Context: an optimization exercise on an open-source flow, tuned for small area. The choices shown serve that exercise and are no tape-out recipe. Only simulation tests tie the RTL to the original design; equivalence was not proved. Some runs may be left out. An edit can pass the tests and still lose a function that they never use.

==> flow/design.v <==
`timescale 1ns / 10ps
package types_pkg;
  parameter int BITS = 16;
  parameter int DIGITS = 8;
endpackage
`timescale 1ns / 10ps
module unbounce_btn (
    input  logic CPU_RESET,   
    input  logic CLOCK,
    input  logic BTN_IN,
    output logic BTN_OUT,
    output logic RISE
);
  logic [2:0] p;
  logic x, last, rise1;
  assign x = BTN_IN ^ BTN_OUT;
  assign last = p[2] & ~p[1];
  always_ff @(posedge CLOCK or posedge CPU_RESET) begin
    if (CPU_RESET) begin
      p       <= 3'b000;
      BTN_OUT <= 1'b0;
    end else begin
      p[2]    <= p[1];
      p[1]    <= p[0];
      p[0]    <= ~(p[2] ^ ~(p[1] | p[0] | x));   
      BTN_OUT <= BTN_OUT ^ last;
    end
  end
  always_ff @(posedge CLOCK) begin
    rise1 <= last & ~BTN_OUT;
    RISE  <= rise1;
  end
endmodule
`timescale 1ns / 10ps
module unbounce_array #(
    parameter int BITS = 16
) (
    input  logic            CPU_RESET,   
    input  logic            CLOCK,
    input  logic [BITS-1:0] BTN_IN,
    output logic [BITS-1:0] BTN_OUT
);
  genvar i;
  for (i = 0; i < BITS; i++) begin : gen_btn
    unbounce_btn u_btn (
        .CPU_RESET(CPU_RESET),
        .CLOCK(CLOCK),
        .BTN_IN(BTN_IN[i]),
        .BTN_OUT(BTN_OUT[i]),
        .RISE()
    );
  end
endmodule
`timescale 1ns / 1ps
`timescale 1ns / 10ps
module divider_nr (
    input  wire         clk,
    input  wire         init,
    input  wire         adj,
    input  wire         adj_sub,
    input  wire         uq,
    input  wire  [15:0] dividend,
    input  wire  [15:0] divisor,      
    input  wire         divisor_neg,  
    output logic [15:0] quotient,
    output logic        rem_neg,
    output logic        last
);
  logic [16:0] rem;
  logic [4:0] count;
  logic [15:0] v1, v2, v3, v4;
  logic s3, s2, s1, s0;
  assign s3 = dividend[15:8] == 8'd0;
  assign v1 = s3 ? {dividend[7:0], 8'd0} : dividend;
  assign s2 = v1[15:12] == 4'd0;
  assign v2 = s2 ? {v1[11:0], 4'd0} : v1;
  assign s1 = v2[15:14] == 2'd0;
  assign v3 = s1 ? {v2[13:0], 2'd0} : v2;
  assign s0 = ~v3[15];
  assign v4 = s0 ? {v3[14:0], 1'b0} : v3;
  logic f;
  assign f = adj_sub ^ divisor_neg;
  logic [16:0] ra, rb, sum;
  logic [17:0] c;
  assign ra = {rem[15:0], quotient[15]};
  assign rb = {divisor[15], divisor} ^ {17{f}};
  assign c[0] = f;
  genvar i;
  for (i = 0; i < 17; i++) begin : g_add
    assign sum[i] = ra[i] ^ rb[i] ^ c[i];
    assign c[i+1] = (ra[i] & rb[i]) | (ra[i] & c[i]) | (rb[i] & c[i]);
  end
  logic [4:0] count_inc;
  assign count_inc[0] = ~count[0];
  assign count_inc[1] = count[1] ^ count[0];
  assign count_inc[2] = count[2] ^ (count[1] & count[0]);
  assign count_inc[3] = count[3] ^ (count[2] & count[1] & count[0]);
  assign count_inc[4] = count[4] ^ (count[3] & count[2] & count[1] & count[0]);
  assign rem_neg = rem[16];
  assign last = count == 5'd16;
  always_ff @(posedge clk) begin
    if (init) begin
      quotient <= v4;
      rem      <= '0;
      count    <= v4[15] ? {1'b0, s3, s2, s1, s0} : 5'd16;
    end else begin
      if (adj) rem <= sum;
      if (uq) begin
        quotient <= {quotient[14:0], ~rem[16]};
        count    <= count_inc;
      end
    end
  end
endmodule
`timescale 1ns / 10ps
module select_btn_action (
    input  logic        clk,
    input  logic        rst,
    input  logic [15:0] SW,
    input  logic        rise_u,
    input  logic        rise_d,
    input  logic        rise_r,
    input  logic        rise_l,
    input  logic        rise_c,
    output logic [15:0] value,      
    output logic        isEdit,
    output logic        total_neg
);
  localparam logic [3:0]
      IDLE  = 4'd0,    
      START = 4'd1,    
      INIT  = 4'd2,
      LS    = 4'd3,
      ADJ0  = 4'd4,
      ADJ1  = 4'd5,
      UQ    = 4'd6,
      TN    = 4'd7,
      TR1   = 4'd8,
      ADJ2  = 4'd9,
      DONE  = 4'd10,
      FIN   = 4'd11;   
  logic [3:0] st;
  logic [15:0] total;
  logic [15:0] abs_total;
  logic [15:0] quotient;
  logic rem_neg, last;
  logic sw_lo_nz;
  assign total_neg = total[15];
  logic [15:0] low_or;
  assign low_or[0] = 1'b0;
  genvar i;
  for (i = 1; i < 16; i++) begin : g_abs
    assign low_or[i] = low_or[i-1] | total[i-1];
  end
  assign abs_total = total ^ ({16{total[15]}} & low_or);
  assign value = isEdit ? SW : abs_total;
  assign sw_lo_nz = SW[14:0] != 15'd0;
  divider_nr u_divider (
      .clk(clk),
      .init(st == INIT),
      .adj(st == ADJ0 || st == ADJ1),
      .adj_sub(st == ADJ1),
      .uq(st == UQ),
      .dividend(abs_total),
      .divisor(SW),
      .divisor_neg(SW[15] & sw_lo_nz),
      .quotient(quotient),
      .rem_neg(rem_neg),
      .last(last)
  );
  always_ff @(posedge clk) begin
    if (rst) begin
      st <= IDLE;
    end else begin
      case (st)
        IDLE:    if (rise_l && (SW[15] || sw_lo_nz)) st <= START;
        START:   st <= INIT;
        INIT:    st <= LS;
        LS:      st <= rem_neg ? ADJ0 : ADJ1;
        ADJ0:    st <= UQ;
        ADJ1:    st <= UQ;
        UQ:      st <= TN;
        TN:      st <= last ? TR1 : LS;
        TR1:     st <= rem_neg ? ADJ2 : DONE;
        ADJ2:    st <= DONE;
        DONE:    st <= FIN;
        default: st <= IDLE;
      endcase
    end
  end
  logic fin, neg;
  logic mul, unit, as, sub, qfin, qneg;
  logic [15:0] y;
  assign fin  = st == FIN;
  assign neg  = total[15] ^ SW[15];
  assign qfin = fin & ~rst;
  assign qneg = qfin & neg;
  assign mul  = ~rst & ~fin & rise_r;
  assign unit = ~rst & ~fin & ~rise_r;
  assign as   = unit & (rise_d | rise_u);
  assign sub  = unit & rise_d;
  mac16 u_mac (
      .a(total),
      .sw(SW),
      .q(quotient),
      .mul(mul),
      .unit(unit),
      .as(as),
      .sub(sub),
      .fin(qfin),
      .qneg(qneg),
      .y(y)
  );
  always_ff @(posedge clk) begin
    total <= y;
    if (rst) isEdit <= 1'b1;
    else if (rise_c) isEdit <= ~isEdit;
  end
endmodule
module mac16 (
    input  logic [15:0] a,      
    input  logic [15:0] sw,     
    input  logic [15:0] q,      
    input  logic        mul,    
    input  logic        unit,   
    input  logic        as,     
    input  logic        sub,
    input  logic        fin,    
    input  logic        qneg,
    output logic [15:0] y
);
  logic [15:0] m;
  assign m = mul ? sw : {15'd0, unit};
  wire one_0 = m[0] ^ 1'b0;
  wire two_0 = (m[1] & ~m[0] & ~1'b0) | (~m[1] & m[0] & 1'b0);
  wire neg_0 = m[1] ^ qneg;
  wire pp_0_0 = ((a[0] & one_0) | (q[0] & fin)) ^ neg_0;
  wire pp_0_1 = ((a[1] & one_0) | (a[0] & two_0) | (q[1] & fin)) ^ neg_0;
  wire pp_0_2 = ((a[2] & one_0) | (a[1] & two_0) | (q[2] & fin)) ^ neg_0;
  wire pp_0_3 = ((a[3] & one_0) | (a[2] & two_0) | (q[3] & fin)) ^ neg_0;
  wire pp_0_4 = ((a[4] & one_0) | (a[3] & two_0) | (q[4] & fin)) ^ neg_0;
  wire pp_0_5 = ((a[5] & one_0) | (a[4] & two_0) | (q[5] & fin)) ^ neg_0;
  wire pp_0_6 = ((a[6] & one_0) | (a[5] & two_0) | (q[6] & fin)) ^ neg_0;
  wire pp_0_7 = ((a[7] & one_0) | (a[6] & two_0) | (q[7] & fin)) ^ neg_0;
  wire pp_0_8 = ((a[8] & one_0) | (a[7] & two_0) | (q[8] & fin)) ^ neg_0;
  wire pp_0_9 = ((a[9] & one_0) | (a[8] & two_0) | (q[9] & fin)) ^ neg_0;
  wire pp_0_10 = ((a[10] & one_0) | (a[9] & two_0) | (q[10] & fin)) ^ neg_0;
  wire pp_0_11 = ((a[11] & one_0) | (a[10] & two_0) | (q[11] & fin)) ^ neg_0;
  wire pp_0_12 = ((a[12] & one_0) | (a[11] & two_0) | (q[12] & fin)) ^ neg_0;
  wire pp_0_13 = ((a[13] & one_0) | (a[12] & two_0) | (q[13] & fin)) ^ neg_0;
  wire pp_0_14 = ((a[14] & one_0) | (a[13] & two_0) | (q[14] & fin)) ^ neg_0;
  wire pp_0_15 = ((a[15] & one_0) | (a[14] & two_0) | (q[15] & fin)) ^ neg_0;
  wire one_1 = m[2] ^ m[1];
  wire two_1 = (m[3] & ~m[2] & ~m[1]) | (~m[3] & m[2] & m[1]);
  wire neg_1 = m[3] ^ sub;
  wire pp_1_0 = ((a[0] & one_1) | (sw[2] & as)) ^ neg_1;
  wire pp_1_1 = ((a[1] & one_1) | (a[0] & two_1) | (sw[3] & as)) ^ neg_1;
  wire pp_1_2 = ((a[2] & one_1) | (a[1] & two_1) | (sw[4] & as)) ^ neg_1;
  wire pp_1_3 = ((a[3] & one_1) | (a[2] & two_1) | (sw[5] & as)) ^ neg_1;
  wire pp_1_4 = ((a[4] & one_1) | (a[3] & two_1) | (sw[6] & as)) ^ neg_1;
  wire pp_1_5 = ((a[5] & one_1) | (a[4] & two_1) | (sw[7] & as)) ^ neg_1;
  wire pp_1_6 = ((a[6] & one_1) | (a[5] & two_1) | (sw[8] & as)) ^ neg_1;
  wire pp_1_7 = ((a[7] & one_1) | (a[6] & two_1) | (sw[9] & as)) ^ neg_1;
  wire pp_1_8 = ((a[8] & one_1) | (a[7] & two_1) | (sw[10] & as)) ^ neg_1;
  wire pp_1_9 = ((a[9] & one_1) | (a[8] & two_1) | (sw[11] & as)) ^ neg_1;
  wire pp_1_10 = ((a[10] & one_1) | (a[9] & two_1) | (sw[12] & as)) ^ neg_1;
  wire pp_1_11 = ((a[11] & one_1) | (a[10] & two_1) | (sw[13] & as)) ^ neg_1;
  wire pp_1_12 = ((a[12] & one_1) | (a[11] & two_1) | (sw[14] & as)) ^ neg_1;
  wire pp_1_13 = ((a[13] & one_1) | (a[12] & two_1) | (sw[15] & as)) ^ neg_1;
  wire one_2 = m[4] ^ m[3];
  wire two_2 = (m[5] & ~m[4] & ~m[3]) | (~m[5] & m[4] & m[3]);
  wire neg_2 = m[5];
  wire pp_2_0 = ((a[0] & one_2)) ^ neg_2;
  wire pp_2_1 = ((a[1] & one_2) | (a[0] & two_2)) ^ neg_2;
  wire pp_2_2 = ((a[2] & one_2) | (a[1] & two_2)) ^ neg_2;
  wire pp_2_3 = ((a[3] & one_2) | (a[2] & two_2)) ^ neg_2;
  wire pp_2_4 = ((a[4] & one_2) | (a[3] & two_2)) ^ neg_2;
  wire pp_2_5 = ((a[5] & one_2) | (a[4] & two_2)) ^ neg_2;
  wire pp_2_6 = ((a[6] & one_2) | (a[5] & two_2)) ^ neg_2;
  wire pp_2_7 = ((a[7] & one_2) | (a[6] & two_2)) ^ neg_2;
  wire pp_2_8 = ((a[8] & one_2) | (a[7] & two_2)) ^ neg_2;
  wire pp_2_9 = ((a[9] & one_2) | (a[8] & two_2)) ^ neg_2;
  wire pp_2_10 = ((a[10] & one_2) | (a[9] & two_2)) ^ neg_2;
  wire pp_2_11 = ((a[11] & one_2) | (a[10] & two_2)) ^ neg_2;
  wire one_3 = m[6] ^ m[5];
  wire two_3 = (m[7] & ~m[6] & ~m[5]) | (~m[7] & m[6] & m[5]);
  wire neg_3 = m[7];
  wire pp_3_0 = ((a[0] & one_3)) ^ neg_3;
  wire pp_3_1 = ((a[1] & one_3) | (a[0] & two_3)) ^ neg_3;
  wire pp_3_2 = ((a[2] & one_3) | (a[1] & two_3)) ^ neg_3;
  wire pp_3_3 = ((a[3] & one_3) | (a[2] & two_3)) ^ neg_3;
  wire pp_3_4 = ((a[4] & one_3) | (a[3] & two_3)) ^ neg_3;
  wire pp_3_5 = ((a[5] & one_3) | (a[4] & two_3)) ^ neg_3;
  wire pp_3_6 = ((a[6] & one_3) | (a[5] & two_3)) ^ neg_3;
  wire pp_3_7 = ((a[7] & one_3) | (a[6] & two_3)) ^ neg_3;
  wire pp_3_8 = ((a[8] & one_3) | (a[7] & two_3)) ^ neg_3;
  wire pp_3_9 = ((a[9] & one_3) | (a[8] & two_3)) ^ neg_3;
  wire one_4 = m[8] ^ m[7];
  wire two_4 = (m[9] & ~m[8] & ~m[7]) | (~m[9] & m[8] & m[7]);
  wire neg_4 = m[9];
  wire pp_4_0 = ((a[0] & one_4)) ^ neg_4;
  wire pp_4_1 = ((a[1] & one_4) | (a[0] & two_4)) ^ neg_4;
  wire pp_4_2 = ((a[2] & one_4) | (a[1] & two_4)) ^ neg_4;
  wire pp_4_3 = ((a[3] & one_4) | (a[2] & two_4)) ^ neg_4;
  wire pp_4_4 = ((a[4] & one_4) | (a[3] & two_4)) ^ neg_4;
  wire pp_4_5 = ((a[5] & one_4) | (a[4] & two_4)) ^ neg_4;
  wire pp_4_6 = ((a[6] & one_4) | (a[5] & two_4)) ^ neg_4;
  wire pp_4_7 = ((a[7] & one_4) | (a[6] & two_4)) ^ neg_4;
  wire one_5 = m[10] ^ m[9];
  wire two_5 = (m[11] & ~m[10] & ~m[9]) | (~m[11] & m[10] & m[9]);
  wire neg_5 = m[11];
  wire pp_5_0 = ((a[0] & one_5)) ^ neg_5;
  wire pp_5_1 = ((a[1] & one_5) | (a[0] & two_5)) ^ neg_5;
  wire pp_5_2 = ((a[2] & one_5) | (a[1] & two_5)) ^ neg_5;
  wire pp_5_3 = ((a[3] & one_5) | (a[2] & two_5)) ^ neg_5;
  wire pp_5_4 = ((a[4] & one_5) | (a[3] & two_5)) ^ neg_5;
  wire pp_5_5 = ((a[5] & one_5) | (a[4] & two_5)) ^ neg_5;
  wire one_6 = m[12] ^ m[11];
  wire two_6 = (m[13] & ~m[12] & ~m[11]) | (~m[13] & m[12] & m[11]);
  wire neg_6 = m[13];
  wire pp_6_0 = ((a[0] & one_6)) ^ neg_6;
  wire pp_6_1 = ((a[1] & one_6) | (a[0] & two_6)) ^ neg_6;
  wire pp_6_2 = ((a[2] & one_6) | (a[1] & two_6)) ^ neg_6;
  wire pp_6_3 = ((a[3] & one_6) | (a[2] & two_6)) ^ neg_6;
  wire one_7 = m[14] ^ m[13];
  wire two_7 = (m[15] & ~m[14] & ~m[13]) | (~m[15] & m[14] & m[13]);
  wire neg_7 = m[15];
  wire pp_7_0 = ((a[0] & one_7)) ^ neg_7;
  wire pp_7_1 = ((a[1] & one_7) | (a[0] & two_7)) ^ neg_7;
  wire e_0 = (sw[0] & as) ^ sub;
  wire e_1 = (sw[1] & as) ^ sub;
  wire n01 = m[1] | m[3];   
  wire cin = qneg | sub | m[1];
  wire r1p = m[3];
  wire fs_0 = pp_0_0 ^ e_0 ^ cin;
  wire fc_0 = (pp_0_0 & e_0) | (pp_0_0 & cin) | (e_0 & cin);
  assign y[0] = fs_0;
  wire fs_1 = pp_0_1 ^ e_1 ^ fc_0;
  wire fc_1 = (pp_0_1 & e_1) | (pp_0_1 & fc_0) | (e_1 & fc_0);
  assign y[1] = fs_1;
  wire fs_2 = pp_0_2 ^ pp_1_0 ^ r1p;
  wire fc_2 = (pp_0_2 & pp_1_0) | (pp_0_2 & r1p) | (pp_1_0 & r1p);
  wire hs_0 = fc_1 ^ fs_2;
  wire hc_0 = fc_1 & fs_2;
  assign y[2] = hs_0;
  wire fs_3 = pp_0_3 ^ pp_1_1 ^ fc_2;
  wire fc_3 = (pp_0_3 & pp_1_1) | (pp_0_3 & fc_2) | (pp_1_1 & fc_2);
  wire hs_1 = hc_0 ^ fs_3;
  wire hc_1 = hc_0 & fs_3;
  assign y[3] = hs_1;
  wire fs_4 = pp_0_4 ^ pp_1_2 ^ pp_2_0;
  wire fc_4 = (pp_0_4 & pp_1_2) | (pp_0_4 & pp_2_0) | (pp_1_2 & pp_2_0);
  wire fs_5 = neg_2 ^ fc_3 ^ hc_1;
  wire fc_5 = (neg_2 & fc_3) | (neg_2 & hc_1) | (fc_3 & hc_1);
  wire hs_2 = fs_4 ^ fs_5;
  wire hc_2 = fs_4 & fs_5;
  assign y[4] = hs_2;
  wire fs_6 = pp_0_5 ^ pp_1_3 ^ pp_2_1;
  wire fc_6 = (pp_0_5 & pp_1_3) | (pp_0_5 & pp_2_1) | (pp_1_3 & pp_2_1);
  wire fs_7 = fc_4 ^ fc_5 ^ hc_2;
  wire fc_7 = (fc_4 & fc_5) | (fc_4 & hc_2) | (fc_5 & hc_2);
  wire hs_3 = fs_6 ^ fs_7;
  wire hc_3 = fs_6 & fs_7;
  assign y[5] = hs_3;
  wire fs_8 = pp_0_6 ^ pp_1_4 ^ pp_2_2;
  wire fc_8 = (pp_0_6 & pp_1_4) | (pp_0_6 & pp_2_2) | (pp_1_4 & pp_2_2);
  wire fs_9 = pp_3_0 ^ neg_3 ^ fc_6;
  wire fc_9 = (pp_3_0 & neg_3) | (pp_3_0 & fc_6) | (neg_3 & fc_6);
  wire fs_10 = fc_7 ^ hc_3 ^ fs_8;
  wire fc_10 = (fc_7 & hc_3) | (fc_7 & fs_8) | (hc_3 & fs_8);
  wire hs_4 = fs_9 ^ fs_10;
  wire hc_4 = fs_9 & fs_10;
  assign y[6] = hs_4;
  wire fs_11 = pp_0_7 ^ pp_1_5 ^ pp_2_3;
  wire fc_11 = (pp_0_7 & pp_1_5) | (pp_0_7 & pp_2_3) | (pp_1_5 & pp_2_3);
  wire fs_12 = pp_3_1 ^ fc_8 ^ fc_9;
  wire fc_12 = (pp_3_1 & fc_8) | (pp_3_1 & fc_9) | (fc_8 & fc_9);
  wire fs_13 = fc_10 ^ hc_4 ^ fs_11;
  wire fc_13 = (fc_10 & hc_4) | (fc_10 & fs_11) | (hc_4 & fs_11);
  wire hs_5 = fs_12 ^ fs_13;
  wire hc_5 = fs_12 & fs_13;
  assign y[7] = hs_5;
  wire fs_14 = pp_0_8 ^ pp_1_6 ^ pp_2_4;
  wire fc_14 = (pp_0_8 & pp_1_6) | (pp_0_8 & pp_2_4) | (pp_1_6 & pp_2_4);
  wire fs_15 = pp_3_2 ^ pp_4_0 ^ neg_4;
  wire fc_15 = (pp_3_2 & pp_4_0) | (pp_3_2 & neg_4) | (pp_4_0 & neg_4);
  wire fs_16 = fc_11 ^ fc_12 ^ fc_13;
  wire fc_16 = (fc_11 & fc_12) | (fc_11 & fc_13) | (fc_12 & fc_13);
  wire fs_17 = hc_5 ^ fs_14 ^ fs_15;
  wire fc_17 = (hc_5 & fs_14) | (hc_5 & fs_15) | (fs_14 & fs_15);
  wire hs_6 = fs_16 ^ fs_17;
  wire hc_6 = fs_16 & fs_17;
  assign y[8] = hs_6;
  wire fs_18 = pp_0_9 ^ pp_1_7 ^ pp_2_5;
  wire fc_18 = (pp_0_9 & pp_1_7) | (pp_0_9 & pp_2_5) | (pp_1_7 & pp_2_5);
  wire fs_19 = pp_3_3 ^ pp_4_1 ^ fc_14;
  wire fc_19 = (pp_3_3 & pp_4_1) | (pp_3_3 & fc_14) | (pp_4_1 & fc_14);
  wire fs_20 = fc_15 ^ fc_16 ^ fc_17;
  wire fc_20 = (fc_15 & fc_16) | (fc_15 & fc_17) | (fc_16 & fc_17);
  wire fs_21 = hc_6 ^ fs_18 ^ fs_19;
  wire fc_21 = (hc_6 & fs_18) | (hc_6 & fs_19) | (fs_18 & fs_19);
  wire hs_7 = fs_20 ^ fs_21;
  wire hc_7 = fs_20 & fs_21;
  assign y[9] = hs_7;
  wire fs_22 = pp_0_10 ^ pp_1_8 ^ pp_2_6;
  wire fc_22 = (pp_0_10 & pp_1_8) | (pp_0_10 & pp_2_6) | (pp_1_8 & pp_2_6);
  wire fs_23 = pp_3_4 ^ pp_4_2 ^ pp_5_0;
  wire fc_23 = (pp_3_4 & pp_4_2) | (pp_3_4 & pp_5_0) | (pp_4_2 & pp_5_0);
  wire fs_24 = neg_5 ^ fc_18 ^ fc_19;
  wire fc_24 = (neg_5 & fc_18) | (neg_5 & fc_19) | (fc_18 & fc_19);
  wire fs_25 = fc_20 ^ fc_21 ^ hc_7;
  wire fc_25 = (fc_20 & fc_21) | (fc_20 & hc_7) | (fc_21 & hc_7);
  wire fs_26 = fs_22 ^ fs_23 ^ fs_24;
  wire fc_26 = (fs_22 & fs_23) | (fs_22 & fs_24) | (fs_23 & fs_24);
  wire hs_8 = fs_25 ^ fs_26;
  wire hc_8 = fs_25 & fs_26;
  assign y[10] = hs_8;
  wire fs_27 = pp_0_11 ^ pp_1_9 ^ pp_2_7;
  wire fc_27 = (pp_0_11 & pp_1_9) | (pp_0_11 & pp_2_7) | (pp_1_9 & pp_2_7);
  wire fs_28 = pp_3_5 ^ pp_4_3 ^ pp_5_1;
  wire fc_28 = (pp_3_5 & pp_4_3) | (pp_3_5 & pp_5_1) | (pp_4_3 & pp_5_1);
  wire fs_29 = fc_22 ^ fc_23 ^ fc_24;
  wire fc_29 = (fc_22 & fc_23) | (fc_22 & fc_24) | (fc_23 & fc_24);
  wire fs_30 = fc_25 ^ fc_26 ^ hc_8;
  wire fc_30 = (fc_25 & fc_26) | (fc_25 & hc_8) | (fc_26 & hc_8);
  wire fs_31 = fs_27 ^ fs_28 ^ fs_29;
  wire fc_31 = (fs_27 & fs_28) | (fs_27 & fs_29) | (fs_28 & fs_29);
  wire hs_9 = fs_30 ^ fs_31;
  wire hc_9 = fs_30 & fs_31;
  assign y[11] = hs_9;
  wire fs_32 = pp_0_12 ^ pp_1_10 ^ pp_2_8;
  wire fc_32 = (pp_0_12 & pp_1_10) | (pp_0_12 & pp_2_8) | (pp_1_10 & pp_2_8);
  wire fs_33 = pp_3_6 ^ pp_4_4 ^ pp_5_2;
  wire fc_33 = (pp_3_6 & pp_4_4) | (pp_3_6 & pp_5_2) | (pp_4_4 & pp_5_2);
  wire fs_34 = pp_6_0 ^ neg_6 ^ fc_27;
  wire fc_34 = (pp_6_0 & neg_6) | (pp_6_0 & fc_27) | (neg_6 & fc_27);
  wire fs_35 = fc_28 ^ fc_29 ^ fc_30;
  wire fc_35 = (fc_28 & fc_29) | (fc_28 & fc_30) | (fc_29 & fc_30);
  wire fs_36 = fc_31 ^ hc_9 ^ fs_32;
  wire fc_36 = (fc_31 & hc_9) | (fc_31 & fs_32) | (hc_9 & fs_32);
  wire fs_37 = fs_33 ^ fs_34 ^ fs_35;
  wire fc_37 = (fs_33 & fs_34) | (fs_33 & fs_35) | (fs_34 & fs_35);
  wire hs_10 = fs_36 ^ fs_37;
  wire hc_10 = fs_36 & fs_37;
  assign y[12] = hs_10;
  wire fs_38 = pp_0_13 ^ pp_1_11 ^ pp_2_9;
  wire fc_38 = (pp_0_13 & pp_1_11) | (pp_0_13 & pp_2_9) | (pp_1_11 & pp_2_9);
  wire fs_39 = pp_3_7 ^ pp_4_5 ^ pp_5_3;
  wire fc_39 = (pp_3_7 & pp_4_5) | (pp_3_7 & pp_5_3) | (pp_4_5 & pp_5_3);
  wire fs_40 = pp_6_1 ^ fc_32 ^ fc_33;
  wire fc_40 = (pp_6_1 & fc_32) | (pp_6_1 & fc_33) | (fc_32 & fc_33);
  wire fs_41 = fc_34 ^ fc_35 ^ fc_36;
  wire fc_41 = (fc_34 & fc_35) | (fc_34 & fc_36) | (fc_35 & fc_36);
  wire fs_42 = fc_37 ^ hc_10 ^ fs_38;
  wire fc_42 = (fc_37 & hc_10) | (fc_37 & fs_38) | (hc_10 & fs_38);
  wire fs_43 = fs_39 ^ fs_40 ^ fs_41;
  wire fc_43 = (fs_39 & fs_40) | (fs_39 & fs_41) | (fs_40 & fs_41);
  wire hs_11 = fs_42 ^ fs_43;
  wire hc_11 = fs_42 & fs_43;
  assign y[13] = hs_11;
  wire fs_44 = pp_0_14 ^ pp_1_12 ^ pp_2_10;
  wire fc_44 = (pp_0_14 & pp_1_12) | (pp_0_14 & pp_2_10) | (pp_1_12 & pp_2_10);
  wire fs_45 = pp_3_8 ^ pp_4_6 ^ pp_5_4;
  wire fc_45 = (pp_3_8 & pp_4_6) | (pp_3_8 & pp_5_4) | (pp_4_6 & pp_5_4);
  wire fs_46 = pp_6_2 ^ pp_7_0 ^ neg_7;
  wire fc_46 = (pp_6_2 & pp_7_0) | (pp_6_2 & neg_7) | (pp_7_0 & neg_7);
  wire fs_47 = fc_38 ^ fc_39 ^ fc_40;
  wire fc_47 = (fc_38 & fc_39) | (fc_38 & fc_40) | (fc_39 & fc_40);
  wire fs_48 = fc_41 ^ fc_42 ^ fc_43;
  wire fc_48 = (fc_41 & fc_42) | (fc_41 & fc_43) | (fc_42 & fc_43);
  wire fs_49 = hc_11 ^ fs_44 ^ fs_45;
  wire fc_49 = (hc_11 & fs_44) | (hc_11 & fs_45) | (fs_44 & fs_45);
  wire fs_50 = fs_46 ^ fs_47 ^ fs_48;
  wire fc_50 = (fs_46 & fs_47) | (fs_46 & fs_48) | (fs_47 & fs_48);
  wire hs_12 = fs_49 ^ fs_50;
  wire hc_12 = fs_49 & fs_50;
  assign y[14] = hs_12;
  assign y[15] = pp_0_15 ^ pp_1_13 ^ pp_2_11 ^ pp_3_9 ^ pp_4_7 ^ pp_5_5 ^ pp_6_3 ^ pp_7_1 ^ fc_44 ^ fc_45 ^ fc_46 ^ fc_47 ^ fc_48 ^ fc_49 ^ fc_50 ^ hc_12;
endmodule
`timescale 1ns / 10ps
module bin_to_bcd (
    input  logic [15:0] bin,
    output logic [19:0] bcd
);
  integer i, j;
  logic [19:0] temp;
  logic [15:0] bin_work;
  always_comb begin
    bin_work = bin;
    temp = '0;
    for (i = 15; i >= 0; i--) begin
      for (j = 0; j < 5; j++) begin
        if (temp[j*4+:4] >= 4'd5) temp[j*4+:4] = temp[j*4+:4] + 4'd3;
      end
      {temp, bin_work} = {temp, bin_work} << 1;
    end
    bcd = temp;
  end
endmodule
`timescale 1ns / 10ps
module dec_cat_map (
    input  [3:0] encoded,
    output logic [7:0] cathode
);
  always @* begin
    case (encoded)
      4'h0: cathode = 8'b11000000;
      4'h1: cathode = 8'b11111001;
      4'h2: cathode = 8'b10100100;
      4'h3: cathode = 8'b10110000;
      4'h4: cathode = 8'b10011001;
      4'h5: cathode = 8'b10010010;
      4'h6: cathode = 8'b10000010;
      4'h7: cathode = 8'b11111000;
      4'h8: cathode = 8'b10000000;
      4'h9: cathode = 8'b10010000;
      4'hb: cathode = 8'b10111111;
      4'hc: cathode = 8'b00000110;
      default: cathode = 8'b11111111;
    endcase
  end
endmodule
`timescale 1ns / 10ps
module seg_display_calc (
    input  logic [15:0] value,
    input  logic        isEdit,
    input  logic        total_neg,
    input  logic [2:0]  digit,
    output logic [3:0]  code
);
  logic [19:0] bcd;
  bin_to_bcd u_bcd (
      .bin(value),
      .bcd(bcd)
  );
  logic z1, z2, z3, z4;
  assign z4 = bcd[19:16] == 4'd0;
  assign z3 = z4 & (bcd[15:12] == 4'd0);
  assign z2 = z3 & (bcd[11:8] == 4'd0);
  assign z1 = z2 & (bcd[7:4] == 4'd0);
  always_comb begin
    case (digit)
      3'd0: code = bcd[3:0];
      3'd1: code = z1 ? 4'd10 : bcd[7:4];
      3'd2: code = z2 ? 4'd10 : bcd[11:8];
      3'd3: code = z3 ? 4'd10 : bcd[15:12];
      3'd4: code = z4 ? 4'd10 : bcd[19:16];
      3'd7: code = isEdit ? 4'd12 : (total_neg ? 4'd11 : 4'd10);
      default: code = 4'd10;
    endcase
  end
endmodule
module clock_seg_display (
    input  logic clk,
    input  logic rst,
    output logic step
);
  localparam logic [13:0] RST_STATE = 14'h3ea0;   
  localparam logic [13:0] LOOP_STATE = 14'h3a80;   
  localparam logic [13:0] HIT_MASK = 14'h3eb7;   
  localparam logic [13:0] HIT_VALUE = 14'h1236;
  logic [13:0] s;
  logic fb;
  assign fb   = ~(s[13] ^ s[4] ^ s[2] ^ s[0]);
  assign step = (s & HIT_MASK) == HIT_VALUE;
  always_ff @(posedge clk) begin
    if (rst) s <= RST_STATE;
    else if (step) s <= LOOP_STATE;
    else s <= {s[12:0], fb};
  end
endmodule
module seg_display (
    input  logic       clk,
    input  logic       rst,
    input  logic       step,
    input  logic [3:0] code_next,
    output logic [2:0] digit_next,
    output logic [7:0] AN,
    output logic       CA, CB, CC, CD, CE, CF, CG, DP
);
  logic [2:0] digit;
  logic [3:0] code;
  logic [7:0] cathode;
  assign digit_next[0] = digit[0] ^ step;
  assign digit_next[1] = digit[1] ^ (digit[0] & step);
  assign digit_next[2] = digit[2] ^ (digit[1] & digit[0] & step);
  always_ff @(posedge clk) begin
    digit <= rst ? 3'd0 : digit_next;
    code  <= code_next;
  end
  always_comb begin
    AN = 8'hff;
    AN[digit] = 1'b0;
  end
  dec_cat_map u_map (
      .encoded(code),
      .cathode(cathode)
  );
  assign {DP, CG, CF, CE, CD, CC, CB, CA} = cathode;
endmodule
`timescale 1ns / 100ps
module sys_pll (
    input  wire clk_in1,
    output wire clk_out1
);
  assign clk_out1 = clk_in1;
endmodule
`timescale 1ns / 100ps
module top (
    input  wire          CLK100MHZ,
    input  wire          CPU_RESETN,
    input  wire   [15:0] SW,
    output logic  [15:0] LED,
    input  wire          BTNC,
    input  wire          BTNU,
    input  wire          BTNL,
    input  wire          BTNR,
    input  wire          BTND,
    output logic  [ 7:0] AN,
    output logic         CA,
    output logic         CB,
    output logic         CC,
    output logic         CD,
    output logic         CE,
    output logic         CF,
    output logic         CG,
    output logic         DP,
    output logic         LED16_B,
    output logic         LED16_G,
    output logic         LED16_R,
    output logic         LED17_B,
    output logic         LED17_G,
    output logic         LED17_R
);
  assign {LED16_B, LED16_G, LED16_R, LED17_B, LED17_G, LED17_R} = 6'b000000;
  wire rst = ~CPU_RESETN;
  wire clk;
  sys_pll u_sys_pll (
      .clk_in1 (CLK100MHZ),
      .clk_out1(clk)
  );
  logic rise_c, rise_u, rise_l, rise_r, rise_d;
  logic [15:0] SW_DEB;
  unbounce_btn deb_btnC (.CPU_RESET(rst), .CLOCK(clk), .BTN_IN(BTNC), .BTN_OUT(), .RISE(rise_c));
  unbounce_btn deb_btnU (.CPU_RESET(rst), .CLOCK(clk), .BTN_IN(BTNU), .BTN_OUT(), .RISE(rise_u));
  unbounce_btn deb_btnL (.CPU_RESET(rst), .CLOCK(clk), .BTN_IN(BTNL), .BTN_OUT(), .RISE(rise_l));
  unbounce_btn deb_btnR (.CPU_RESET(rst), .CLOCK(clk), .BTN_IN(BTNR), .BTN_OUT(), .RISE(rise_r));
  unbounce_btn deb_btnD (.CPU_RESET(rst), .CLOCK(clk), .BTN_IN(BTND), .BTN_OUT(), .RISE(rise_d));
  unbounce_array debouncer (
      .CPU_RESET(rst),
      .CLOCK(clk),
      .BTN_IN(SW),
      .BTN_OUT(SW_DEB)
  );
  assign LED = SW_DEB;
  logic [15:0] value;
  logic isEdit, total_neg;
  select_btn_action u_calc (
      .clk(clk),
      .rst(rst),
      .SW(SW_DEB),
      .rise_u(rise_u),
      .rise_d(rise_d),
      .rise_r(rise_r),
      .rise_l(rise_l),
      .rise_c(rise_c),
      .value(value),
      .isEdit(isEdit),
      .total_neg(total_neg)
  );
  logic step;
  clock_seg_display u_timer (
      .clk (clk),
      .rst (rst),
      .step(step)
  );
  logic [2:0] digit_next;
  logic [3:0] code_next;
  seg_display_calc u_code (
      .value(value),
      .isEdit(isEdit),
      .total_neg(total_neg),
      .digit(digit_next),
      .code(code_next)
  );
  seg_display u_disp (
      .clk(clk),
      .rst(rst),
      .step(step),
      .code_next(code_next),
      .digit_next(digit_next),
      .AN(AN),
      .CA(CA), .CB(CB), .CC(CC), .CD(CD), .CE(CE), .CF(CF), .CG(CG), .DP(DP)
  );
endmodule
==> flow/flow/run.sh <==
#!/bin/bash
# Own layout flow: the standard flow, except that
#  - synthesis maps the logic with an area-oriented ABC script (amap) and
#    without extract_fa's adder cells, which ABC cannot restructure;
#    registers come out of the same synthesis steps as the standard
#    synthesis, so their names and cell types are unchanged;
#  - ports are buffered with the smallest buffer;
#  - the clock tree uses small clock buffers and no dummy loads.
# Each step's full output goes to a log file here.
set -euo pipefail
here=$(pwd)
CTS_BUF=${CTS_BUF:-sky130_fd_sc_hd__clkbuf_8}
rm -rf "$here/scripts_area"
cp -r "$FLOW_HOME/scripts" "$here/scripts_area"
cp "$here/flow/abc_area.script" "$here/scripts_area/abc_area.script"
bash standard.sh SCRIPTS_DIR="$here/scripts_area" ADDER_MAP_FILE= synth > "$here/synth.log" 2>&1
export BUFFER_PORTS_ARGS="-buffer_cell sky130_fd_sc_hd__buf_1"
export CTS_ARGS="-sink_clustering_enable -repair_clock_nets -dont_use_dummy_load -buf_list $CTS_BUF"
bash standard.sh > "$here/layout.log" 2>&1
test -f "$here/out/final.def"
==> flow/flow/abc_area.script <==
strash
dch -f
amap
topo
strash
dch -f
amap
topo
==> flow/standard.sh <==
#!/bin/bash
# synth_recipe.tcl (not shown) runs the flow's synth.tcl, then flattens the netlist and writes it again
# the make line also repeats each setting of config.mk as NAME=value (left out here)
make -C /OpenROAD-flow-scripts/flow DESIGN_CONFIG=/design/flow/config.mk WORK_HOME=/design/flow/orfs CLKGATE_MAP_FILE= SYNTH_SCRIPT=/design/flow/synth_recipe.tcl "${@:-finish}"
==> flow/config.mk <==
export PLATFORM = sky130hd
export DESIGN_NAME = top
export DESIGN_NICKNAME = top
export VERILOG_FILES = /design/flow/design.v
export SDC_FILE = /design/flow/constraint.sdc
export NUM_CORES = 4
export LEC_CHECK = 0
export ABC_AREA = 1
export CAP_MARGIN = 20
export CORE_MARGIN = 2
export CORE_UTILIZATION = 40
export PLACE_DENSITY = 0.6
export SLEW_MARGIN = 20
==> flow/constraint.sdc <==
create_clock -name core_clock -period 20.0 [get_ports {CLK100MHZ}]
set_input_delay 4.0000 -clock core_clock [delete_from_list [all_inputs] [get_ports {CLK100MHZ}]]
set_output_delay 4.0000 -clock core_clock [all_outputs]
set_load 0.01 [all_outputs]
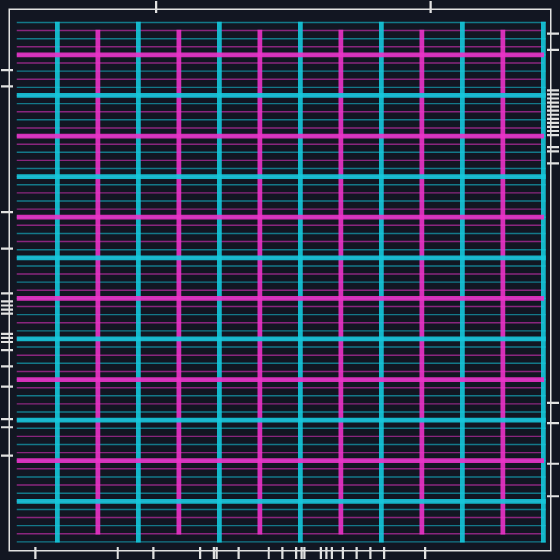
*Supply network, run 1*
Pins as bars on the die edge.
legend:
  cyan:
    net: VSS
  magenta:
    net: VDD
rows: 64
met4 straps: 13

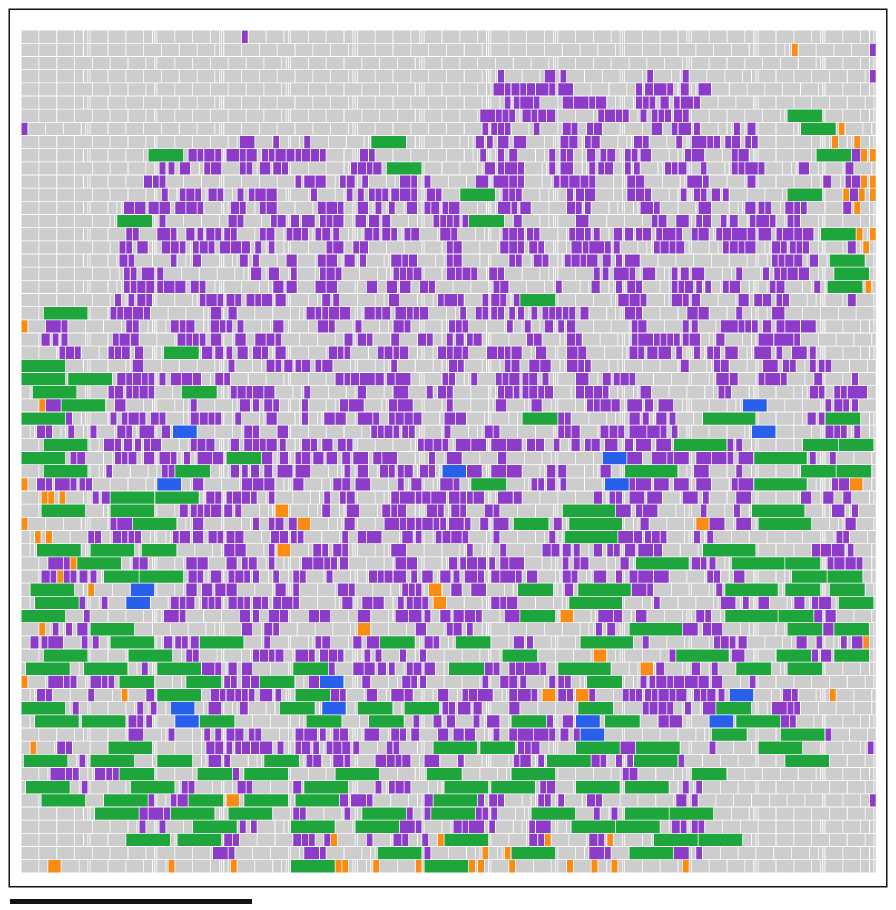
*Placed cells, one color a class, run 1*
The bar under the picture is 50 um long. Fill, decap, tap and diode cells in gray.
legend:
  purple:
    class: all other logic
    cells: 1667
    share_of_their_area: 63%
  green:
    class: flip-flops
    cells: 178
    share_of_their_area: 32%
  orange:
    class: other buffers and delay cells
    cells: 68
    share_of_their_area: 2.4%
  blue:
    class: cells driving clock nets
    cells: 17
    share_of_their_area: 1.8%

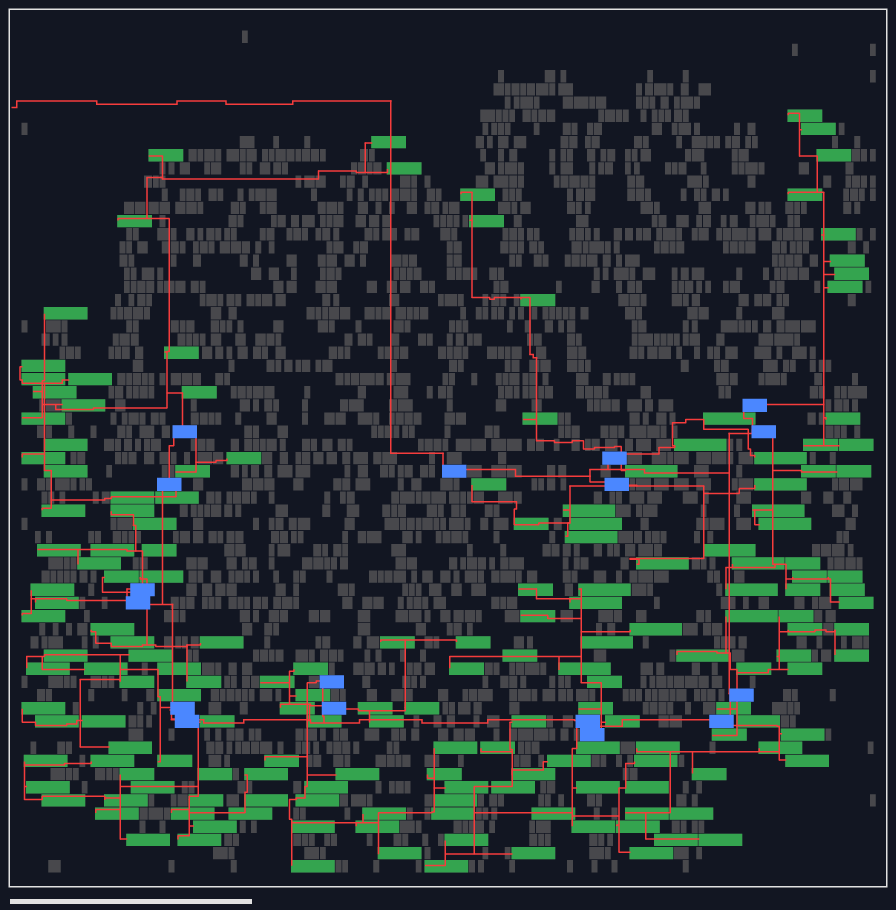
*Clock network drawn from the DEF, run 1*
The bar under the picture is 50 um long.
legend:
  blue:
    item: cells driving clock nets
    count: 17
  red:
    item: clock wires
    length: 2330 um
  green:
    item: flip-flops
    count: 178
routed clock nets: 18

==> metrics.md, run 1 <==
| Metric | Value |
|---|---|
| Final setup fails | `0` |
| Filler cell count | `3229` |
| Place WS | `4.98 ns` |
| # DRC | `0` |
| Ports | `61` |
| Post-Synth Adder-Cell Area | `0%` |
| Final Hold Slack | `0.329 ns` |
| First-pass GRT wire length | `58400 um` |
| Initial antenna violation count | `0` |
| ANT nets after route | `0` |
| WL/cell | `15.6 um` |
| Slew HR | `32.1%` |
| Distinct cell type count after synthesis | `45` |
| Via count | `12900` |
| Number of detailed-route iterations in the first pass | `6` |
| Sequential cell area | `4190 sq um` |
| Unrepaired setup endpoints after global routing | `no` |
| Mapped Cells | `approximately 1900` |
| Largest fanout on the critical path | `7` |
| Total Neg Setup Slack | `0 ns` |
| Synth async-reset ratio | `47.2%` |
| Worst min path class | `flop to flop` |
| Mapped Avg Cell Area | `6.73 sq um` |
| DRT Wirelength | `36300 um` |
| Gr usage total | `22.0%` |
| # H-tree levels | `4` |
| Commonest non-fill, non-tap cell in the layout | `nor2_1` |
| Run status | `timing/DRC/antenna clean` |
| CP endpoint kind | `flop` |
| Synth Area in XOR/XNOR | `0.419%` |
| CP peak stage delay | `0.49 ns` |
| Final non-filler cell total | `between 2000 and 2500` |
| Synthesis-to-layout area growth | `7.14%` |
| CTS resizes | `0` |
| Crit path top cell by count | `nor2_1` |
| Initial Util | `40.7%` |
| Post-synthesis compound-gate area fraction | `a little under a third` |
| CP Launch Type | `flop` |
| Cell family contributing the most delay on the critical path | `simple AND/OR/NAND/NOR gates` |
| Dpl hpwl | `~28000 um` |
| Clock skew | `0.0405 ns` |
| Post-CTS setup repair buffer count | `0` |
| Cell area after layout | `13400 sq um` |
| Final period utilization | `between 70% and 80%` |
## run 1: registers in the layout (all words and copies together), names as in the netlist, 4 cells and up
register                         flops
u_timer.s                           14
u_calc.total                        16
u_calc.st                            4
debouncer.gen_btn.u_btn.BTN_OUT     16
u_calc.u_divider.count               5
u_disp.cathode                       8
u_calc.u_divider.quotient           16
debouncer.gen_btn.u_btn.p           48
u_calc.u_divider.rem                17
## run 1: final timing paths
| kind | startpoint | end | slack, ns | depth (start not counted) |
|---|---|---|---|---|
| setup / recovery | u_calc.total[0] | u_disp.cathode[3] | 4.72 | 77 |
| setup reg to reg | u_calc.total[0] | u_disp.cathode[3] | 4.72 | 77 |
| hold reg to reg | deb_btnL.rise1 | deb_btnL.RISE | 0.33 | 0 |
| min in group asynchronous | CPU_RESETN | deb_btnU.p[2] | 3.58 | 1 |
| hold / removal | deb_btnL.rise1 | deb_btnL.RISE | 0.33 | 0 |
| max in group asynchronous | CPU_RESETN | debouncer.gen_btn[8].u_btn.BTN_OUT | 15.27 | 2 |
## run 1: area by class of cell
class,instances,area share (%)
multi-input cells,1512,56.7
flip-flops and latches,178,31.2
inverters,155,4.33
well taps,396,3.69
repair buffers,68,2.32
clock buffers,17,1.74
## run 1: cells in the mapped netlist (all sizes together), types with 2 or more instances
cell type	number	share of area, %
a2111oi	23	1.6
a211oi	16	0.96
a21boi	2	0.12
a21o	2	0.12
a21oi	208	8.3
a221oi	5	0.35
a22oi	18	1.1
a31oi	5	0.25
and2	32	1.6
and3	5	0.25
buf	22	1.3
clkinv	155	4.6
dfrtp	84	17
dfxtp	73	12
edfxtp	21	5.0
nand2	159	4.8
nand2b	2	0.10
nand3	28	1.1
nand4	4	0.20
nor2	517	15
nor2b	43	2.1
nor3	30	1.2
nor4	5	0.25
o21a	18	1.1
o21ai	150	6.0
o221a	2	0.18
o221ai	29	2.0
o22a	31	2.2
o22ai	120	6.0
o31a	10	0.70
o31ai	2	0.12
o32ai	4	0.28
or2	11	0.55
or3	11	0.55
xnor2	2	0.14
xor2	4	0.28
## run 1: routing by layer
metal / track usage [%] / routed length (um)
met5: 0 / 0
met4: 6.89 / 794
met3: 4.05 / 2570
met2: 35.6 / 16200
met1: 29.7 / 16700
## run 1: worst register-to-register path: cells and delay by family (launching register included)
family	cells	cell delay [ns]
buf+inv	10	1.46
simple gates	44	7.76
compound gates	23	5.55
flops	1	0.44
==> run 1 -> run 2 <==
--- a/flow/flow/run.sh
+++ b/flow/flow/run.sh
@@ -2,3 +2,4 @@
 # Own layout flow: the standard flow, except that
-#  - synthesis maps the logic with an area-oriented ABC script (amap) and
+#  - synthesis maps the logic with an area-oriented ABC script (deepsyn,
+#    then amap) and
 #    without extract_fa's adder cells, which ABC cannot restructure;
==> flow/flow/abc_area.script (replaced) <==
strash
&get -n
&deepsyn -T 60
&put
dch -f
amap
topo
--- a/flow/config.mk
+++ b/flow/config.mk
@@ -11,3 +11,3 @@
 export CORE_UTILIZATION = 40
-export PLACE_DENSITY = 0.6
+export PLACE_DENSITY = 0.62
 export SLEW_MARGIN = 20
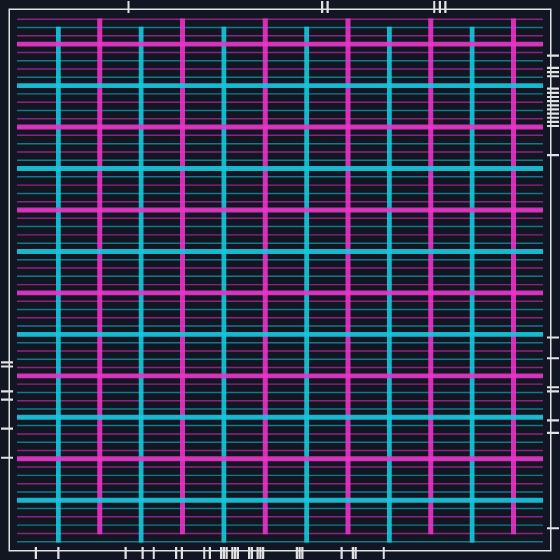
*Supply network, run 2*
Pins as bars on the die edge.
die width: 177 um
die height: 177 um
Core Footprint: 29600 sq um

==> run 2 against run 1 <==
Compared with the run above: still clean; via count decreased by 4.4%; highest routed layer unchanged; fmax is 4.1% higher; first-iteration DRC count is 2.7% higher; synthesized area is 4.3% lower; final cell count fell by 4.9%; non-clock buffer count shrank 2.
==> metrics.md, run 2 <==
| Metric | Value |
|---|---|
| Run status | `timing/DRC/antenna clean` |
| Synth async-reset ratio | `47.2% (unchanged)` |
| Area leader, netlist | `dfrtp_1` |
| ANT nets after route | `0 (unchanged)` |
| Root Buffer | `clkbuf_8` |
| Final #Nets | `~1800` |
| Min-Delay Endpoint | `deb_btnL.RISE` |
| # H-tree levels | `4 (unchanged)` |
| CP Launch Type | `flop` |
| Met2 Use GR | `36.6% (+0.96 points)` |
| Final non-filler cell total | `2212 (-4.9%)` |
| Total Neg Setup Slack | `0 ns (unchanged)` |
| Filler cell count | `3055 (-5.4%)` |
| WL/cell | `15.7 um (+0.73%)` |
| Synth area leaders | `dfrtp_1 18%, nor2_1 13%, dfxtp_1 12%` |
| R2r setup slk | `5.32 ns (+0.60 ns)` |
| DRT Wirelength | `34800 um (-4.2%)` |
| Initial Util | `40.6% (-0.18 points)` |
| Crit path top cell by count | `nor2_1` |
| Largest fanout on the critical path | `12 (+5)` |
| Vias in the first global route | `11100` |
| # DRC | `0 (unchanged)` |
| Register with the most flip-flops | `debouncer.gen_btn.u_btn.p` |
| Clock skew | `0.0299 ns (-0.0107 ns)` |
| Worst R2R Path Depth | `81 (+5.2%)` |
| Final setup fails | `0 (unchanged)` |
| First-pass GRT wire length | `56300 um (-3.6%)` |
| Ports | `61 (unchanged)` |
| Mapped Avg Cell Area | `6.83 sq um (+1.5%)` |
| Via count | `12400 (-4.4%)` |
| CP peak stage delay | `0.57 ns (+0.08 ns)` |
| Commonest non-fill, non-tap cell in the layout | `nor2_1` |
| Largest regs | `debouncer.gen_btn.u_btn.p x48, u_calc.u_divider.rem x17` |
| Sequential cell area | `4190 sq um (unchanged)` |
| Unrepaired setup endpoints after global routing | `no` |
| RR Startpoint | `u_calc.total[3]` |
| CP startpoint | `u_calc.total[3]` |
| Top cells by count, synth | `401 x nor2_1, 219 x a21oi_1, 205 x o21ai_0, 180 x clkinv_1, 168 x nand2_1` |
| Count leader, synth | `nor2_1` |
| Dpl hpwl | `26000 um (-6.1%)` |
| Distinct cell type count after synthesis | `45 (unchanged)` |
| CP Depth | `81 (+5.2%)` |
| Final period utilization | `73.4% (-3.0 points)` |
| Number of synthesized flops with an enable pin | `21` |
| Max FFs per register | `48 (unchanged)` |
| CTS Buffer Depth | `2` |
| Synthesis-to-layout area growth | `7.37%` |
| Mapped Cells | `1756 (-5.7%)` |
| CTS resizes | `0 (unchanged)` |
| Cell family contributing the most delay on the critical path | `compound AO/OA/AOI/OAI gates` |
| M1 GR Usage | `31.4% (+1.7 points)` |
| Post-CTS setup repair buffer count | `0 (unchanged)` |
| Min-delay src | `deb_btnL.rise1` |
| Met3 usage | `3.03% (-1.0 points)` |
| Share of the synthesized area in the top cell type | `17.5% (+0.75 points)` |
| WP buf/inv | `12` |
| Initial antenna violation count | `0 (unchanged)` |
| Gr usage total | `22.6% (+0.62 points)` |
| Slew HR | `36.3% (+4.2 points)` |
| Worst min path class | `flop to flop` |
| Final Hold Slack | `0.326 ns (-0.00246 ns)` |
| Count of final hold-check violations | `0` |
| R2R Path End | `u_disp.cathode[4]` |
| CP endpoint kind | `flop` |
| GR peak layer | `met2` |
| CTS Sinks | `about 180` |
| Number of detailed-route iterations in the first pass | `6 (unchanged)` |
| WP data required | `roughly 20 ns` |
| Hold path depth | `0 (unchanged)` |
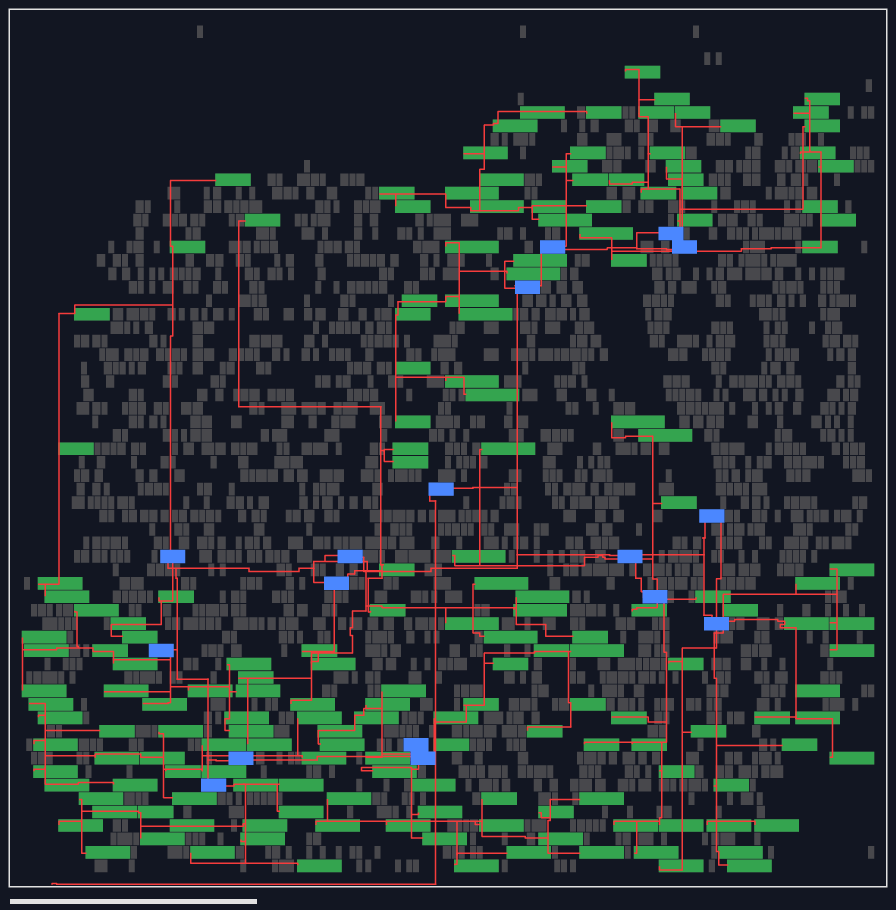
*Clock network drawn from the DEF, run 2*
The bar under the picture is 50 um long.
legend:
  green:
    item: flip-flops
    count: 178
  red:
    item: clock wires
    length: 2650 um
  blue:
    item: cells driving clock nets
    count: 17
routed clock nets: 18
flops lie: all over the die

## run 2: metal layers
metal | wire length (um) | share of wire [%]
met4 | 766 | 2.2
met5 | 0 | 0
met1 | 16900 | 48
met3 | 1710 | 4.9
met2 | 15400 | 44
## run 2: worst max path at each step
| stage | endpoint | slack [ns] |
|---|---|---|
| final | u_disp.cathode[4] | 5.32 |
| after global placement | u_disp.cathode[4] | 6.15 |
| after CTS | u_disp.cathode[4] | 5.47 |
| after floorplan | u_disp.cathode[3] | 7.72 |
| after global routing | u_disp.cathode[3] | 2.98 |
| after detailed placement | u_disp.cathode[4] | 5.53 |
## run 2: final cells by class
cell class | instances | area share [%]
multi-input combinational | 1381 | 54.3
sequential | 178 | 32.6
inverter | 180 | 5.25
tap | 390 | 3.79
timing repair buffer | 66 | 2.30
clock buffer | 17 | 1.82
## run 2: logic make-up (layout without fill, tap and decap cells)
logic type | Yosys count | count (layout) | synth area share (%)
compound gates | 708 | 708 | 35.3
simple gates | 665 | 665 | 22.6
buf+inv | 202 | 263 | 7.01
flops | 178 | 178 | 35.0
xor+xnor | 2 | 2 | 0.146
other cells | 1 | 6 | 0.0313
## run 2: worst reg2reg max path: cells and delay by family (launching register included)
kind	cells	cell delay, ns
AO/OA/AOI/OAI	29	6.85
buffers and inverters	12	2.10
flip-flops	1	0.39
AND/OR/NAND/NOR	40	5.22
## run 2: stage by stage
stage	setup slack, ns	cell area, sq um
final	5.32	12900
after CTS	5.47	12900
after global placement	6.15	12600
after detailed placement	5.53	12600
after global routing	2.98	12900
after floorplan	7.72	12000
==> run 2 -> run 3 <==
--- a/flow/design.v
+++ b/flow/design.v
@@ -70,12 +70,18 @@
   logic [4:0] count;
-  logic [15:0] v1, v2, v3, v4;
-  logic s3, s2, s1, s0;
-  assign s3 = dividend[15:8] == 8'd0;
-  assign v1 = s3 ? {dividend[7:0], 8'd0} : dividend;
-  assign s2 = v1[15:12] == 4'd0;
-  assign v2 = s2 ? {v1[11:0], 4'd0} : v1;
-  assign s1 = v2[15:14] == 2'd0;
-  assign v3 = s1 ? {v2[13:0], 2'd0} : v2;
-  assign s0 = ~v3[15];
-  assign v4 = s0 ? {v3[14:0], 1'b0} : v3;
+  logic [7:0] h8;
+  logic [3:0] h4;
+  logic [1:0] h2;
+  logic z8, z4, z2, z1, zero;
+  assign z8 = dividend[15:8] == 8'd0;
+  assign h8 = z8 ? dividend[7:0] : dividend[15:8];
+  assign z4 = h8[7:4] == 4'd0;
+  assign h4 = z4 ? h8[3:0] : h8[7:4];
+  assign z2 = h4[3:2] == 2'd0;
+  assign h2 = z2 ? h4[1:0] : h4[3:2];
+  assign z1 = ~h2[1];
+  assign zero = z8 & z4 & z2 & z1 & ~h2[0];
+  logic [3:0] p;
+  assign p = ~count[3:0];
+  logic qbit;
+  assign qbit = quotient[p];
   logic f;
@@ -84,3 +90,3 @@
   logic [17:0] c;
-  assign ra = {rem[15:0], quotient[15]};
+  assign ra = {rem[15:0], qbit};
   assign rb = {divisor[15], divisor} ^ {17{f}};
@@ -102,5 +108,5 @@
     if (init) begin
-      quotient <= v4;
+      quotient <= dividend;
       rem      <= '0;
-      count    <= v4[15] ? {1'b0, s3, s2, s1, s0} : 5'd16;
+      count    <= zero ? 5'd16 : {1'b0, z8, z4, z2, z1};
     end else begin
@@ -108,4 +114,4 @@
       if (uq) begin
-        quotient <= {quotient[14:0], ~rem[16]};
-        count    <= count_inc;
+        quotient[p] <= ~rem[16];
+        count       <= count_inc;
       end
==> run 3 against run 2 <==
Compared with the run above: via count down 2.1%; die area hardly changed; synthesized cell count down 0.68%; worst setup slack improved by 0.40 ns; final area decreased by 0.13%; count of clock-buffer cells in the layout unchanged; wire length down 4.8%; critical path depth is 2 lower.
==> metrics.md, run 3 <==
| Metric | Value |
|---|---|
| Flops & latches, synth | `178` |
| CP peak stage delay | `0.51 ns (-0.06 ns)` |
| Max Cap Viol | `0` |
| CP Launch Type | `flop` |
| Initial antenna violation count | `0 (unchanged)` |
| Commonest non-fill, non-tap cell in the layout | `nor2_1` |
| Unrepaired setup endpoints after global routing | `no` |
| Via/cell ratio | `5.51` |
| Share of layout cells above drive strength 1 | `1.66%` |
| Critical path class | `flop to flop` |
| Synth area leaders | `dfrtp_1 18%, dfxtp_1 12%, nor2_1 12%` |
| Number of detailed-route iterations in the first pass | `6 (unchanged)` |
| Ys Warns | `8` |
| Antenna cell count | `0` |
| Routability Congestion | `roughly 0.88` |
| Via count | `12100 (-2.1%)` |
| Vias in the first global route | `10700 (-2.9%)` |
| Largest fanout on the critical path | `6 (-6)` |
| WL/cell | `15.1 um (-4.2%)` |
| Initial Util | `40.5% (about the same)` |
| Final non-filler cell total | `2199 (-0.59%)` |
| Seq/Total Area, Yosys | `35.0%` |
| Gr usage total | `21.7% (-0.95 points)` |
| ANT nets after route | `0 (unchanged)` |
| Ports | `61 (unchanged)` |
| Max FFs per register | `48 (unchanged)` |
| WP data required | `20.37 ns (about the same)` |
| Total Neg Setup Slack | `0 ns (unchanged)` |
| Core Footprint | `29600 sq um (unchanged)` |
| Dpl hpwl | `25200 um (-3.1%)` |
| Root Buffer | `clkbuf_8` |
| CTS Buffer Depth | `2 (unchanged)` |
| # DRC | `0 (unchanged)` |
| Final period utilization | `71.4% (-2.0 points)` |
| Clock-pin slew on the worst setup and hold paths | `0.10 ns` |
| Clock skew | `0.0255 ns (-0.00434 ns)` |
| Largest regs | `debouncer.gen_btn.u_btn.p x48, u_calc.u_divider.rem x17` |
| Synth async-reset ratio | `47.2% (unchanged)` |
| Fin crit period | `14.28 ns` |
| Top cells by count, synth | `389 x nor2_1, 215 x a21oi_1, 211 x o21ai_0, 182 x clkinv_1, 168 x nand2_1` |
| Die height | `177 um (about the same)` |
| Final #Nets | `1834 (-0.70%)` |
| Mapped Cells | `1744 (-0.68%)` |
| WP buf/inv | `14 (+2)` |
| # H-tree levels | `4 (unchanged)` |
| Netlist area before placement | `12000 sq um` |
| First-pass GRT wire length | `54200 um (-3.7%)` |
| Register with the most flip-flops | `debouncer.gen_btn.u_btn.p` |
| Run status | `timing/DRC/antenna clean` |
| Mapped Avg Cell Area | `6.87 sq um (+0.67%)` |
| CTS tree | `done` |
| Least-Margin Pin Slew | `1.13 ns` |
| Number of synthesized flops with an enable pin | `21 (unchanged)` |
| Share of the synthesized area in the top cell type | `17.5% (about the same)` |
| Post-CTS setup repair buffer count | `0 (unchanged)` |
| Synthesis-to-layout area growth | `7.26%` |
| Worst min path class | `flop to flop` |
| Final setup fails | `0 (unchanged)` |
| Cell family contributing the most delay on the critical path | `compound AO/OA/AOI/OAI gates` |
| Area leader, netlist | `dfrtp_1` |
| Count of final hold-check violations | `0 (unchanged)` |
| Site Rows | `63` |
| Count leader, synth | `nor2_1` |
| Final Hold Slack | `0.330 ns (+0.00392 ns)` |
| FMAX | `0.0700 GHz` |
| CTS Sinks | `178 (unchanged)` |
| Slew HR | `24.6% (-12 points)` |
| Commonest non-fill, non-tap cells in the layout | `389 x nor2_1, 215 x a21oi_1, 211 x o21ai_0` |
| Crit path top cell by count | `nor2_1` |
| Dpl cells | `2182` |
| CP endpoint kind | `flop` |
| CTS resizes | `0 (unchanged)` |
| Die width | `177 um (about the same)` |
| Skew-Pair Late Insertion Delay | `just under 0.5 ns` |
| DRT Wirelength | `33100 um (-4.8%)` |
| Distinct cell type count after synthesis | `47 (+4.4%)` |
==> run 3: changes by cell type in the layout (fill, tap and decap cells not counted), moves of 6 or more <==
cell      delta
a211oi_1     +6
nor2_1      -12
nor4_1       +6
nor2b_1      +6
o311a_1     +11
o22ai_1     -24
o21ai_0      +6
==> run 3: kinds of logic (layout without fill, tap and decap cells) <==
logic type / after synthesis / in the layout / share of synthesized area, %
flip-flops: 178 / 178 / 35.0
AND/OR/NAND/NOR: 657 / 657 / 22.4
other: 1 / 6 / 0.0313
buffers and inverters: 204 / 264 / 7.08
AO/OA/AOI/OAI: 701 / 701 / 35.3
XOR/XNOR: 3 / 3 / 0.219
==> run 3: worst paths after layout <==
kind | from | endpoint | slack, ns | cells after the start
worst max-delay path | u_calc.total[1] | u_disp.cathode[4] | 5.72 | 79
worst min-delay path | deb_btnD.rise1 | deb_btnD.RISE | 0.33 | 0
worst max register to register | u_calc.total[1] | u_disp.cathode[4] | 5.72 | 79
worst min register to register | deb_btnD.rise1 | deb_btnD.RISE | 0.33 | 0
max in group asynchronous | CPU_RESETN | debouncer.gen_btn[7].u_btn.p[1] | 15.43 | 2
min in group asynchronous | CPU_RESETN | deb_btnU.BTN_OUT | 3.48 | 1
==> run 3: final cells by class <==
cell class                      instances  area (sq um)  share of cell area (%)
Multi-Input combinational cell       1367          6970                    54.2
Sequential cell                       178          4190                    32.6
Inverter                              182           683                    5.31
Tap cell                              390           488                    3.80
Timing Repair Buffer                   65           289                    2.25
Clock buffer                           17           234                    1.82
==> run 3: stage by stage <==
stage,util [%],area [sq um],setup WS [ns]
finish,43.5,12900,5.72
global route,43.5,12900,3.30
CTS,43.5,12900,5.77
detailed placement,42.7,12600,5.84
global placement,42.7,12600,6.10
floorplan,-,12000,8.18
==> run 3: routing by layer <==
metal | track usage [%] | wire length, um | vias to the layer above
met4 | 7.78 | 1030 | 0
met2 | 33.1 | 14200 | 349
met3 | 4.10 | 2090 | 55
met5 | 0 | 0 | -
li1 | - | - | 6412
met1 | 30.4 | 15800 | 5298
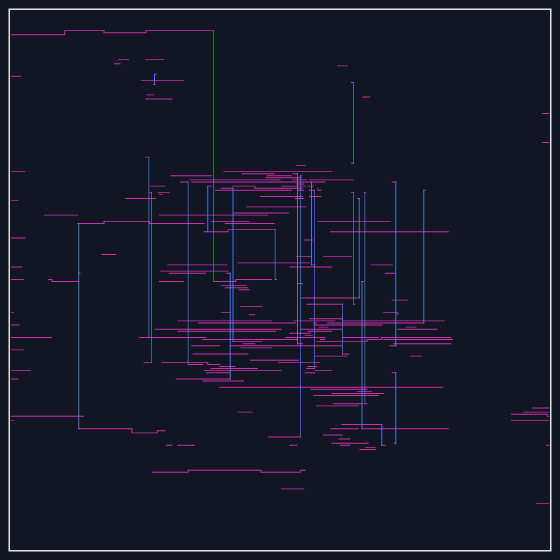
*Metal layers overlaid, run 3*
Two of the layers only.
legend:
  magenta:
    layer: met3
    wire_length: 2090 um
  blue:
    layer: met4
    wire_length: 1030 um

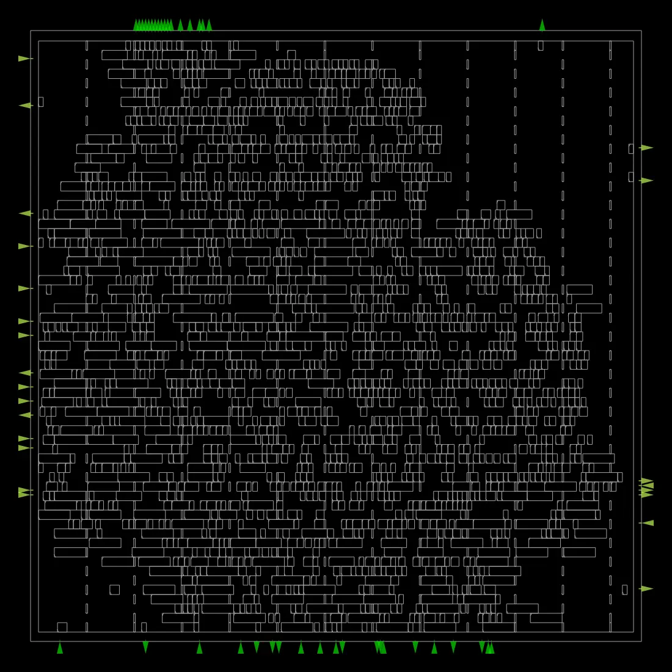
*Cell placement, run 3*
sequential share of cell area: 32.6%
filler cell count: 3063
final core utilization: 43.5%

==> run 3 -> run 4 <==
==> flow/flow/abc_area.script (replaced) <==
strash
&get -n
&deepsyn -T 60
&put
dch
amap -F 5 -A 16
topo
==> run 4 against run 3 <==
Compared with the run above: critical path depth shrank 1; wire length rose by 6.3%; global-route usage increased by 1.4 points; die area down 1.1%; register-to-register slack worse by 1.0 ns; critical path type unchanged; critical endpoint is now u_disp.cathode[3].
==> metrics.md, run 4 <==
| Metric | Value |
|---|---|
| Critical path class | `flop to flop` |
| FMAX | `0.0654 GHz (-6.6%)` |
| Largest regs | `debouncer.gen_btn.u_btn.p x48, u_calc.u_divider.rem x17` |
| Number of detailed-route iterations in the first pass | `11 (+5)` |
| Number of synthesized flops with an enable pin | `21 (unchanged)` |
| CTS tree | `done` |
| Run status | `timing/DRC/antenna clean` |
| Post-CTS setup repair buffer count | `0 (unchanged)` |
| CP Launch Type | `flop` |
| Final setup margin | `4.72 ns (-1.00 ns)` |
| Gr usage total | `23.1% (+1.4 points)` |
| Ports | `61 (unchanged)` |
| Commonest non-fill, non-tap cell in the layout | `nor2_1` |
| Ys Warns | `8 (unchanged)` |
| Max FFs per register | `48 (unchanged)` |
| Area leader, netlist | `dfrtp_1` |
| Total Neg Setup Slack | `0 ns (unchanged)` |
| Commonest non-fill, non-tap cells in the layout | `352 x nor2_1, 208 x a21oi_1, 183 x o21ai_0` |
| Mapped Avg Cell Area | `7.03 sq um (+2.2%)` |
| Final period utilization | `76.4% (+5.0 points)` |
| Share of the synthesized area in the top cell type | `17.7% (+0.20 points)` |
| Worst min path class | `flop to flop` |
| Count of final hold-check violations | `0 (unchanged)` |
| First-pass GRT wire length | `57800 um (+6.6%)` |
| Top cells by count, synth | `352 x nor2_1, 208 x a21oi_1, 184 x o21ai_0, 164 x nand2_1, 159 x clkinv_1` |
| Final setup fails | `0 (unchanged)` |
| Clock skew | `0.0288 ns (+0.00332 ns)` |
| WP data required | `20.38 ns (about the same)` |
| Initial Util | `40.3% (-0.24 points)` |
| Distinct cell type count after synthesis | `43 (-8.5%)` |
| Synthesis-to-layout area growth | `7.27% (about the same)` |
| Slew HR | `27.0% (+2.4 points)` |
| Vias in the first global route | `10900 (+1.5%)` |
| Largest fanout on the critical path | `10 (+4)` |
| Synth async-reset ratio | `47.2% (unchanged)` |
| ANT nets after route | `0 (unchanged)` |
| Root Buffer | `clkbuf_8` |
| Unrepaired setup endpoints after global routing | `no` |
==> run 4: through the flow <==
step	cells	utilization (%)
after floorplan	1692	-
after global placement	2123	42.4
after detailed placement	2123	42.4
after CTS	2140	43.2
after global routing	2141	43.2
final	2141	43.2
==> run 4: worst paths after layout <==
check / depth (start not counted) / from / endpoint / slack [ns]
max: 78 / u_calc.total[0] / u_disp.cathode[3] / 4.72
min: 0 / deb_btnD.rise1 / deb_btnD.RISE / 0.34
max reg2reg: 78 / u_calc.total[0] / u_disp.cathode[3] / 4.72
min reg2reg: 0 / deb_btnD.rise1 / deb_btnD.RISE / 0.34
max in group asynchronous: 2 / CPU_RESETN / debouncer.gen_btn[14].u_btn.BTN_OUT / 15.29
min in group asynchronous: 1 / CPU_RESETN / deb_btnL.p[2] / 3.47
==> run 4: final cells by class <==
type                            count  area, sq um
Clock buffer                       17          234
Fill cell                        3022        16700
Inverter                          159          597
Multi-Input combinational cell   1333         6920
Sequential cell                   178         4190
Tap cell                          390          488
Timing Repair Buffer               64          282
==> run 4: kinds of logic after synthesis <==
group / synth area share (%)
other: 0.0316
flip-flops: 35.4
AND/OR/NAND/NOR: 22.2
buffers and inverters: 6.43
XOR/XNOR: 0.296
AO/OA/AOI/OAI: 35.6
==> run 4: routing by layer <==
metal | wire length (um) | GRT usage, % | part of all wire, %
met2 | 15600 | 36.6 | 44
met5 | 0 | 0 | 0
met4 | 825 | 6.99 | 2.3
met1 | 16300 | 33.1 | 46
met3 | 2470 | 2.56 | 7.0
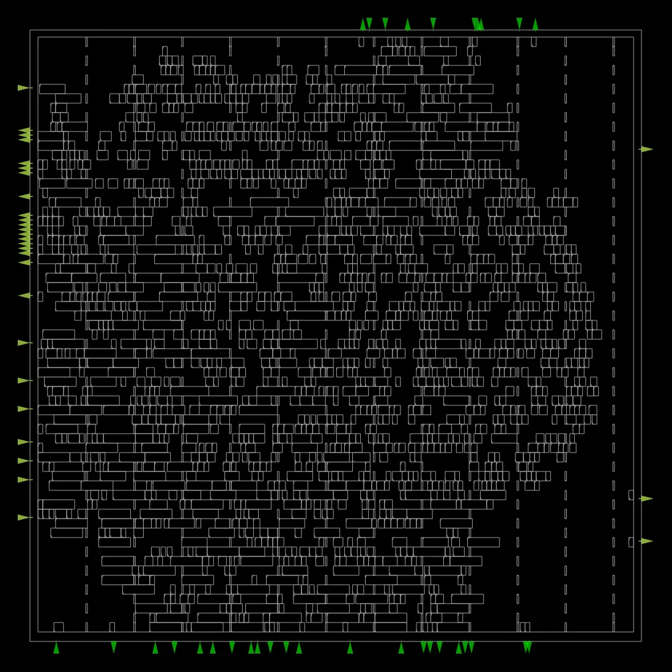
*Cell placement, run 4*
Site Rows: 63
final non-filler cell total: 2141
final core utilization: 43.2%
Core Footprint: 29400 sq um

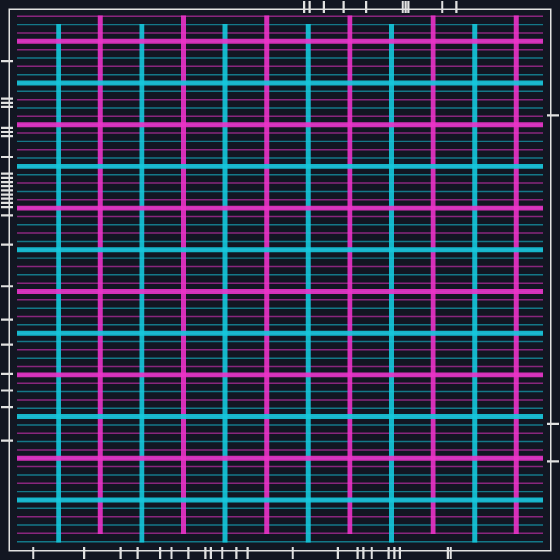
*Supply network, run 4*
Pins as bars on the die edge.
legend:
  magenta:
    net: VDD
  cyan:
    net: VSS
met4 straps: 12
rows: 63
met1 rails: 64
met5 straps: 12

==> run 4 -> run 5 <==
==> flow/flow/abc_area.script (replaced) <==
strash
&get -n
&deepsyn -T 60
&put
dch -f
amap
topo
--- a/flow/config.mk
+++ b/flow/config.mk
@@ -8,3 +8,3 @@
 export ABC_AREA = 1
-export CAP_MARGIN = 20
+export CAP_MARGIN = 5
 export CORE_MARGIN = 2
@@ -12,2 +12,2 @@
 export PLACE_DENSITY = 0.62
-export SLEW_MARGIN = 20
+export SLEW_MARGIN = 5
==> run 5 against run 4 <==
Compared with the run above: still clean; synthesized area is 1.1% higher; global-route usage is 1.4 points lower; synthesized cell count is 3.4% higher; first-iteration DRC count is 22% lower; worst setup slack better by 1.0 ns; die area is 1.1% higher; via count is 0.85% lower; wire length is 5.9% lower; critical endpoint is now u_disp.cathode[4]; highest routed layer unchanged.
==> metrics.md, run 5 <==
| Metric | Value |
|---|---|
| CP startpoint | `u_calc.total[1]` |
| Register with the most flip-flops | `debouncer.gen_btn.u_btn.p` |
| Antenna cell count | `0` |
| Synth async-reset ratio | `47.2% (unchanged)` |
| Slew HR | `24.6% (-2.4 points)` |
| Initial Util | `40.5% (+0.24 points)` |
| Initial drt markers | `1077` |
| Post-synthesis compound-gate area fraction | `35.3% (-0.38 points)` |
| Share of the synthesized area in the top cell type | `17.5% (-0.20 points)` |
| Initial antenna violation count | `0` |
| Fin. max-slew vios | `0` |
| Dpl cells | `2182 (+2.8%)` |
| Mapped Avg Cell Area | `6.87 sq um (-2.2%)` |
| Site Rows | `63 (unchanged)` |
| Largest net degree at the start of global routing | `57` |
| Die area | `between 30000 and 40000 sq um` |
| CTS Buffer Depth | `2` |
| Post-synthesis simple-gate area fraction | `22.4% (+0.20 points)` |
| ANT nets after route | `0 (unchanged)` |
| CTS tree | `done` |
| Die height | `~180 um` |
| Area of the multi-input gates | `6970 sq um (+0.69%)` |
| CTS resizes | `0` |
| Slowest CP cell | `nor4_1` |
| Max Cap Viol | `0` |
| Commonest non-fill, non-tap cell in the layout | `nor2_1` |
| CP Launch Type | `flop` |
| Final #Nets | `1834` |
| First-pass GRT wire length | `54200 um (-6.2%)` |
| Largest fanout on the critical path | `6 (-4)` |
| RR Startpoint | `u_calc.total[1]` |
| Crit path DAT | `14.65 ns` |
| Vias in the first global route | `10700 (-1.5%)` |
| Dpl hpwl | `between 20000 and 30000 um` |
| Gr usage total | `21.7% (-1.4 points)` |
| Fin crit period | `14.28 ns` |
| Run status | `timing/DRC/antenna clean` |
| Mapped Cells | `1744` |
| Clock skew | `0.0255 ns (-0.00332 ns)` |
| Max FFs per register | `48 (unchanged)` |
| Root Buffer | `clkbuf_8` |
| Grt total ovfl | `0` |
| Filler cell count | `3063 (+1.4%)` |
| Critical path class | `flop to flop` |
| Share of layout cells above drive strength 1 | `1.66%` |
| Hold buffers post-CTS | `0` |
| Flops & latches, synth | `approximately 180` |
| Synth Area in XOR/XNOR | `0.219% (-0.076 points)` |
| Count leader, synth | `nor2_1` |
| Ports | `61 (unchanged)` |
| CP endpoint kind | `flop` |
| Largest regs | `debouncer.gen_btn.u_btn.p x48, u_calc.u_divider.rem x17` |
| CP peak stage delay | `slightly above 0.5 ns` |
| Ys Warns | `8 (unchanged)` |
| Synth area leaders | `dfrtp_1 18%, dfxtp_1 12%, nor2_1 12%` |
| Via count | `12100` |
| Number of detailed-route iterations in the first pass | `6 (-5)` |
| Clock-pin slew on the worst setup and hold paths | `0.10 ns` |
| Synthesis-to-layout area growth | `7.26% (about the same)` |
| Core Footprint | `29600 sq um (+0.54%)` |
| Cell family contributing the most delay on the critical path | `compound AO/OA/AOI/OAI gates` |
| Top cells by count, synth | `389 x nor2_1, 215 x a21oi_1, 211 x o21ai_0, 182 x clkinv_1, 168 x nand2_1` |
| Die width | `177 um` |
| Skew-Pair Late Insertion Delay | `0.49 ns` |
| WP data required | `20.37 ns (about the same)` |
| R2r setup slk | `5.72 ns (+1.00 ns)` |
| Distinct cell type count after synthesis | `47 (+9.3%)` |
| Final setup fails | `0 (unchanged)` |
| Least-Margin Pin Slew | `around 1.1 ns` |
| Post-synthesis mux area share | `0% (unchanged)` |
| Count of final hold-check violations | `0 (unchanged)` |
| Post-Synth Adder-Cell Area | `0% (unchanged)` |
| Crit path top cell by count | `nor2_1` |
| Total Neg Setup Slack | `0 ns (unchanged)` |
| Min-delay src | `deb_btnD.rise1` |
| Via/cell ratio | `5.51` |
| Worst min path class | `flop to flop` |
| Commonest non-fill, non-tap cells in the layout | `389 x nor2_1, 215 x a21oi_1, 211 x o21ai_0` |
| Main combinational cell family by area after synthesis | `compound AO/OA/AOI/OAI gates` |
| Netlist area before placement | `12000 sq um` |
| Number of synthesized flops with an enable pin | `21 (unchanged)` |
| WL/cell | `15.1 um` |
| DRT Wirelength | `33100 um` |
| FMAX | `0.0700 GHz (+7.0%)` |
| Final period utilization | `71.4% (-5.0 points)` |
| CTS Sinks | `178` |
| Ys flop type | `dfrtp_1` |
| Sequential cell area | `4190 sq um (unchanged)` |
| Final non-filler cell total | `2199 (+2.7%)` |
| Port-buffer cells | `54` |
| Unrepaired setup endpoints after global routing | `no` |
| Post-CTS setup repair buffer count | `0 (unchanged)` |
| Seq/Total Area, Yosys | `a little over a third` |
| WP buf/inv | `14` |
| Routability Congestion | `0.876` |
| Area leader, netlist | `dfrtp_1` |
| # DRC | `0` |
-- run 5: changes by cell type after synthesis, sizes merged, moves of 16 or more --
cell	before	now
a222oi	31	15
clkinv	159	182
nor2	352	389
nor2b	29	12
o21a	14	33
o21ai	184	211
o22ai	113	92
-- run 5: cell type report --
type                       count  share of cell area (%)
sequential                   178                    32.6
inverter                     182                    5.31
clock buffer                  17                    1.82
tap                          390                    3.80
timing repair buffer          65                    2.25
multi-input combinational   1367                    54.2
-- run 5: worst paths after layout --
check                           cells after the start                         endpoint
worst min-delay path                                0                    deb_btnD.RISE
worst max register to register                     79                u_disp.cathode[4]
worst max-delay path                               79                u_disp.cathode[4]
max in group asynchronous                           2  debouncer.gen_btn[7].u_btn.p[1]
min in group asynchronous                           1                 deb_btnU.BTN_OUT
worst min register to register                      0                    deb_btnD.RISE
-- run 5: metal layers --
layer	vias to the layer above	global-route usage, %	share of wire, %
met5	-	0	0
met4	0	7.78	3.1
met3	55	4.10	6.3
met2	349	33.1	43
met1	5298	30.4	48
li1	6412	-	-
-- run 5: logic make-up after synthesis --
group,Yosys count
XOR/XNOR,3
other,1
AND/OR/NAND/NOR,657
buffers and inverters,204
AO/OA/AOI/OAI,701
flip-flops,178
-- run 5: per-stage QoR --
step	hold slack, ns	instance area (sq um)	setup slack (ns)	utilization (%)
after floorplan	0.310	12000	8.18	-
after global placement	0.312	12600	6.10	42.7
after detailed placement	0.312	12600	5.84	42.7
after CTS	0.330	12900	5.77	43.5
after global routing	0.339	12900	3.30	43.5
final	0.330	12900	5.72	43.5
-- run 5: worst register-to-register path, delay by kind of cell (launching register included) --
kind	cells	cell delay, ns
buffers and inverters	14	2.16
AOI/OAI and AO/OA	29	6.15
DFF	1	0.37
and+or+nand+nor	36	5.51
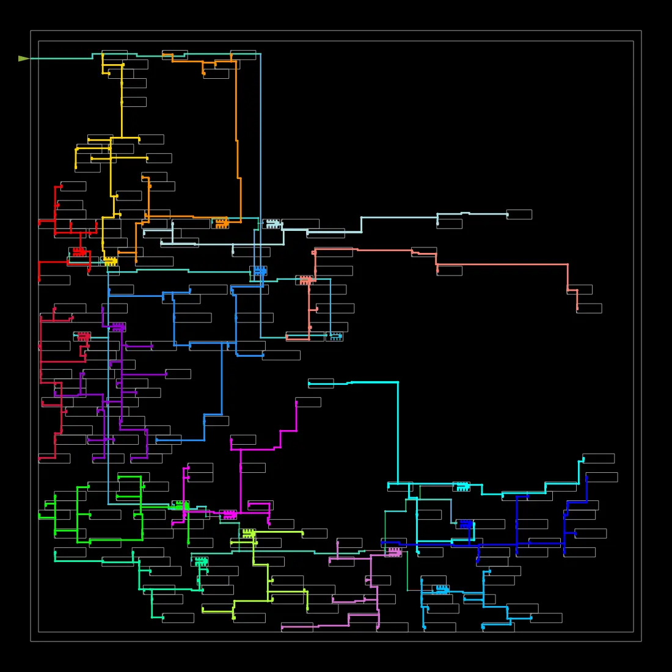
*Clock tree branches, run 5*
total CTS buffers: 17
seq_cells: 178
# H-tree levels: 4

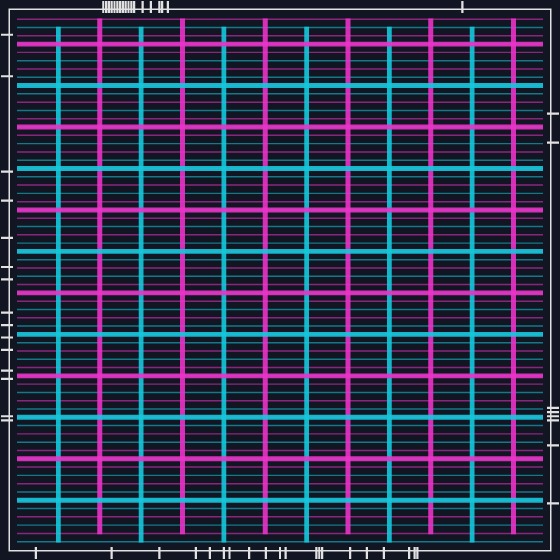
*Supply network, run 5*
Pins as bars on the die edge.
legend:
  cyan:
    net: VSS
  magenta:
    net: VDD
rows: 63
met5 straps: 12
signal pins: 61
met4 straps: 12
met1 rails: 64

==> run 5 -> run 6 <==
==> flow/flow/abc_area.script (replaced) <==
strash
&get -n
&deepsyn -T 60
&put
dch
amap -F 5 -A 16
topo
--- a/flow/config.mk
+++ b/flow/config.mk
@@ -8,6 +8,6 @@
 export ABC_AREA = 1
-export CAP_MARGIN = 5
+export CAP_MARGIN = 20
 export CORE_MARGIN = 2
-export CORE_UTILIZATION = 40
-export PLACE_DENSITY = 0.62
-export SLEW_MARGIN = 5
+export CORE_UTILIZATION = 55
+export PLACE_DENSITY = 0.72
+export SLEW_MARGIN = 20
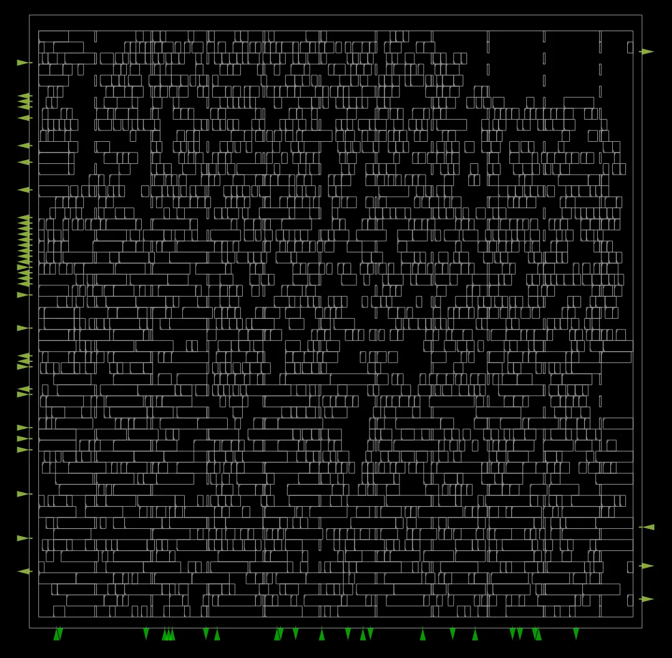
*Cell placement, run 6*
sequential share of cell area: 33.3%
Site Rows: 53

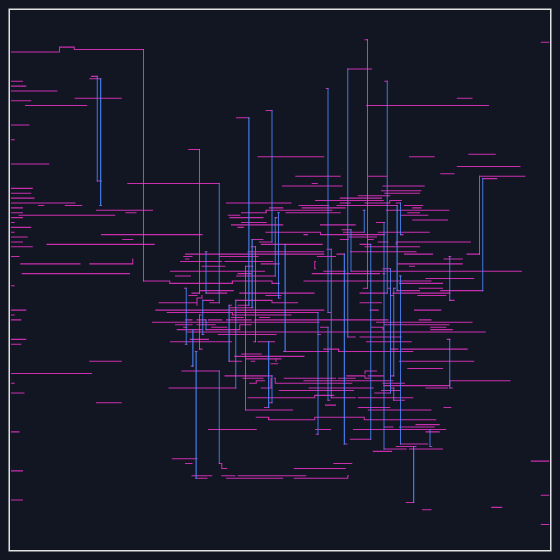
*Metal layers overlaid, run 6*
Two of the layers only.
legend:
  magenta:
    layer: met3
    wire_length: 2790 um
  blue:
    layer: met4
    wire_length: 1430 um

==> run 6 against run 5 <==
Compared with the run above: global-route usage increased by 9.0 points; core utilization grew 16 points; die area fell by 28%; via count up 2.2%; non-clock buffer count unchanged; worst setup slack got worse by 1.1 ns; clock skew increased by 0.022 ns.
==> metrics.md, run 6 <==
| Metric | Value |
|---|---|
| Antenna cell count | `0 (unchanged)` |
| Via/cell ratio | `6.11 (+11%)` |
| Port-buffer cells | `54 (unchanged)` |
| Core Footprint | `21100 sq um (-29%)` |
| Via count | `12400 (+2.2%)` |
| Cell family contributing the most delay on the critical path | `compound AO/OA/AOI/OAI gates` |
| Die height | `151 um (-15%)` |
| WP data required | `20.40 ns (+0.03 ns)` |
| Count of final hold-check violations | `0 (unchanged)` |
| Flops & latches, synth | `178 (unchanged)` |
| Share of the synthesized area in the top cell type | `17.7% (+0.20 points)` |
| FMAX | `0.0648 GHz (-7.4%)` |
| Share of layout cells above drive strength 1 | `1.77% (+0.11 points)` |
| Routability Congestion | `1.02 (+17%)` |
| Slowest CP cell | `a222oi_1` |
| Register with the most flip-flops | `debouncer.gen_btn.u_btn.p` |
| CP peak stage delay | `0.79 ns (+0.28 ns)` |
| CP startpoint | `u_calc.total[0]` |
| Total CTS buffers | `17 (unchanged)` |
| Ys Warns | `8 (unchanged)` |
| Final #Nets | `1777 (-3.1%)` |
| Final period utilization | `77.1% (+5.7 points)` |
| Slew HR | `30.4% (+5.7 points)` |
| Largest regs | `debouncer.gen_btn.u_btn.p x48, u_calc.u_divider.rem x17` |
| Run status | `timing/DRC/antenna clean` |
| Synthesis-to-layout area growth | `6.18%` |
| Die width | `151 um (-15%)` |
| Commonest non-fill, non-tap cells in the layout | `352 x nor2_1, 208 x a21oi_1, 183 x o21ai_0` |
| Number of synthesized flops with an enable pin | `21 (unchanged)` |
| Fin. max-slew vios | `0 (unchanged)` |
| Post-CTS setup repair buffer count | `0 (unchanged)` |
| WL/cell | `17.0 um (+13%)` |
| Dpl cells | `2010 (-7.9%)` |
| Area leader, netlist | `dfrtp_1` |
| Synth async-reset ratio | `47.2% (unchanged)` |
| Clock skew | `0.0471 ns (+0.0216 ns)` |
| Final non-filler cell total | `2027 (-7.8%)` |
| Vias in the first global route | `11000 (+2.8%)` |
| CTS resizes | `0 (unchanged)` |
| Mapped Cells | `1687 (-3.3%)` |
| Unrepaired setup endpoints after global routing | `no` |
| Fin crit period | `15.42 ns (+1.14 ns)` |
| Critical path class | `flop to flop` |
| Initial antenna violation count | `0 (unchanged)` |
| Max FFs per register | `48 (unchanged)` |
| Ys flop type | `dfrtp_1` |
| Largest net degree at the start of global routing | `50 (-12%)` |
| Grt total ovfl | `0 (unchanged)` |
| Crit path top cell by count | `nor2_1` |
| Clock-pin slew on the worst setup and hold paths | `0.11 ns (about the same)` |
| Top cells by count, synth | `352 x nor2_1, 208 x a21oi_1, 184 x o21ai_0, 164 x nand2_1, 159 x clkinv_1` |
| CTS tree | `done` |
| CTS Sinks | `178 (unchanged)` |
| Max Cap Viol | `0 (unchanged)` |
| Count leader, synth | `nor2_1` |
| Die area | `22700 sq um (-28%)` |
| Initial Util | `56.2% (+16 points)` |
| Min-delay src | `deb_btnC.rise1` |
| Root Buffer | `clkbuf_8` |
| Number of detailed-route iterations in the first pass | `11 (+5)` |
| Total Neg Setup Slack | `0 ns (unchanged)` |
| Worst min path class | `flop to flop` |
| Largest fanout on the critical path | `10 (+4)` |
| Final setup fails | `0 (unchanged)` |
| Dpl hpwl | `26000 um (+3.2%)` |
| Ports | `61 (unchanged)` |
| Seq/Total Area, Yosys | `35.4% (+0.40 points)` |
| CP Launch Type | `flop` |
| WP buf/inv | `12 (-2)` |
| Netlist area before placement | `11900 sq um (-1.1%)` |
[run 6: changes by cell type in the layout (fill, tap and decap cells not counted), sizes merged, moves of 10 or more]
cell    delta
nor2      -37
o221a     +11
nor3      +10
a22oi     -12
o21a      -19
o21ai     -27
a222oi    +16
nor2b     +17
clkinv    -23
o22a      -15
o22ai     +21
o311a     -11
[run 6: final timing paths]
path / endpoint / slack, ns / cells past startpoint
max in group asynchronous: debouncer.gen_btn[10].u_btn.BTN_OUT / 15.39 / 2
worst max-delay path: u_disp.cathode[3] / 4.58 / 78
worst max register to register: u_disp.cathode[3] / 4.58 / 78
worst min register to register: deb_btnC.RISE / 0.34 / 0
min in group asynchronous: deb_btnU.p[0] / 3.54 / 1
worst min-delay path: deb_btnC.RISE / 0.34 / 0
[run 6: cell type report]
| class | instances | area (sq um) |
|---|---|---|
| fill | 1954 | 8500 |
| multi-input combinational | 1333 | 6930 |
| sequential | 178 | 4190 |
| inverter | 159 | 597 |
| tap | 275 | 344 |
| timing repair buffer | 65 | 289 |
| clock buffer | 17 | 234 |
[run 6: metrics by stage]
step	instance area [sq um]	setup WS, ns	hold WS (ns)	util (%)
global route	12600	2.14	0.355	59.7
floorplan	11900	7.45	0.310	-
CTS	12600	4.78	0.345	59.6
global placement	12300	5.11	0.319	58.5
finish	12600	4.58	0.344	59.7
detailed placement	12300	4.80	0.313	58.5
[run 6: cells by family (layout without fill, tap and decap cells)]
family / count (synthesis) / in the layout / share of synthesized area [%]
and+or+nand+nor: 635 / 635 / 22.2
xor gates and xnor gates: 4 / 4 / 0.296
buffers and inverters: 181 / 241 / 6.43
DFF: 178 / 178 / 35.4
other: 1 / 6 / 0.0316
AOI/OAI and AO/OA: 688 / 688 / 35.6
[run 6: layer usage]
metal	GRT usage (%)	vias to the layer above	wire length [um]
met5	0	-	0
met2	48.5	534	15200
li1	-	6287	-
met4	13.7	0	1430
met1	41.3	5462	15100
met3	5.30	103	2790
==> run 6 -> run 7 <==
--- a/flow/flow/run.sh
+++ b/flow/flow/run.sh
@@ -18,3 +18,3 @@
 export BUFFER_PORTS_ARGS="-buffer_cell sky130_fd_sc_hd__buf_1"
-export CTS_ARGS="-sink_clustering_enable -repair_clock_nets -dont_use_dummy_load -buf_list $CTS_BUF"
+export CTS_ARGS="-sink_clustering_enable -repair_clock_nets -dont_use_dummy_load -buf_list $CTS_BUF -sink_clustering_size 30 -sink_clustering_max_diameter 100"
 bash standard.sh > "$here/layout.log" 2>&1
==> flow/flow/abc_area.script (replaced) <==
strash
&get -n
&deepsyn -T 60
&put
dch -f
amap
topo
--- a/flow/config.mk
+++ b/flow/config.mk
@@ -10,4 +10,4 @@
 export CORE_MARGIN = 2
-export CORE_UTILIZATION = 55
-export PLACE_DENSITY = 0.72
+export CORE_UTILIZATION = 40
+export PLACE_DENSITY = 0.62
 export SLEW_MARGIN = 20
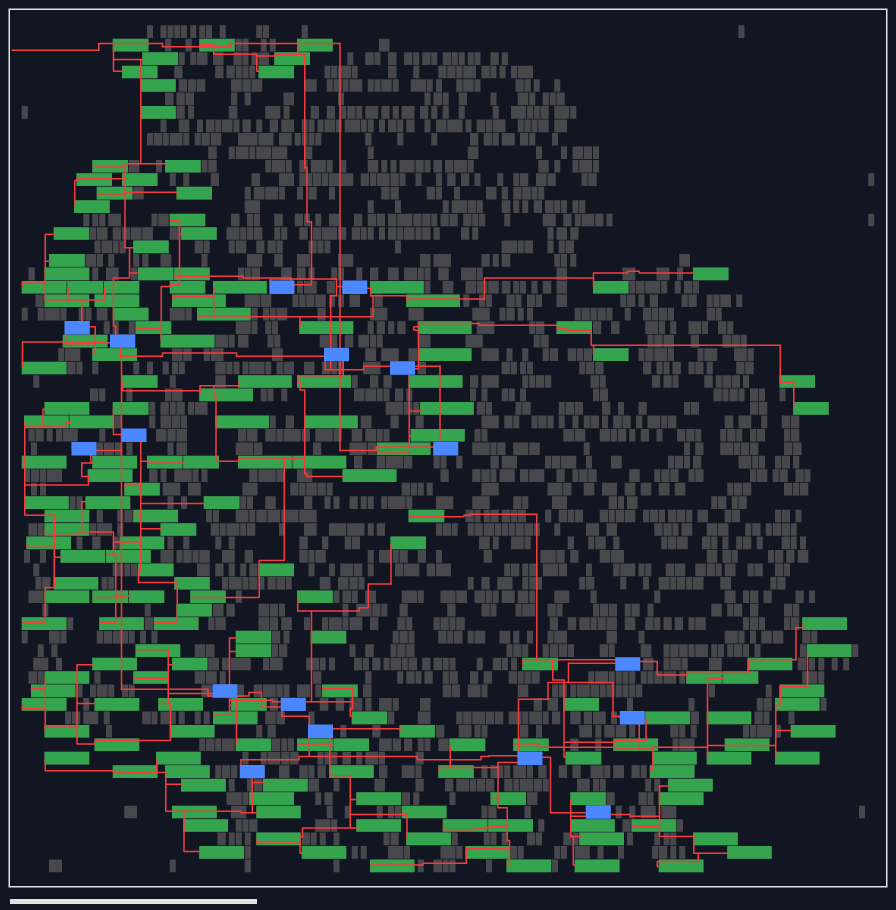
*Clock network drawn from the DEF, run 7*
The bar under the picture is 50 um long.
legend:
  green:
    item: flip-flops
    count: 178
  blue:
    item: cells driving clock nets
    count: 17
  red:
    item: clock wires
    length: 2490 um
routed clock nets: 18
flops lie: all over the die

==> run 7 against run 6 <==
Compared with the run above: first-iteration DRC count down 31%; highest routed layer unchanged; die area up 38%; wire length down 4.0%; still clean; final cell count up 8.5%; worst setup slack better by 1.1 ns; critical endpoint is now u_disp.cathode[4]; synthesized cell count up 3.4%.
==> metrics.md, run 7 <==
| Metric | Value |
|---|---|
| Die height | `177 um (+17%)` |
| Vias in the first global route | `10700 (-2.7%)` |
| R2r setup slk | `5.72 ns (+1.14 ns)` |
| Fin crit period | `14.28 ns (-1.14 ns)` |
| Slowest CP cell | `nor4_1` |
| Grt total ovfl | `0 (unchanged)` |
| Number of synthesized flops with an enable pin | `21 (unchanged)` |
| Fin. max-slew vios | `0 (unchanged)` |
| Post-synthesis simple-gate area fraction | `22.4% (+0.20 points)` |
| Max FFs per register | `48 (unchanged)` |
| FMAX | `0.0700 GHz (+8.0%)` |
| Worst min path class | `flop to flop` |
| Count leader, synth | `nor2_1` |
| Post-CTS setup repair buffer count | `0 (unchanged)` |
| CTS resizes | `0 (unchanged)` |
| Mapped Cells | `1744 (+3.4%)` |
| Via count | `12100 (-2.2%)` |
| Count of final hold-check violations | `0 (unchanged)` |
| WL/cell | `15.1 um (-11%)` |
| Run status | `timing/DRC/antenna clean` |
| Post-synthesis compound-gate area fraction | `35.3% (-0.38 points)` |
| Total CTS buffers | `17 (unchanged)` |
| Ports | `61 (unchanged)` |
| Die area | `31400 sq um (+38%)` |
| Share of layout cells above drive strength 1 | `1.66% (-0.11 points)` |
| Min-Delay Endpoint | `deb_btnD.RISE` |
| Total Neg Setup Slack | `0 ns (unchanged)` |
| Placed cell area | `12600 sq um (+2.3%)` |
| Synthesis-to-layout area growth | `7.26%` |
| Number of detailed-route iterations in the first pass | `6 (-5)` |
| Post-synthesis mux area share | `0% (unchanged)` |
| Final period utilization | `71.4% (-5.7 points)` |
| Top cells by count, synth | `389 x nor2_1, 215 x a21oi_1, 211 x o21ai_0, 182 x clkinv_1, 168 x nand2_1` |
| Via/cell ratio | `5.51 (-9.8%)` |
| Netlist area before placement | `12000 sq um (+1.1%)` |
| Unrepaired setup endpoints after global routing | `no` |
| Critical path class | `flop to flop` |
| Flops & latches, synth | `178 (unchanged)` |
| Sequential cell area | `4190 sq um (unchanged)` |
| Main combinational cell family by area after synthesis | `compound AO/OA/AOI/OAI gates` |
| Hold path depth | `0 (unchanged)` |
| Final setup fails | `0 (unchanged)` |
| Synth Area in XOR/XNOR | `0.219% (-0.076 points)` |
| Die width | `177 um (+17%)` |
| Dpl cells | `2182 (+8.6%)` |
| Clock skew | `0.0255 ns (-0.0216 ns)` |
| Crit path top cell by count | `nor2_1` |
| Register with the most flip-flops | `debouncer.gen_btn.u_btn.p` |
| Max Cap Viol | `0 (unchanged)` |
| Initial Util | `40.5% (-16 points)` |
| Synth async-reset ratio | `47.2% (unchanged)` |
| Site Rows | `63 (+19%)` |
| Clock-pin slew on the worst setup and hold paths | `0.10 ns (about the same)` |
| Ys flop type | `dfrtp_1` |
| CP peak stage delay | `0.51 ns (-0.28 ns)` |
| Area leader, netlist | `dfrtp_1` |
| Antenna cell count | `0 (unchanged)` |
| Share of the synthesized area in the top cell type | `17.5% (-0.20 points)` |
| Routability Congestion | `0.876 (-14%)` |
| Ys Warns | `8 (unchanged)` |
| CTS Sinks | `178 (unchanged)` |
| Seq/Total Area, Yosys | `35.0% (-0.40 points)` |
| WP data required | `20.37 ns (-0.03 ns)` |
| Final #Nets | `1834 (+3.2%)` |
| Area of the multi-input gates | `6970 sq um (+0.60%)` |
| Port-buffer cells | `54 (unchanged)` |
| Min-delay src | `deb_btnD.rise1` |
| Worst R2R Path Depth | `79 (+1.3%)` |
| Dpl hpwl | `25200 um (-3.1%)` |
| Filler cell count | `3063 (+57%)` |
| Post-Synth Adder-Cell Area | `0% (unchanged)` |
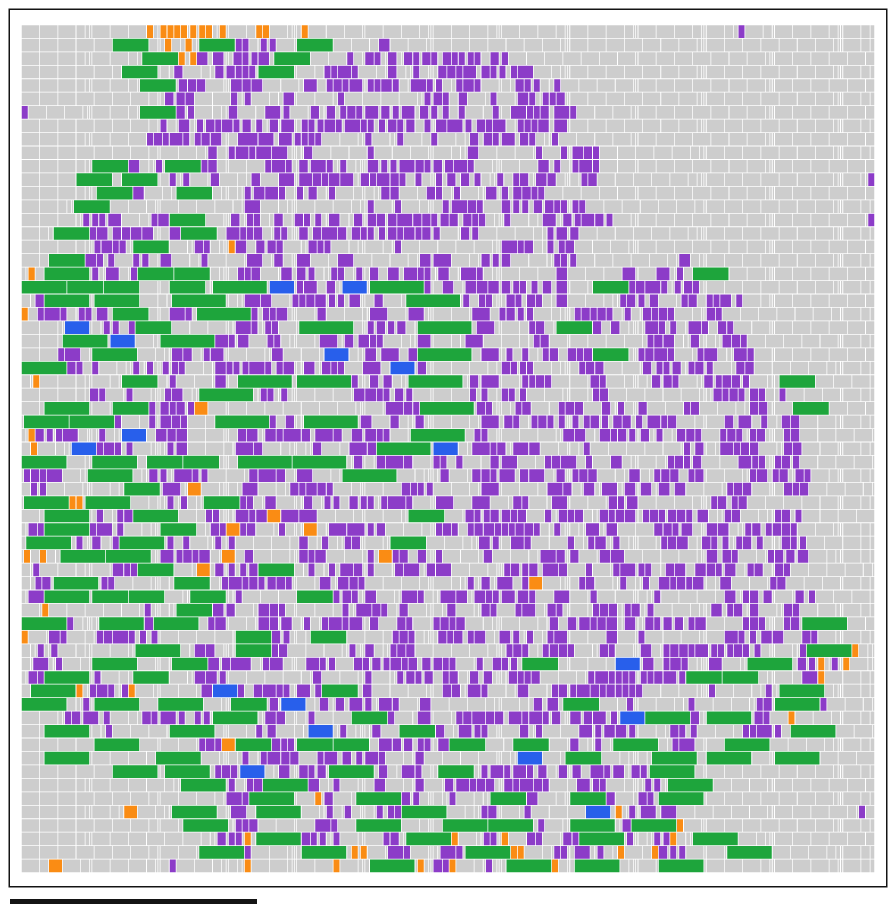
*Placed cells, one color a class, run 7*
The bar under the picture is 50 um long. Fill, decap, tap and diode cells in gray.
legend:
  blue:
    class: cells driving clock nets
    cells: 17
    share_of_their_area: 1.9%
  purple:
    class: all other logic
    cells: 1549
    share_of_their_area: 62%
  green:
    class: flip-flops
    cells: 178
    share_of_their_area: 34%
  orange:
    class: other buffers and delay cells
    cells: 65
    share_of_their_area: 2.3%

[run 7: logic make-up (layout without fill, tap and decap cells)]
group	Yosys count	after routing
other	1	6
flip-flops	178	178
XOR/XNOR	3	3
AO/OA/AOI/OAI	701	701
buffers and inverters	204	264
AND/OR/NAND/NOR	657	657
[run 7: worst max-delay path: cells and delay by family, from the launching register on]
kind                   cells  cell delay [ns]
AND/OR/NAND/NOR           36             5.51
buffers and inverters     14             2.15
AO/OA/AOI/OAI             29             6.15
flip-flops                 1             0.37
[run 7: cell type report]
type	count	area share [%]
clock buffer	17	1.82
inverter	182	5.31
multi-input combinational	1367	54.2
sequential	178	32.6
tap	390	3.80
timing repair buffer	65	2.25
[run 7: layer usage]
metal | vias to the layer above | GRT usage (%) | routed length [um]
met5 | - | 0 | 0
met4 | 0 | 7.78 | 1030
met3 | 55 | 4.10 | 2090
met2 | 349 | 33.1 | 14200
met1 | 5298 | 30.4 | 15800
li1 | 6412 | - | -
[run 7: metrics by stage]
step / setup WS (ns) / hold slack, ns
3_5_place_dp: 5.84 / 0.312
5_1_grt: 3.30 / 0.339
2_1_floorplan: 8.18 / 0.310
4_1_cts: 5.77 / 0.330
3_3_place_gp: 6.10 / 0.312
6_report: 5.72 / 0.330
[run 7: how the worst max path moves through the flow]
stage          cells past startpoint             from                 to  slack [ns]
2_1_floorplan                     52       CPU_RESETN   u_calc.total[15]        8.18
3_3_place_gp                      79  u_calc.total[3]  u_disp.cathode[4]        6.10
5_1_grt                           79  u_calc.total[0]  u_disp.cathode[3]        3.30
4_1_cts                           79  u_calc.total[0]  u_disp.cathode[4]        5.77
3_5_place_dp                      79  u_calc.total[3]  u_disp.cathode[4]        5.84
6_report                          79  u_calc.total[1]  u_disp.cathode[4]        5.72
==> run 7 -> run 8 <==
--- a/flow/flow/run.sh
+++ b/flow/flow/run.sh
@@ -12,3 +12,3 @@
 here=$(pwd)
-CTS_BUF=${CTS_BUF:-sky130_fd_sc_hd__clkbuf_8}
+CTS_BUF=${CTS_BUF:-sky130_fd_sc_hd__clkbuf_16}
 rm -rf "$here/scripts_area"
@@ -18,3 +18,3 @@
 export BUFFER_PORTS_ARGS="-buffer_cell sky130_fd_sc_hd__buf_1"
-export CTS_ARGS="-sink_clustering_enable -repair_clock_nets -dont_use_dummy_load -buf_list $CTS_BUF -sink_clustering_size 30 -sink_clustering_max_diameter 100"
+export CTS_ARGS="-sink_clustering_enable -repair_clock_nets -dont_use_dummy_load -buf_list $CTS_BUF -sink_clustering_size 40 -sink_clustering_max_diameter 120"
 bash standard.sh > "$here/layout.log" 2>&1
==> run 8 against run 7 <==
Compared with the run above: still clean on timing, DRC and antenna; non-clock buffer count unchanged; fmax about the same; register-to-register slack about the same; critical endpoint unchanged; critical path depth unchanged.
==> metrics.md, run 8 <==
| Metric | Value |
|---|---|
| Ys flop type | `dfrtp_1` |
| Via/cell ratio | `5.51 (about the same)` |
| Ys Warns | `8 (unchanged)` |
| Skew-Pair Late Insertion Delay | `0.44 ns` |
| Hold buffers post-CTS | `0` |
| Slowest CP cell | `nor4_1` |
| Clock-pin slew on the worst setup and hold paths | `0.08 ns (-0.02 ns)` |
| Critical path class | `flop to flop` |
| FMAX | `0.0701 GHz (about the same)` |
| Vias in the first global route | `10800 (+0.19%)` |
| Synth area leaders | `dfrtp_1 18%, dfxtp_1 12%, nor2_1 12%` |
| Synth async-reset ratio | `47.2% (unchanged)` |
| CTS Buffer Depth | `2` |
| Via count | `12100 (+0.0083%)` |
| CTS resizes | `0 (unchanged)` |
| Clock skew | `0.0191 ns (-0.00638 ns)` |
| Share of the synthesized area in the top cell type | `17.5% (unchanged)` |
| WP data required | `20.32 ns (-0.05 ns)` |
| Initial Util | `40.5% (unchanged)` |
| Final #Nets | `1834 (unchanged)` |
| CTS tree | `done` |
| CP endpoint kind | `flop` |
| Mapped Avg Cell Area | `6.87 sq um` |
| Count leader, synth | `nor2_1` |
| Total CTS buffers | `17 (unchanged)` |
| Dpl hpwl | `25200 um (unchanged)` |
| Routability Congestion | `0.876 (unchanged)` |
| Antenna cell count | `0 (unchanged)` |
| Largest net degree at the start of global routing | `57` |
| Number of detailed-route iterations in the first pass | `9 (+3)` |
| Port-buffer cells | `54 (unchanged)` |
| CP Launch Type | `flop` |
| Core Footprint | `29600 sq um` |
| Die area | `31400 sq um (unchanged)` |
| Gr usage total | `21.6%` |
| Final period utilization | `71.4% (about the same)` |
| Commonest non-fill, non-tap cells in the layout | `389 x nor2_1, 215 x a21oi_1, 211 x o21ai_0` |
| Worst min path class | `flop to flop` |
| Max Cap Viol | `0 (unchanged)` |
| # H-tree levels | `4` |
| DRT Wirelength | `33300 um` |
| Seq/Total Area, Yosys | `35.0% (unchanged)` |
| Netlist area before placement | `12000 sq um (unchanged)` |
| Area leader, netlist | `dfrtp_1` |
| Slew HR | `23.3%` |
| Die width | `177 um (unchanged)` |
| Total Neg Setup Slack | `0 ns (unchanged)` |
| WL/cell | `15.1 um (+0.57%)` |
| Post-CTS setup repair buffer count | `0 (unchanged)` |
| First-pass GRT wire length | `54300 um` |
| Final Hold Slack | `0.330 ns (-0.000816 ns)` |
| Top cells by count, synth | `389 x nor2_1, 215 x a21oi_1, 211 x o21ai_0, 182 x clkinv_1, 168 x nand2_1` |
| Initial antenna violation count | `0` |
| Die height | `177 um (unchanged)` |
| Unrepaired setup endpoints after global routing | `no` |
| Crit path top cell by count | `nor2_1` |
| Crit path DAT | `around 15 ns` |
| Number of synthesized flops with an enable pin | `21 (unchanged)` |
| Mapped Cells | `1744 (unchanged)` |
| Flops & latches, synth | `178 (unchanged)` |
| ANT nets after route | `0` |
| Final setup fails | `0 (unchanged)` |
| Share of layout cells above drive strength 1 | `1.66% (unchanged)` |
| Register with the most flip-flops | `debouncer.gen_btn.u_btn.p` |
| Count of final hold-check violations | `0 (unchanged)` |
| Site Rows | `63 (unchanged)` |
| Ports | `61 (unchanged)` |
| Final core utilization | `44.1%` |
| CP peak stage delay | `0.50 ns (about the same)` |
| Max FFs per register | `48 (unchanged)` |
| Largest fanout on the critical path | `14` |
| Largest regs | `debouncer.gen_btn.u_btn.p x48, u_calc.u_divider.rem x17` |
| Distinct cell type count after synthesis | `47` |
| Fin crit period | `14.27 ns (-0.00705 ns)` |
| Grt total ovfl | `0 (unchanged)` |
| Initial drt markers | `1111` |
| Synthesis-to-layout area growth | `8.85%` |
| # DRC | `0` |
| Fin. max-slew vios | `0 (unchanged)` |
| Run status | `timing/DRC/antenna clean` |
| Commonest non-fill, non-tap cell in the layout | `nor2_1` |
| Least-Margin Pin Slew | `1.15 ns` |
[run 8: cell counts after synthesis]
Identical to the previous run, type by type.
[run 8: final cells by class]
| class | count | area [sq um] |
|---|---|---|
| fillers | 3031 | 16500 |
| multi-input cells | 1367 | 6970 |
| flip-flops and latches | 178 | 4190 |
| inverters | 182 | 683 |
| well taps | 390 | 488 |
| clock buffers | 17 | 425 |
| repair buffers | 65 | 289 |
[run 8: per-layer routing]
metal,GRT usage [%],part of all wire (%),vias to the layer above
li1,-,-,6403
met2,33.4,43,374
met4,7.40,3.0,0
met5,0,0,-
met3,4.10,6.8,53
met1,30.2,47,5285
[run 8: worst max-delay path, delay by kind of cell, from the launching register on]
kind	cells	cell delay (ns)
AO/OA/AOI/OAI	29	6.17
flip-flops	1	0.33
AND/OR/NAND/NOR	35	5.22
buffers and inverters	15	2.46
[run 8: final timing paths]
kind	to	startpoint	cells after the start	slack (ns)
max	u_disp.cathode[4]	u_calc.total[3]	79	5.73
min	deb_btnL.RISE	deb_btnL.rise1	0	0.33
max reg2reg	u_disp.cathode[4]	u_calc.total[3]	79	5.73
min reg2reg	deb_btnL.RISE	deb_btnL.rise1	0	0.33
max in group asynchronous	debouncer.gen_btn[7].u_btn.p[1]	CPU_RESETN	2	15.38
min in group asynchronous	deb_btnU.BTN_OUT	CPU_RESETN	1	3.54
[run 8: cells by family (layout without fill, tap and decap cells)]
family,after synthesis,after routing,synth area share (%)
AO/OA/AOI/OAI,701,701,35.3
AND/OR/NAND/NOR,657,657,22.4
buffers and inverters,204,264,7.08
flip-flops,178,178,35.0
XOR/XNOR,3,3,0.219
other,1,6,0.0313
[run 8: metrics by stage]
step | instance area [sq um] | instances | setup slack, ns
finish | 13000 | 2199 | 5.73
global route | 13000 | 2199 | 3.31
CTS | 13000 | 2199 | 5.75
detailed placement | 12600 | 2182 | 5.84
global placement | 12600 | 2182 | 6.10
floorplan | 12000 | 1749 | 8.18
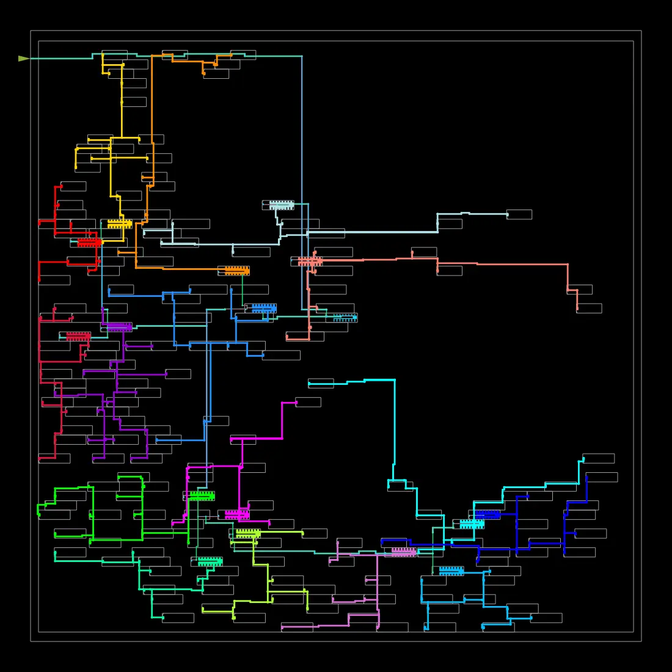
*Clock tree branches, run 8*
CTS Sinks: 178
Root Buffer: clkbuf_16

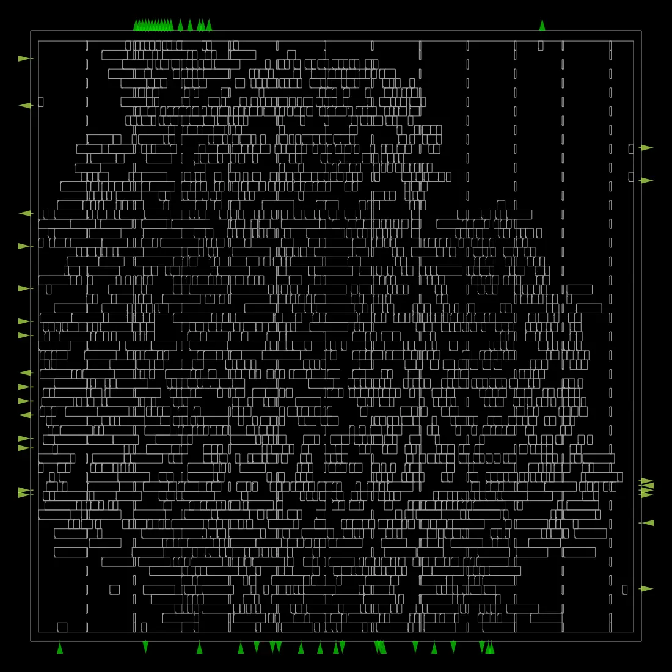
*Cell placement, run 8*
sequential share of cell area: 32.1%
TAP cells: 390
final non-filler cell total: 2199

==> run 8 -> run 9 <==
--- a/flow/flow/run.sh
+++ b/flow/flow/run.sh
@@ -12,3 +12,3 @@
 here=$(pwd)
-CTS_BUF=${CTS_BUF:-sky130_fd_sc_hd__clkbuf_16}
+CTS_BUF=${CTS_BUF:-sky130_fd_sc_hd__clkbuf_8}
 rm -rf "$here/scripts_area"
@@ -18,3 +18,3 @@
 export BUFFER_PORTS_ARGS="-buffer_cell sky130_fd_sc_hd__buf_1"
-export CTS_ARGS="-sink_clustering_enable -repair_clock_nets -dont_use_dummy_load -buf_list $CTS_BUF -sink_clustering_size 40 -sink_clustering_max_diameter 120"
+export CTS_ARGS="-sink_clustering_enable -repair_clock_nets -dont_use_dummy_load -buf_list $CTS_BUF -sink_clustering_size 20 -sink_buffer_max_cap_derate 0.6"
 bash standard.sh > "$here/layout.log" 2>&1
==> flow/flow/abc_area.script (replaced) <==
strash
&get -n
&deepsyn -T 60
&put
dch
amap -F 5 -A 16
topo
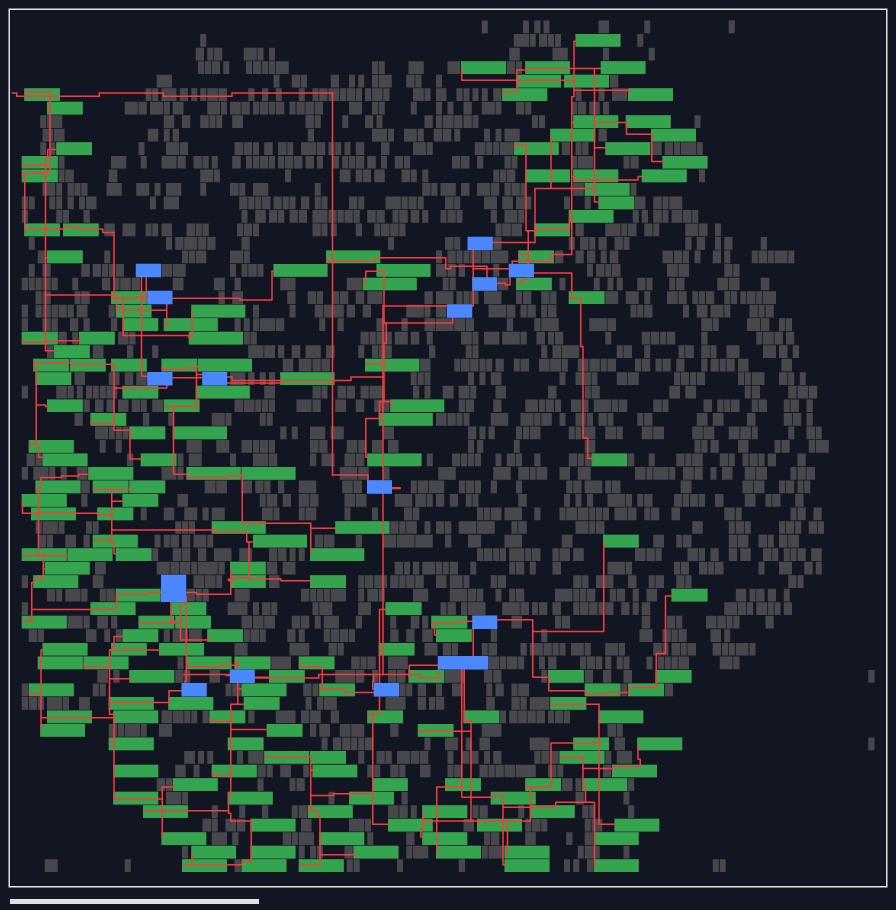
*Clock network drawn from the DEF, run 9*
The bar under the picture is 50 um long.
legend:
  green:
    item: flip-flops
    count: 178
  blue:
    item: cells driving clock nets
    count: 17
  red:
    item: clock wires
    length: 2380 um
flops lie: all over the die
routed clock nets: 18

==> run 9 against run 8 <==
Compared with the run above: critical path depth down 1; hold slack gained 0.0067 ns; global-route usage increased by 1.4 points; non-clock buffer count is 1 lower; fmax shrank 6.6%; critical endpoint is now u_disp.cathode[3]; still clean on timing, DRC and antenna; core utilization shrank 0.90 points.
==> metrics.md, run 9 <==
| Metric | Value |
|---|---|
| Run status | `timing/DRC/antenna clean` |
| Filler cell count | `3022 (-0.30%)` |
| Ports | `61 (unchanged)` |
| Largest regs | `debouncer.gen_btn.u_btn.p x48, u_calc.u_divider.rem x17` |
| Total CTS buffers | `17 (unchanged)` |
| Share of the synthesized area in the top cell type | `17.7% (+0.20 points)` |
| Crit path DAT | `15.67 ns (+1.08 ns)` |
| Core Footprint | `29400 sq um (-0.53%)` |
| Crit path top cell by count | `nor2_1` |
| Largest net degree at the start of global routing | `64 (+12%)` |
| Commonest non-fill, non-tap cells in the layout | `352 x nor2_1, 208 x a21oi_1, 183 x o21ai_0` |
| Slowest CP cell | `a222oi_1` |
| Placed cell area | `12500 sq um (-1.2%)` |
| Place WS | `5.03 ns (-0.816 ns)` |
| Vias in the first global route | `10900 (+1.3%)` |
| Dpl hpwl | `26200 um (+3.7%)` |
| Final non-filler cell total | `2141 (-2.6%)` |
| Die height | `176 um (-0.55%)` |
| Mapped Avg Cell Area | `7.03 sq um (+2.2%)` |
| Post-CTS setup repair buffer count | `0 (unchanged)` |
| CP peak stage delay | `0.59 ns (+0.09 ns)` |
| # DRC | `0 (unchanged)` |
| Skew-Pair Late Insertion Delay | `0.46 ns (+0.02 ns)` |
| Total Neg Setup Slack | `0 ns (unchanged)` |
| Ys flop type | `dfrtp_1` |
| Least-Margin Pin Slew | `1.09 ns (-0.0598 ns)` |
| Register with the most flip-flops | `debouncer.gen_btn.u_btn.p` |
| Critical path class | `flop to flop` |
| Hold buffers post-CTS | `0 (unchanged)` |
| First-pass GRT wire length | `57800 um (+6.5%)` |
| Synth area leaders | `dfrtp_1 18%, dfxtp_1 12%, nor2_1 11%` |
| CP endpoint kind | `flop` |
| Number of synthesized flops with an enable pin | `21 (unchanged)` |
| Number of detailed-route iterations in the first pass | `11 (+2)` |
| Clock-pin slew on the worst setup and hold paths | `0.09 ns (about the same)` |
| Fin. max-slew vios | `0 (unchanged)` |
| Netlist area before placement | `11900 sq um (-1.1%)` |
| Final setup fails | `0 (unchanged)` |
| Slew HR | `27.0% (+3.7 points)` |
| Antenna cell count | `0 (unchanged)` |
| Seq/Total Area, Yosys | `35.4% (+0.40 points)` |
| Root Buffer | `clkbuf_8` |
| Routability Congestion | `0.915 (+4.5%)` |
| Count of final hold-check violations | `0 (unchanged)` |
| CTS Buffer Depth | `2 (unchanged)` |
| WP data required | `20.38 ns (+0.06 ns)` |
| Ys Warns | `8 (unchanged)` |
| Synth async-reset ratio | `47.2% (unchanged)` |
| Clock skew | `0.0288 ns (+0.00971 ns)` |
| CP Launch Type | `flop` |
| Site Rows | `63 (unchanged)` |
| Largest fanout on the critical path | `10 (-4)` |
| Initial Util | `40.3% (-0.24 points)` |
| Share of layout cells above drive strength 1 | `1.66% (-0.0022 points)` |
| Final #Nets | `1776 (-3.2%)` |
| Final period utilization | `76.4% (+5.1 points)` |
| Gr usage total | `23.1% (+1.4 points)` |
| Initial drt markers | `1389 (+25%)` |
| Unrepaired setup endpoints after global routing | `no` |
| CTS Sinks | `178 (unchanged)` |
| Grt total ovfl | `0 (unchanged)` |
| Final setup margin | `4.72 ns (-1.01 ns)` |
| # H-tree levels | `4 (unchanged)` |
| Max Cap Viol | `0 (unchanged)` |
| Fin crit period | `15.28 ns (+1.01 ns)` |
| Final core utilization | `43.2% (-0.90 points)` |
| ANT nets after route | `0 (unchanged)` |
| Worst min path class | `flop to flop` |
| Initial antenna violation count | `0 (unchanged)` |
| Commonest non-fill, non-tap cell in the layout | `nor2_1` |
| Dpl cells | `2123 (-2.7%)` |
| Flops & latches, synth | `178 (unchanged)` |
| Count leader, synth | `nor2_1` |
| Die width | `176 um (-0.55%)` |
| Synthesis-to-layout area growth | `7.27%` |
| Port-buffer cells | `54 (unchanged)` |
| Distinct cell type count after synthesis | `43 (-8.5%)` |
| CTS resizes | `0 (unchanged)` |
| Via/cell ratio | `5.71 (+3.6%)` |
| Cell area after layout | `12700 sq um (-2.6%)` |
| WL/cell | `16.4 um (+8.5%)` |
| FMAX | `0.0654 GHz (-6.6%)` |
| CTS tree | `done` |
| Area leader, netlist | `dfrtp_1` |
| Die area | `31000 sq um (-1.1%)` |
| Via count | `12200 (+0.85%)` |
| Mapped Cells | `1687 (-3.3%)` |
| Max FFs per register | `48 (unchanged)` |
| Top cells by count, synth | `352 x nor2_1, 208 x a21oi_1, 184 x o21ai_0, 164 x nand2_1, 159 x clkinv_1` |
| Final Hold Slack | `0.336 ns (+0.00672 ns)` |
| DRT Wirelength | `35200 um (+5.7%)` |
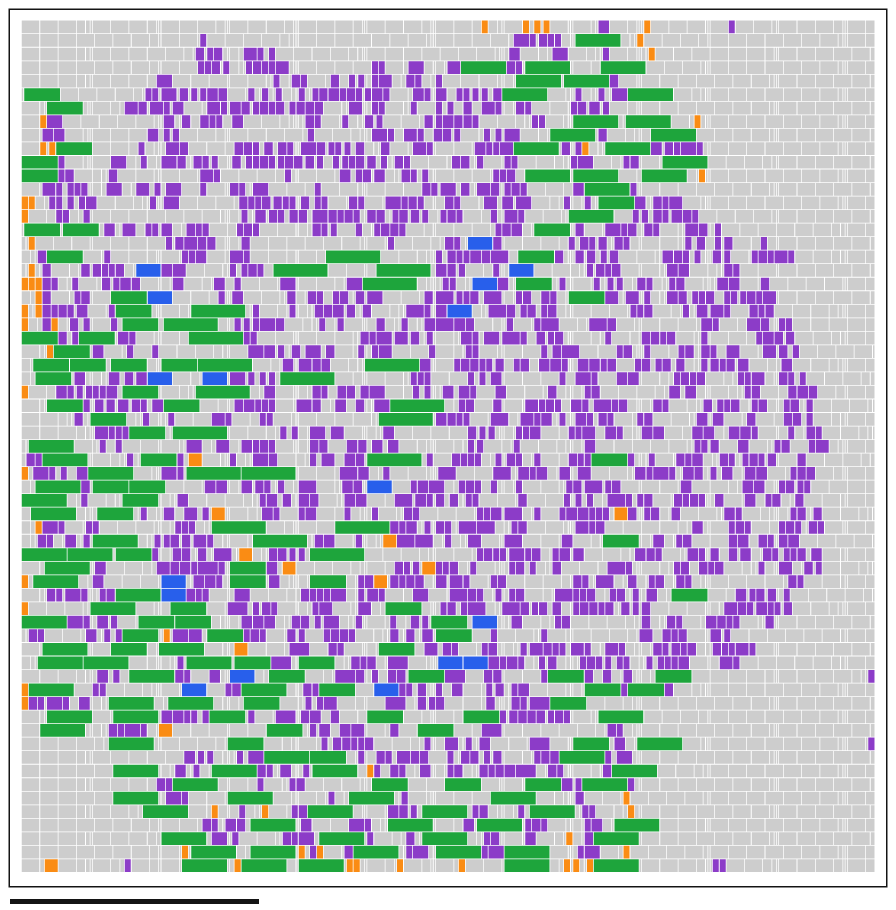
*Placed cells, one color a class, run 9*
The bar under the picture is 50 um long. Fill, decap, tap and diode cells in gray.
legend:
  green:
    class: flip-flops
    cells: 178
    share_of_their_area: 34%
  blue:
    class: cells driving clock nets
    cells: 17
    share_of_their_area: 1.9%
  purple:
    class: all other logic
    cells: 1492
    share_of_their_area: 61%
  orange:
    class: other buffers and delay cells
    cells: 64
    share_of_their_area: 2.3%

## run 9: cell count changes after synthesis, sizes merged, moves of 9 or more
cell	delta
o32ai	+9
o21a	-19
a22oi	-12
nor2	-37
nor3	+10
o22ai	+21
o21ai	-27
clkinv	-23
o22a	-15
a222oi	+16
o221a	+11
o311a	-11
nor2b	+17
## run 9: cells by family (layout without fill, tap and decap cells)
logic type,count (synthesis),count (layout),synth area share [%]
xor+xnor,4,4,0.296
simple gates,635,635,22.2
other cells,1,6,0.0316
compound gates,688,688,35.6
flops,178,178,35.4
buf+inv,181,240,6.43
## run 9: critical path: cells and delay by family (launching register included)
family | cells | cell delay [ns]
AND/OR/NAND/NOR | 37 | 5.32
buffers and inverters | 12 | 1.91
flip-flops | 1 | 0.47
AO/OA/AOI/OAI | 29 | 7.50
## run 9: layer usage
layer | share of wire, % | track usage, % | vias to the layer above
met3 | 7.0 | 2.56 | 60
met5 | 0 | 0 | -
met4 | 2.3 | 6.99 | 0
li1 | - | - | 6284
met1 | 46 | 33.1 | 5408
met2 | 44 | 36.6 | 466
## run 9: cell type report
| type | instances | area [sq um] | share of cell area [%] |
|---|---|---|---|
| inverter | 159 | 597 | 4.69 |
| clock buffer | 17 | 234 | 1.84 |
| sequential | 178 | 4190 | 33.0 |
| timing repair buffer | 64 | 282 | 2.21 |
| multi-input combinational | 1333 | 6920 | 54.4 |
| tap | 390 | 488 | 3.84 |
## run 9: worst paths after layout
| path | start | end | slack [ns] | cells after the start |
|---|---|---|---|---|
| setup / recovery | u_calc.total[0] | u_disp.cathode[3] | 4.72 | 78 |
| hold / removal | deb_btnD.rise1 | deb_btnD.RISE | 0.34 | 0 |
| setup reg to reg | u_calc.total[0] | u_disp.cathode[3] | 4.72 | 78 |
| hold reg to reg | deb_btnD.rise1 | deb_btnD.RISE | 0.34 | 0 |
| max in group asynchronous | CPU_RESETN | debouncer.gen_btn[14].u_btn.BTN_OUT | 15.29 | 2 |
| min in group asynchronous | CPU_RESETN | deb_btnL.p[2] | 3.47 | 1 |

[re-timing with driven ports]
No port has a modelled driver above. Below, the same layouts with a new extraction and two added sets of constraints. Step 1 assumes that a clkbuf_16 drives the clock port and a buf_2 every other input. Step 2 adds t to the input delays and takes it off the output delays; t is the mean of the earliest and latest rising clock arrival at the registers after step 1. Input paths then give back, and output paths get back, about the clock's delay inside the block. a / b / c = no drivers / after step 1 / after step 2; a / b = the first two.
run | t (ns) | slack for setup (ns) | hold slack, ns | worst setup path after step 2 | worst data-port slew with drivers (ns)
run 1 | 0.496 | 4.720 / 4.720 / 4.720 | 0.329 / 0.329 / 0.329 | register to register | 0.04
run 2 | 0.512 | 5.318 / 5.318 / 5.318 | 0.326 / 0.326 / 0.326 | register to register | 0.04
run 3 | 0.518 | 5.720 / 5.720 / 5.720 | 0.330 / 0.330 / 0.330 | register to register | 0.04
run 4 | 0.488 | 4.716 / 4.716 / 4.716 | 0.336 / 0.336 / 0.336 | register to register | 0.04
run 5 | 0.518 | 5.720 / 5.720 / 5.720 | 0.330 / 0.330 / 0.330 | register to register | 0.04
run 6 | 0.478 | 4.578 / 4.578 / 4.578 | 0.344 / 0.344 / 0.344 | register to register | 0.05
run 7 | 0.518 | 5.720 / 5.720 / 5.720 | 0.330 / 0.330 / 0.330 | register to register | 0.04
run 8 | 0.482 | 5.727 / 5.727 / 5.727 | 0.330 / 0.330 / 0.330 | register to register | 0.04
run 9 | 0.488 | 4.716 / 4.716 / 4.716 | 0.336 / 0.336 / 0.336 | register to register | 0.04
After both steps setup and hold are still met in every run listed.
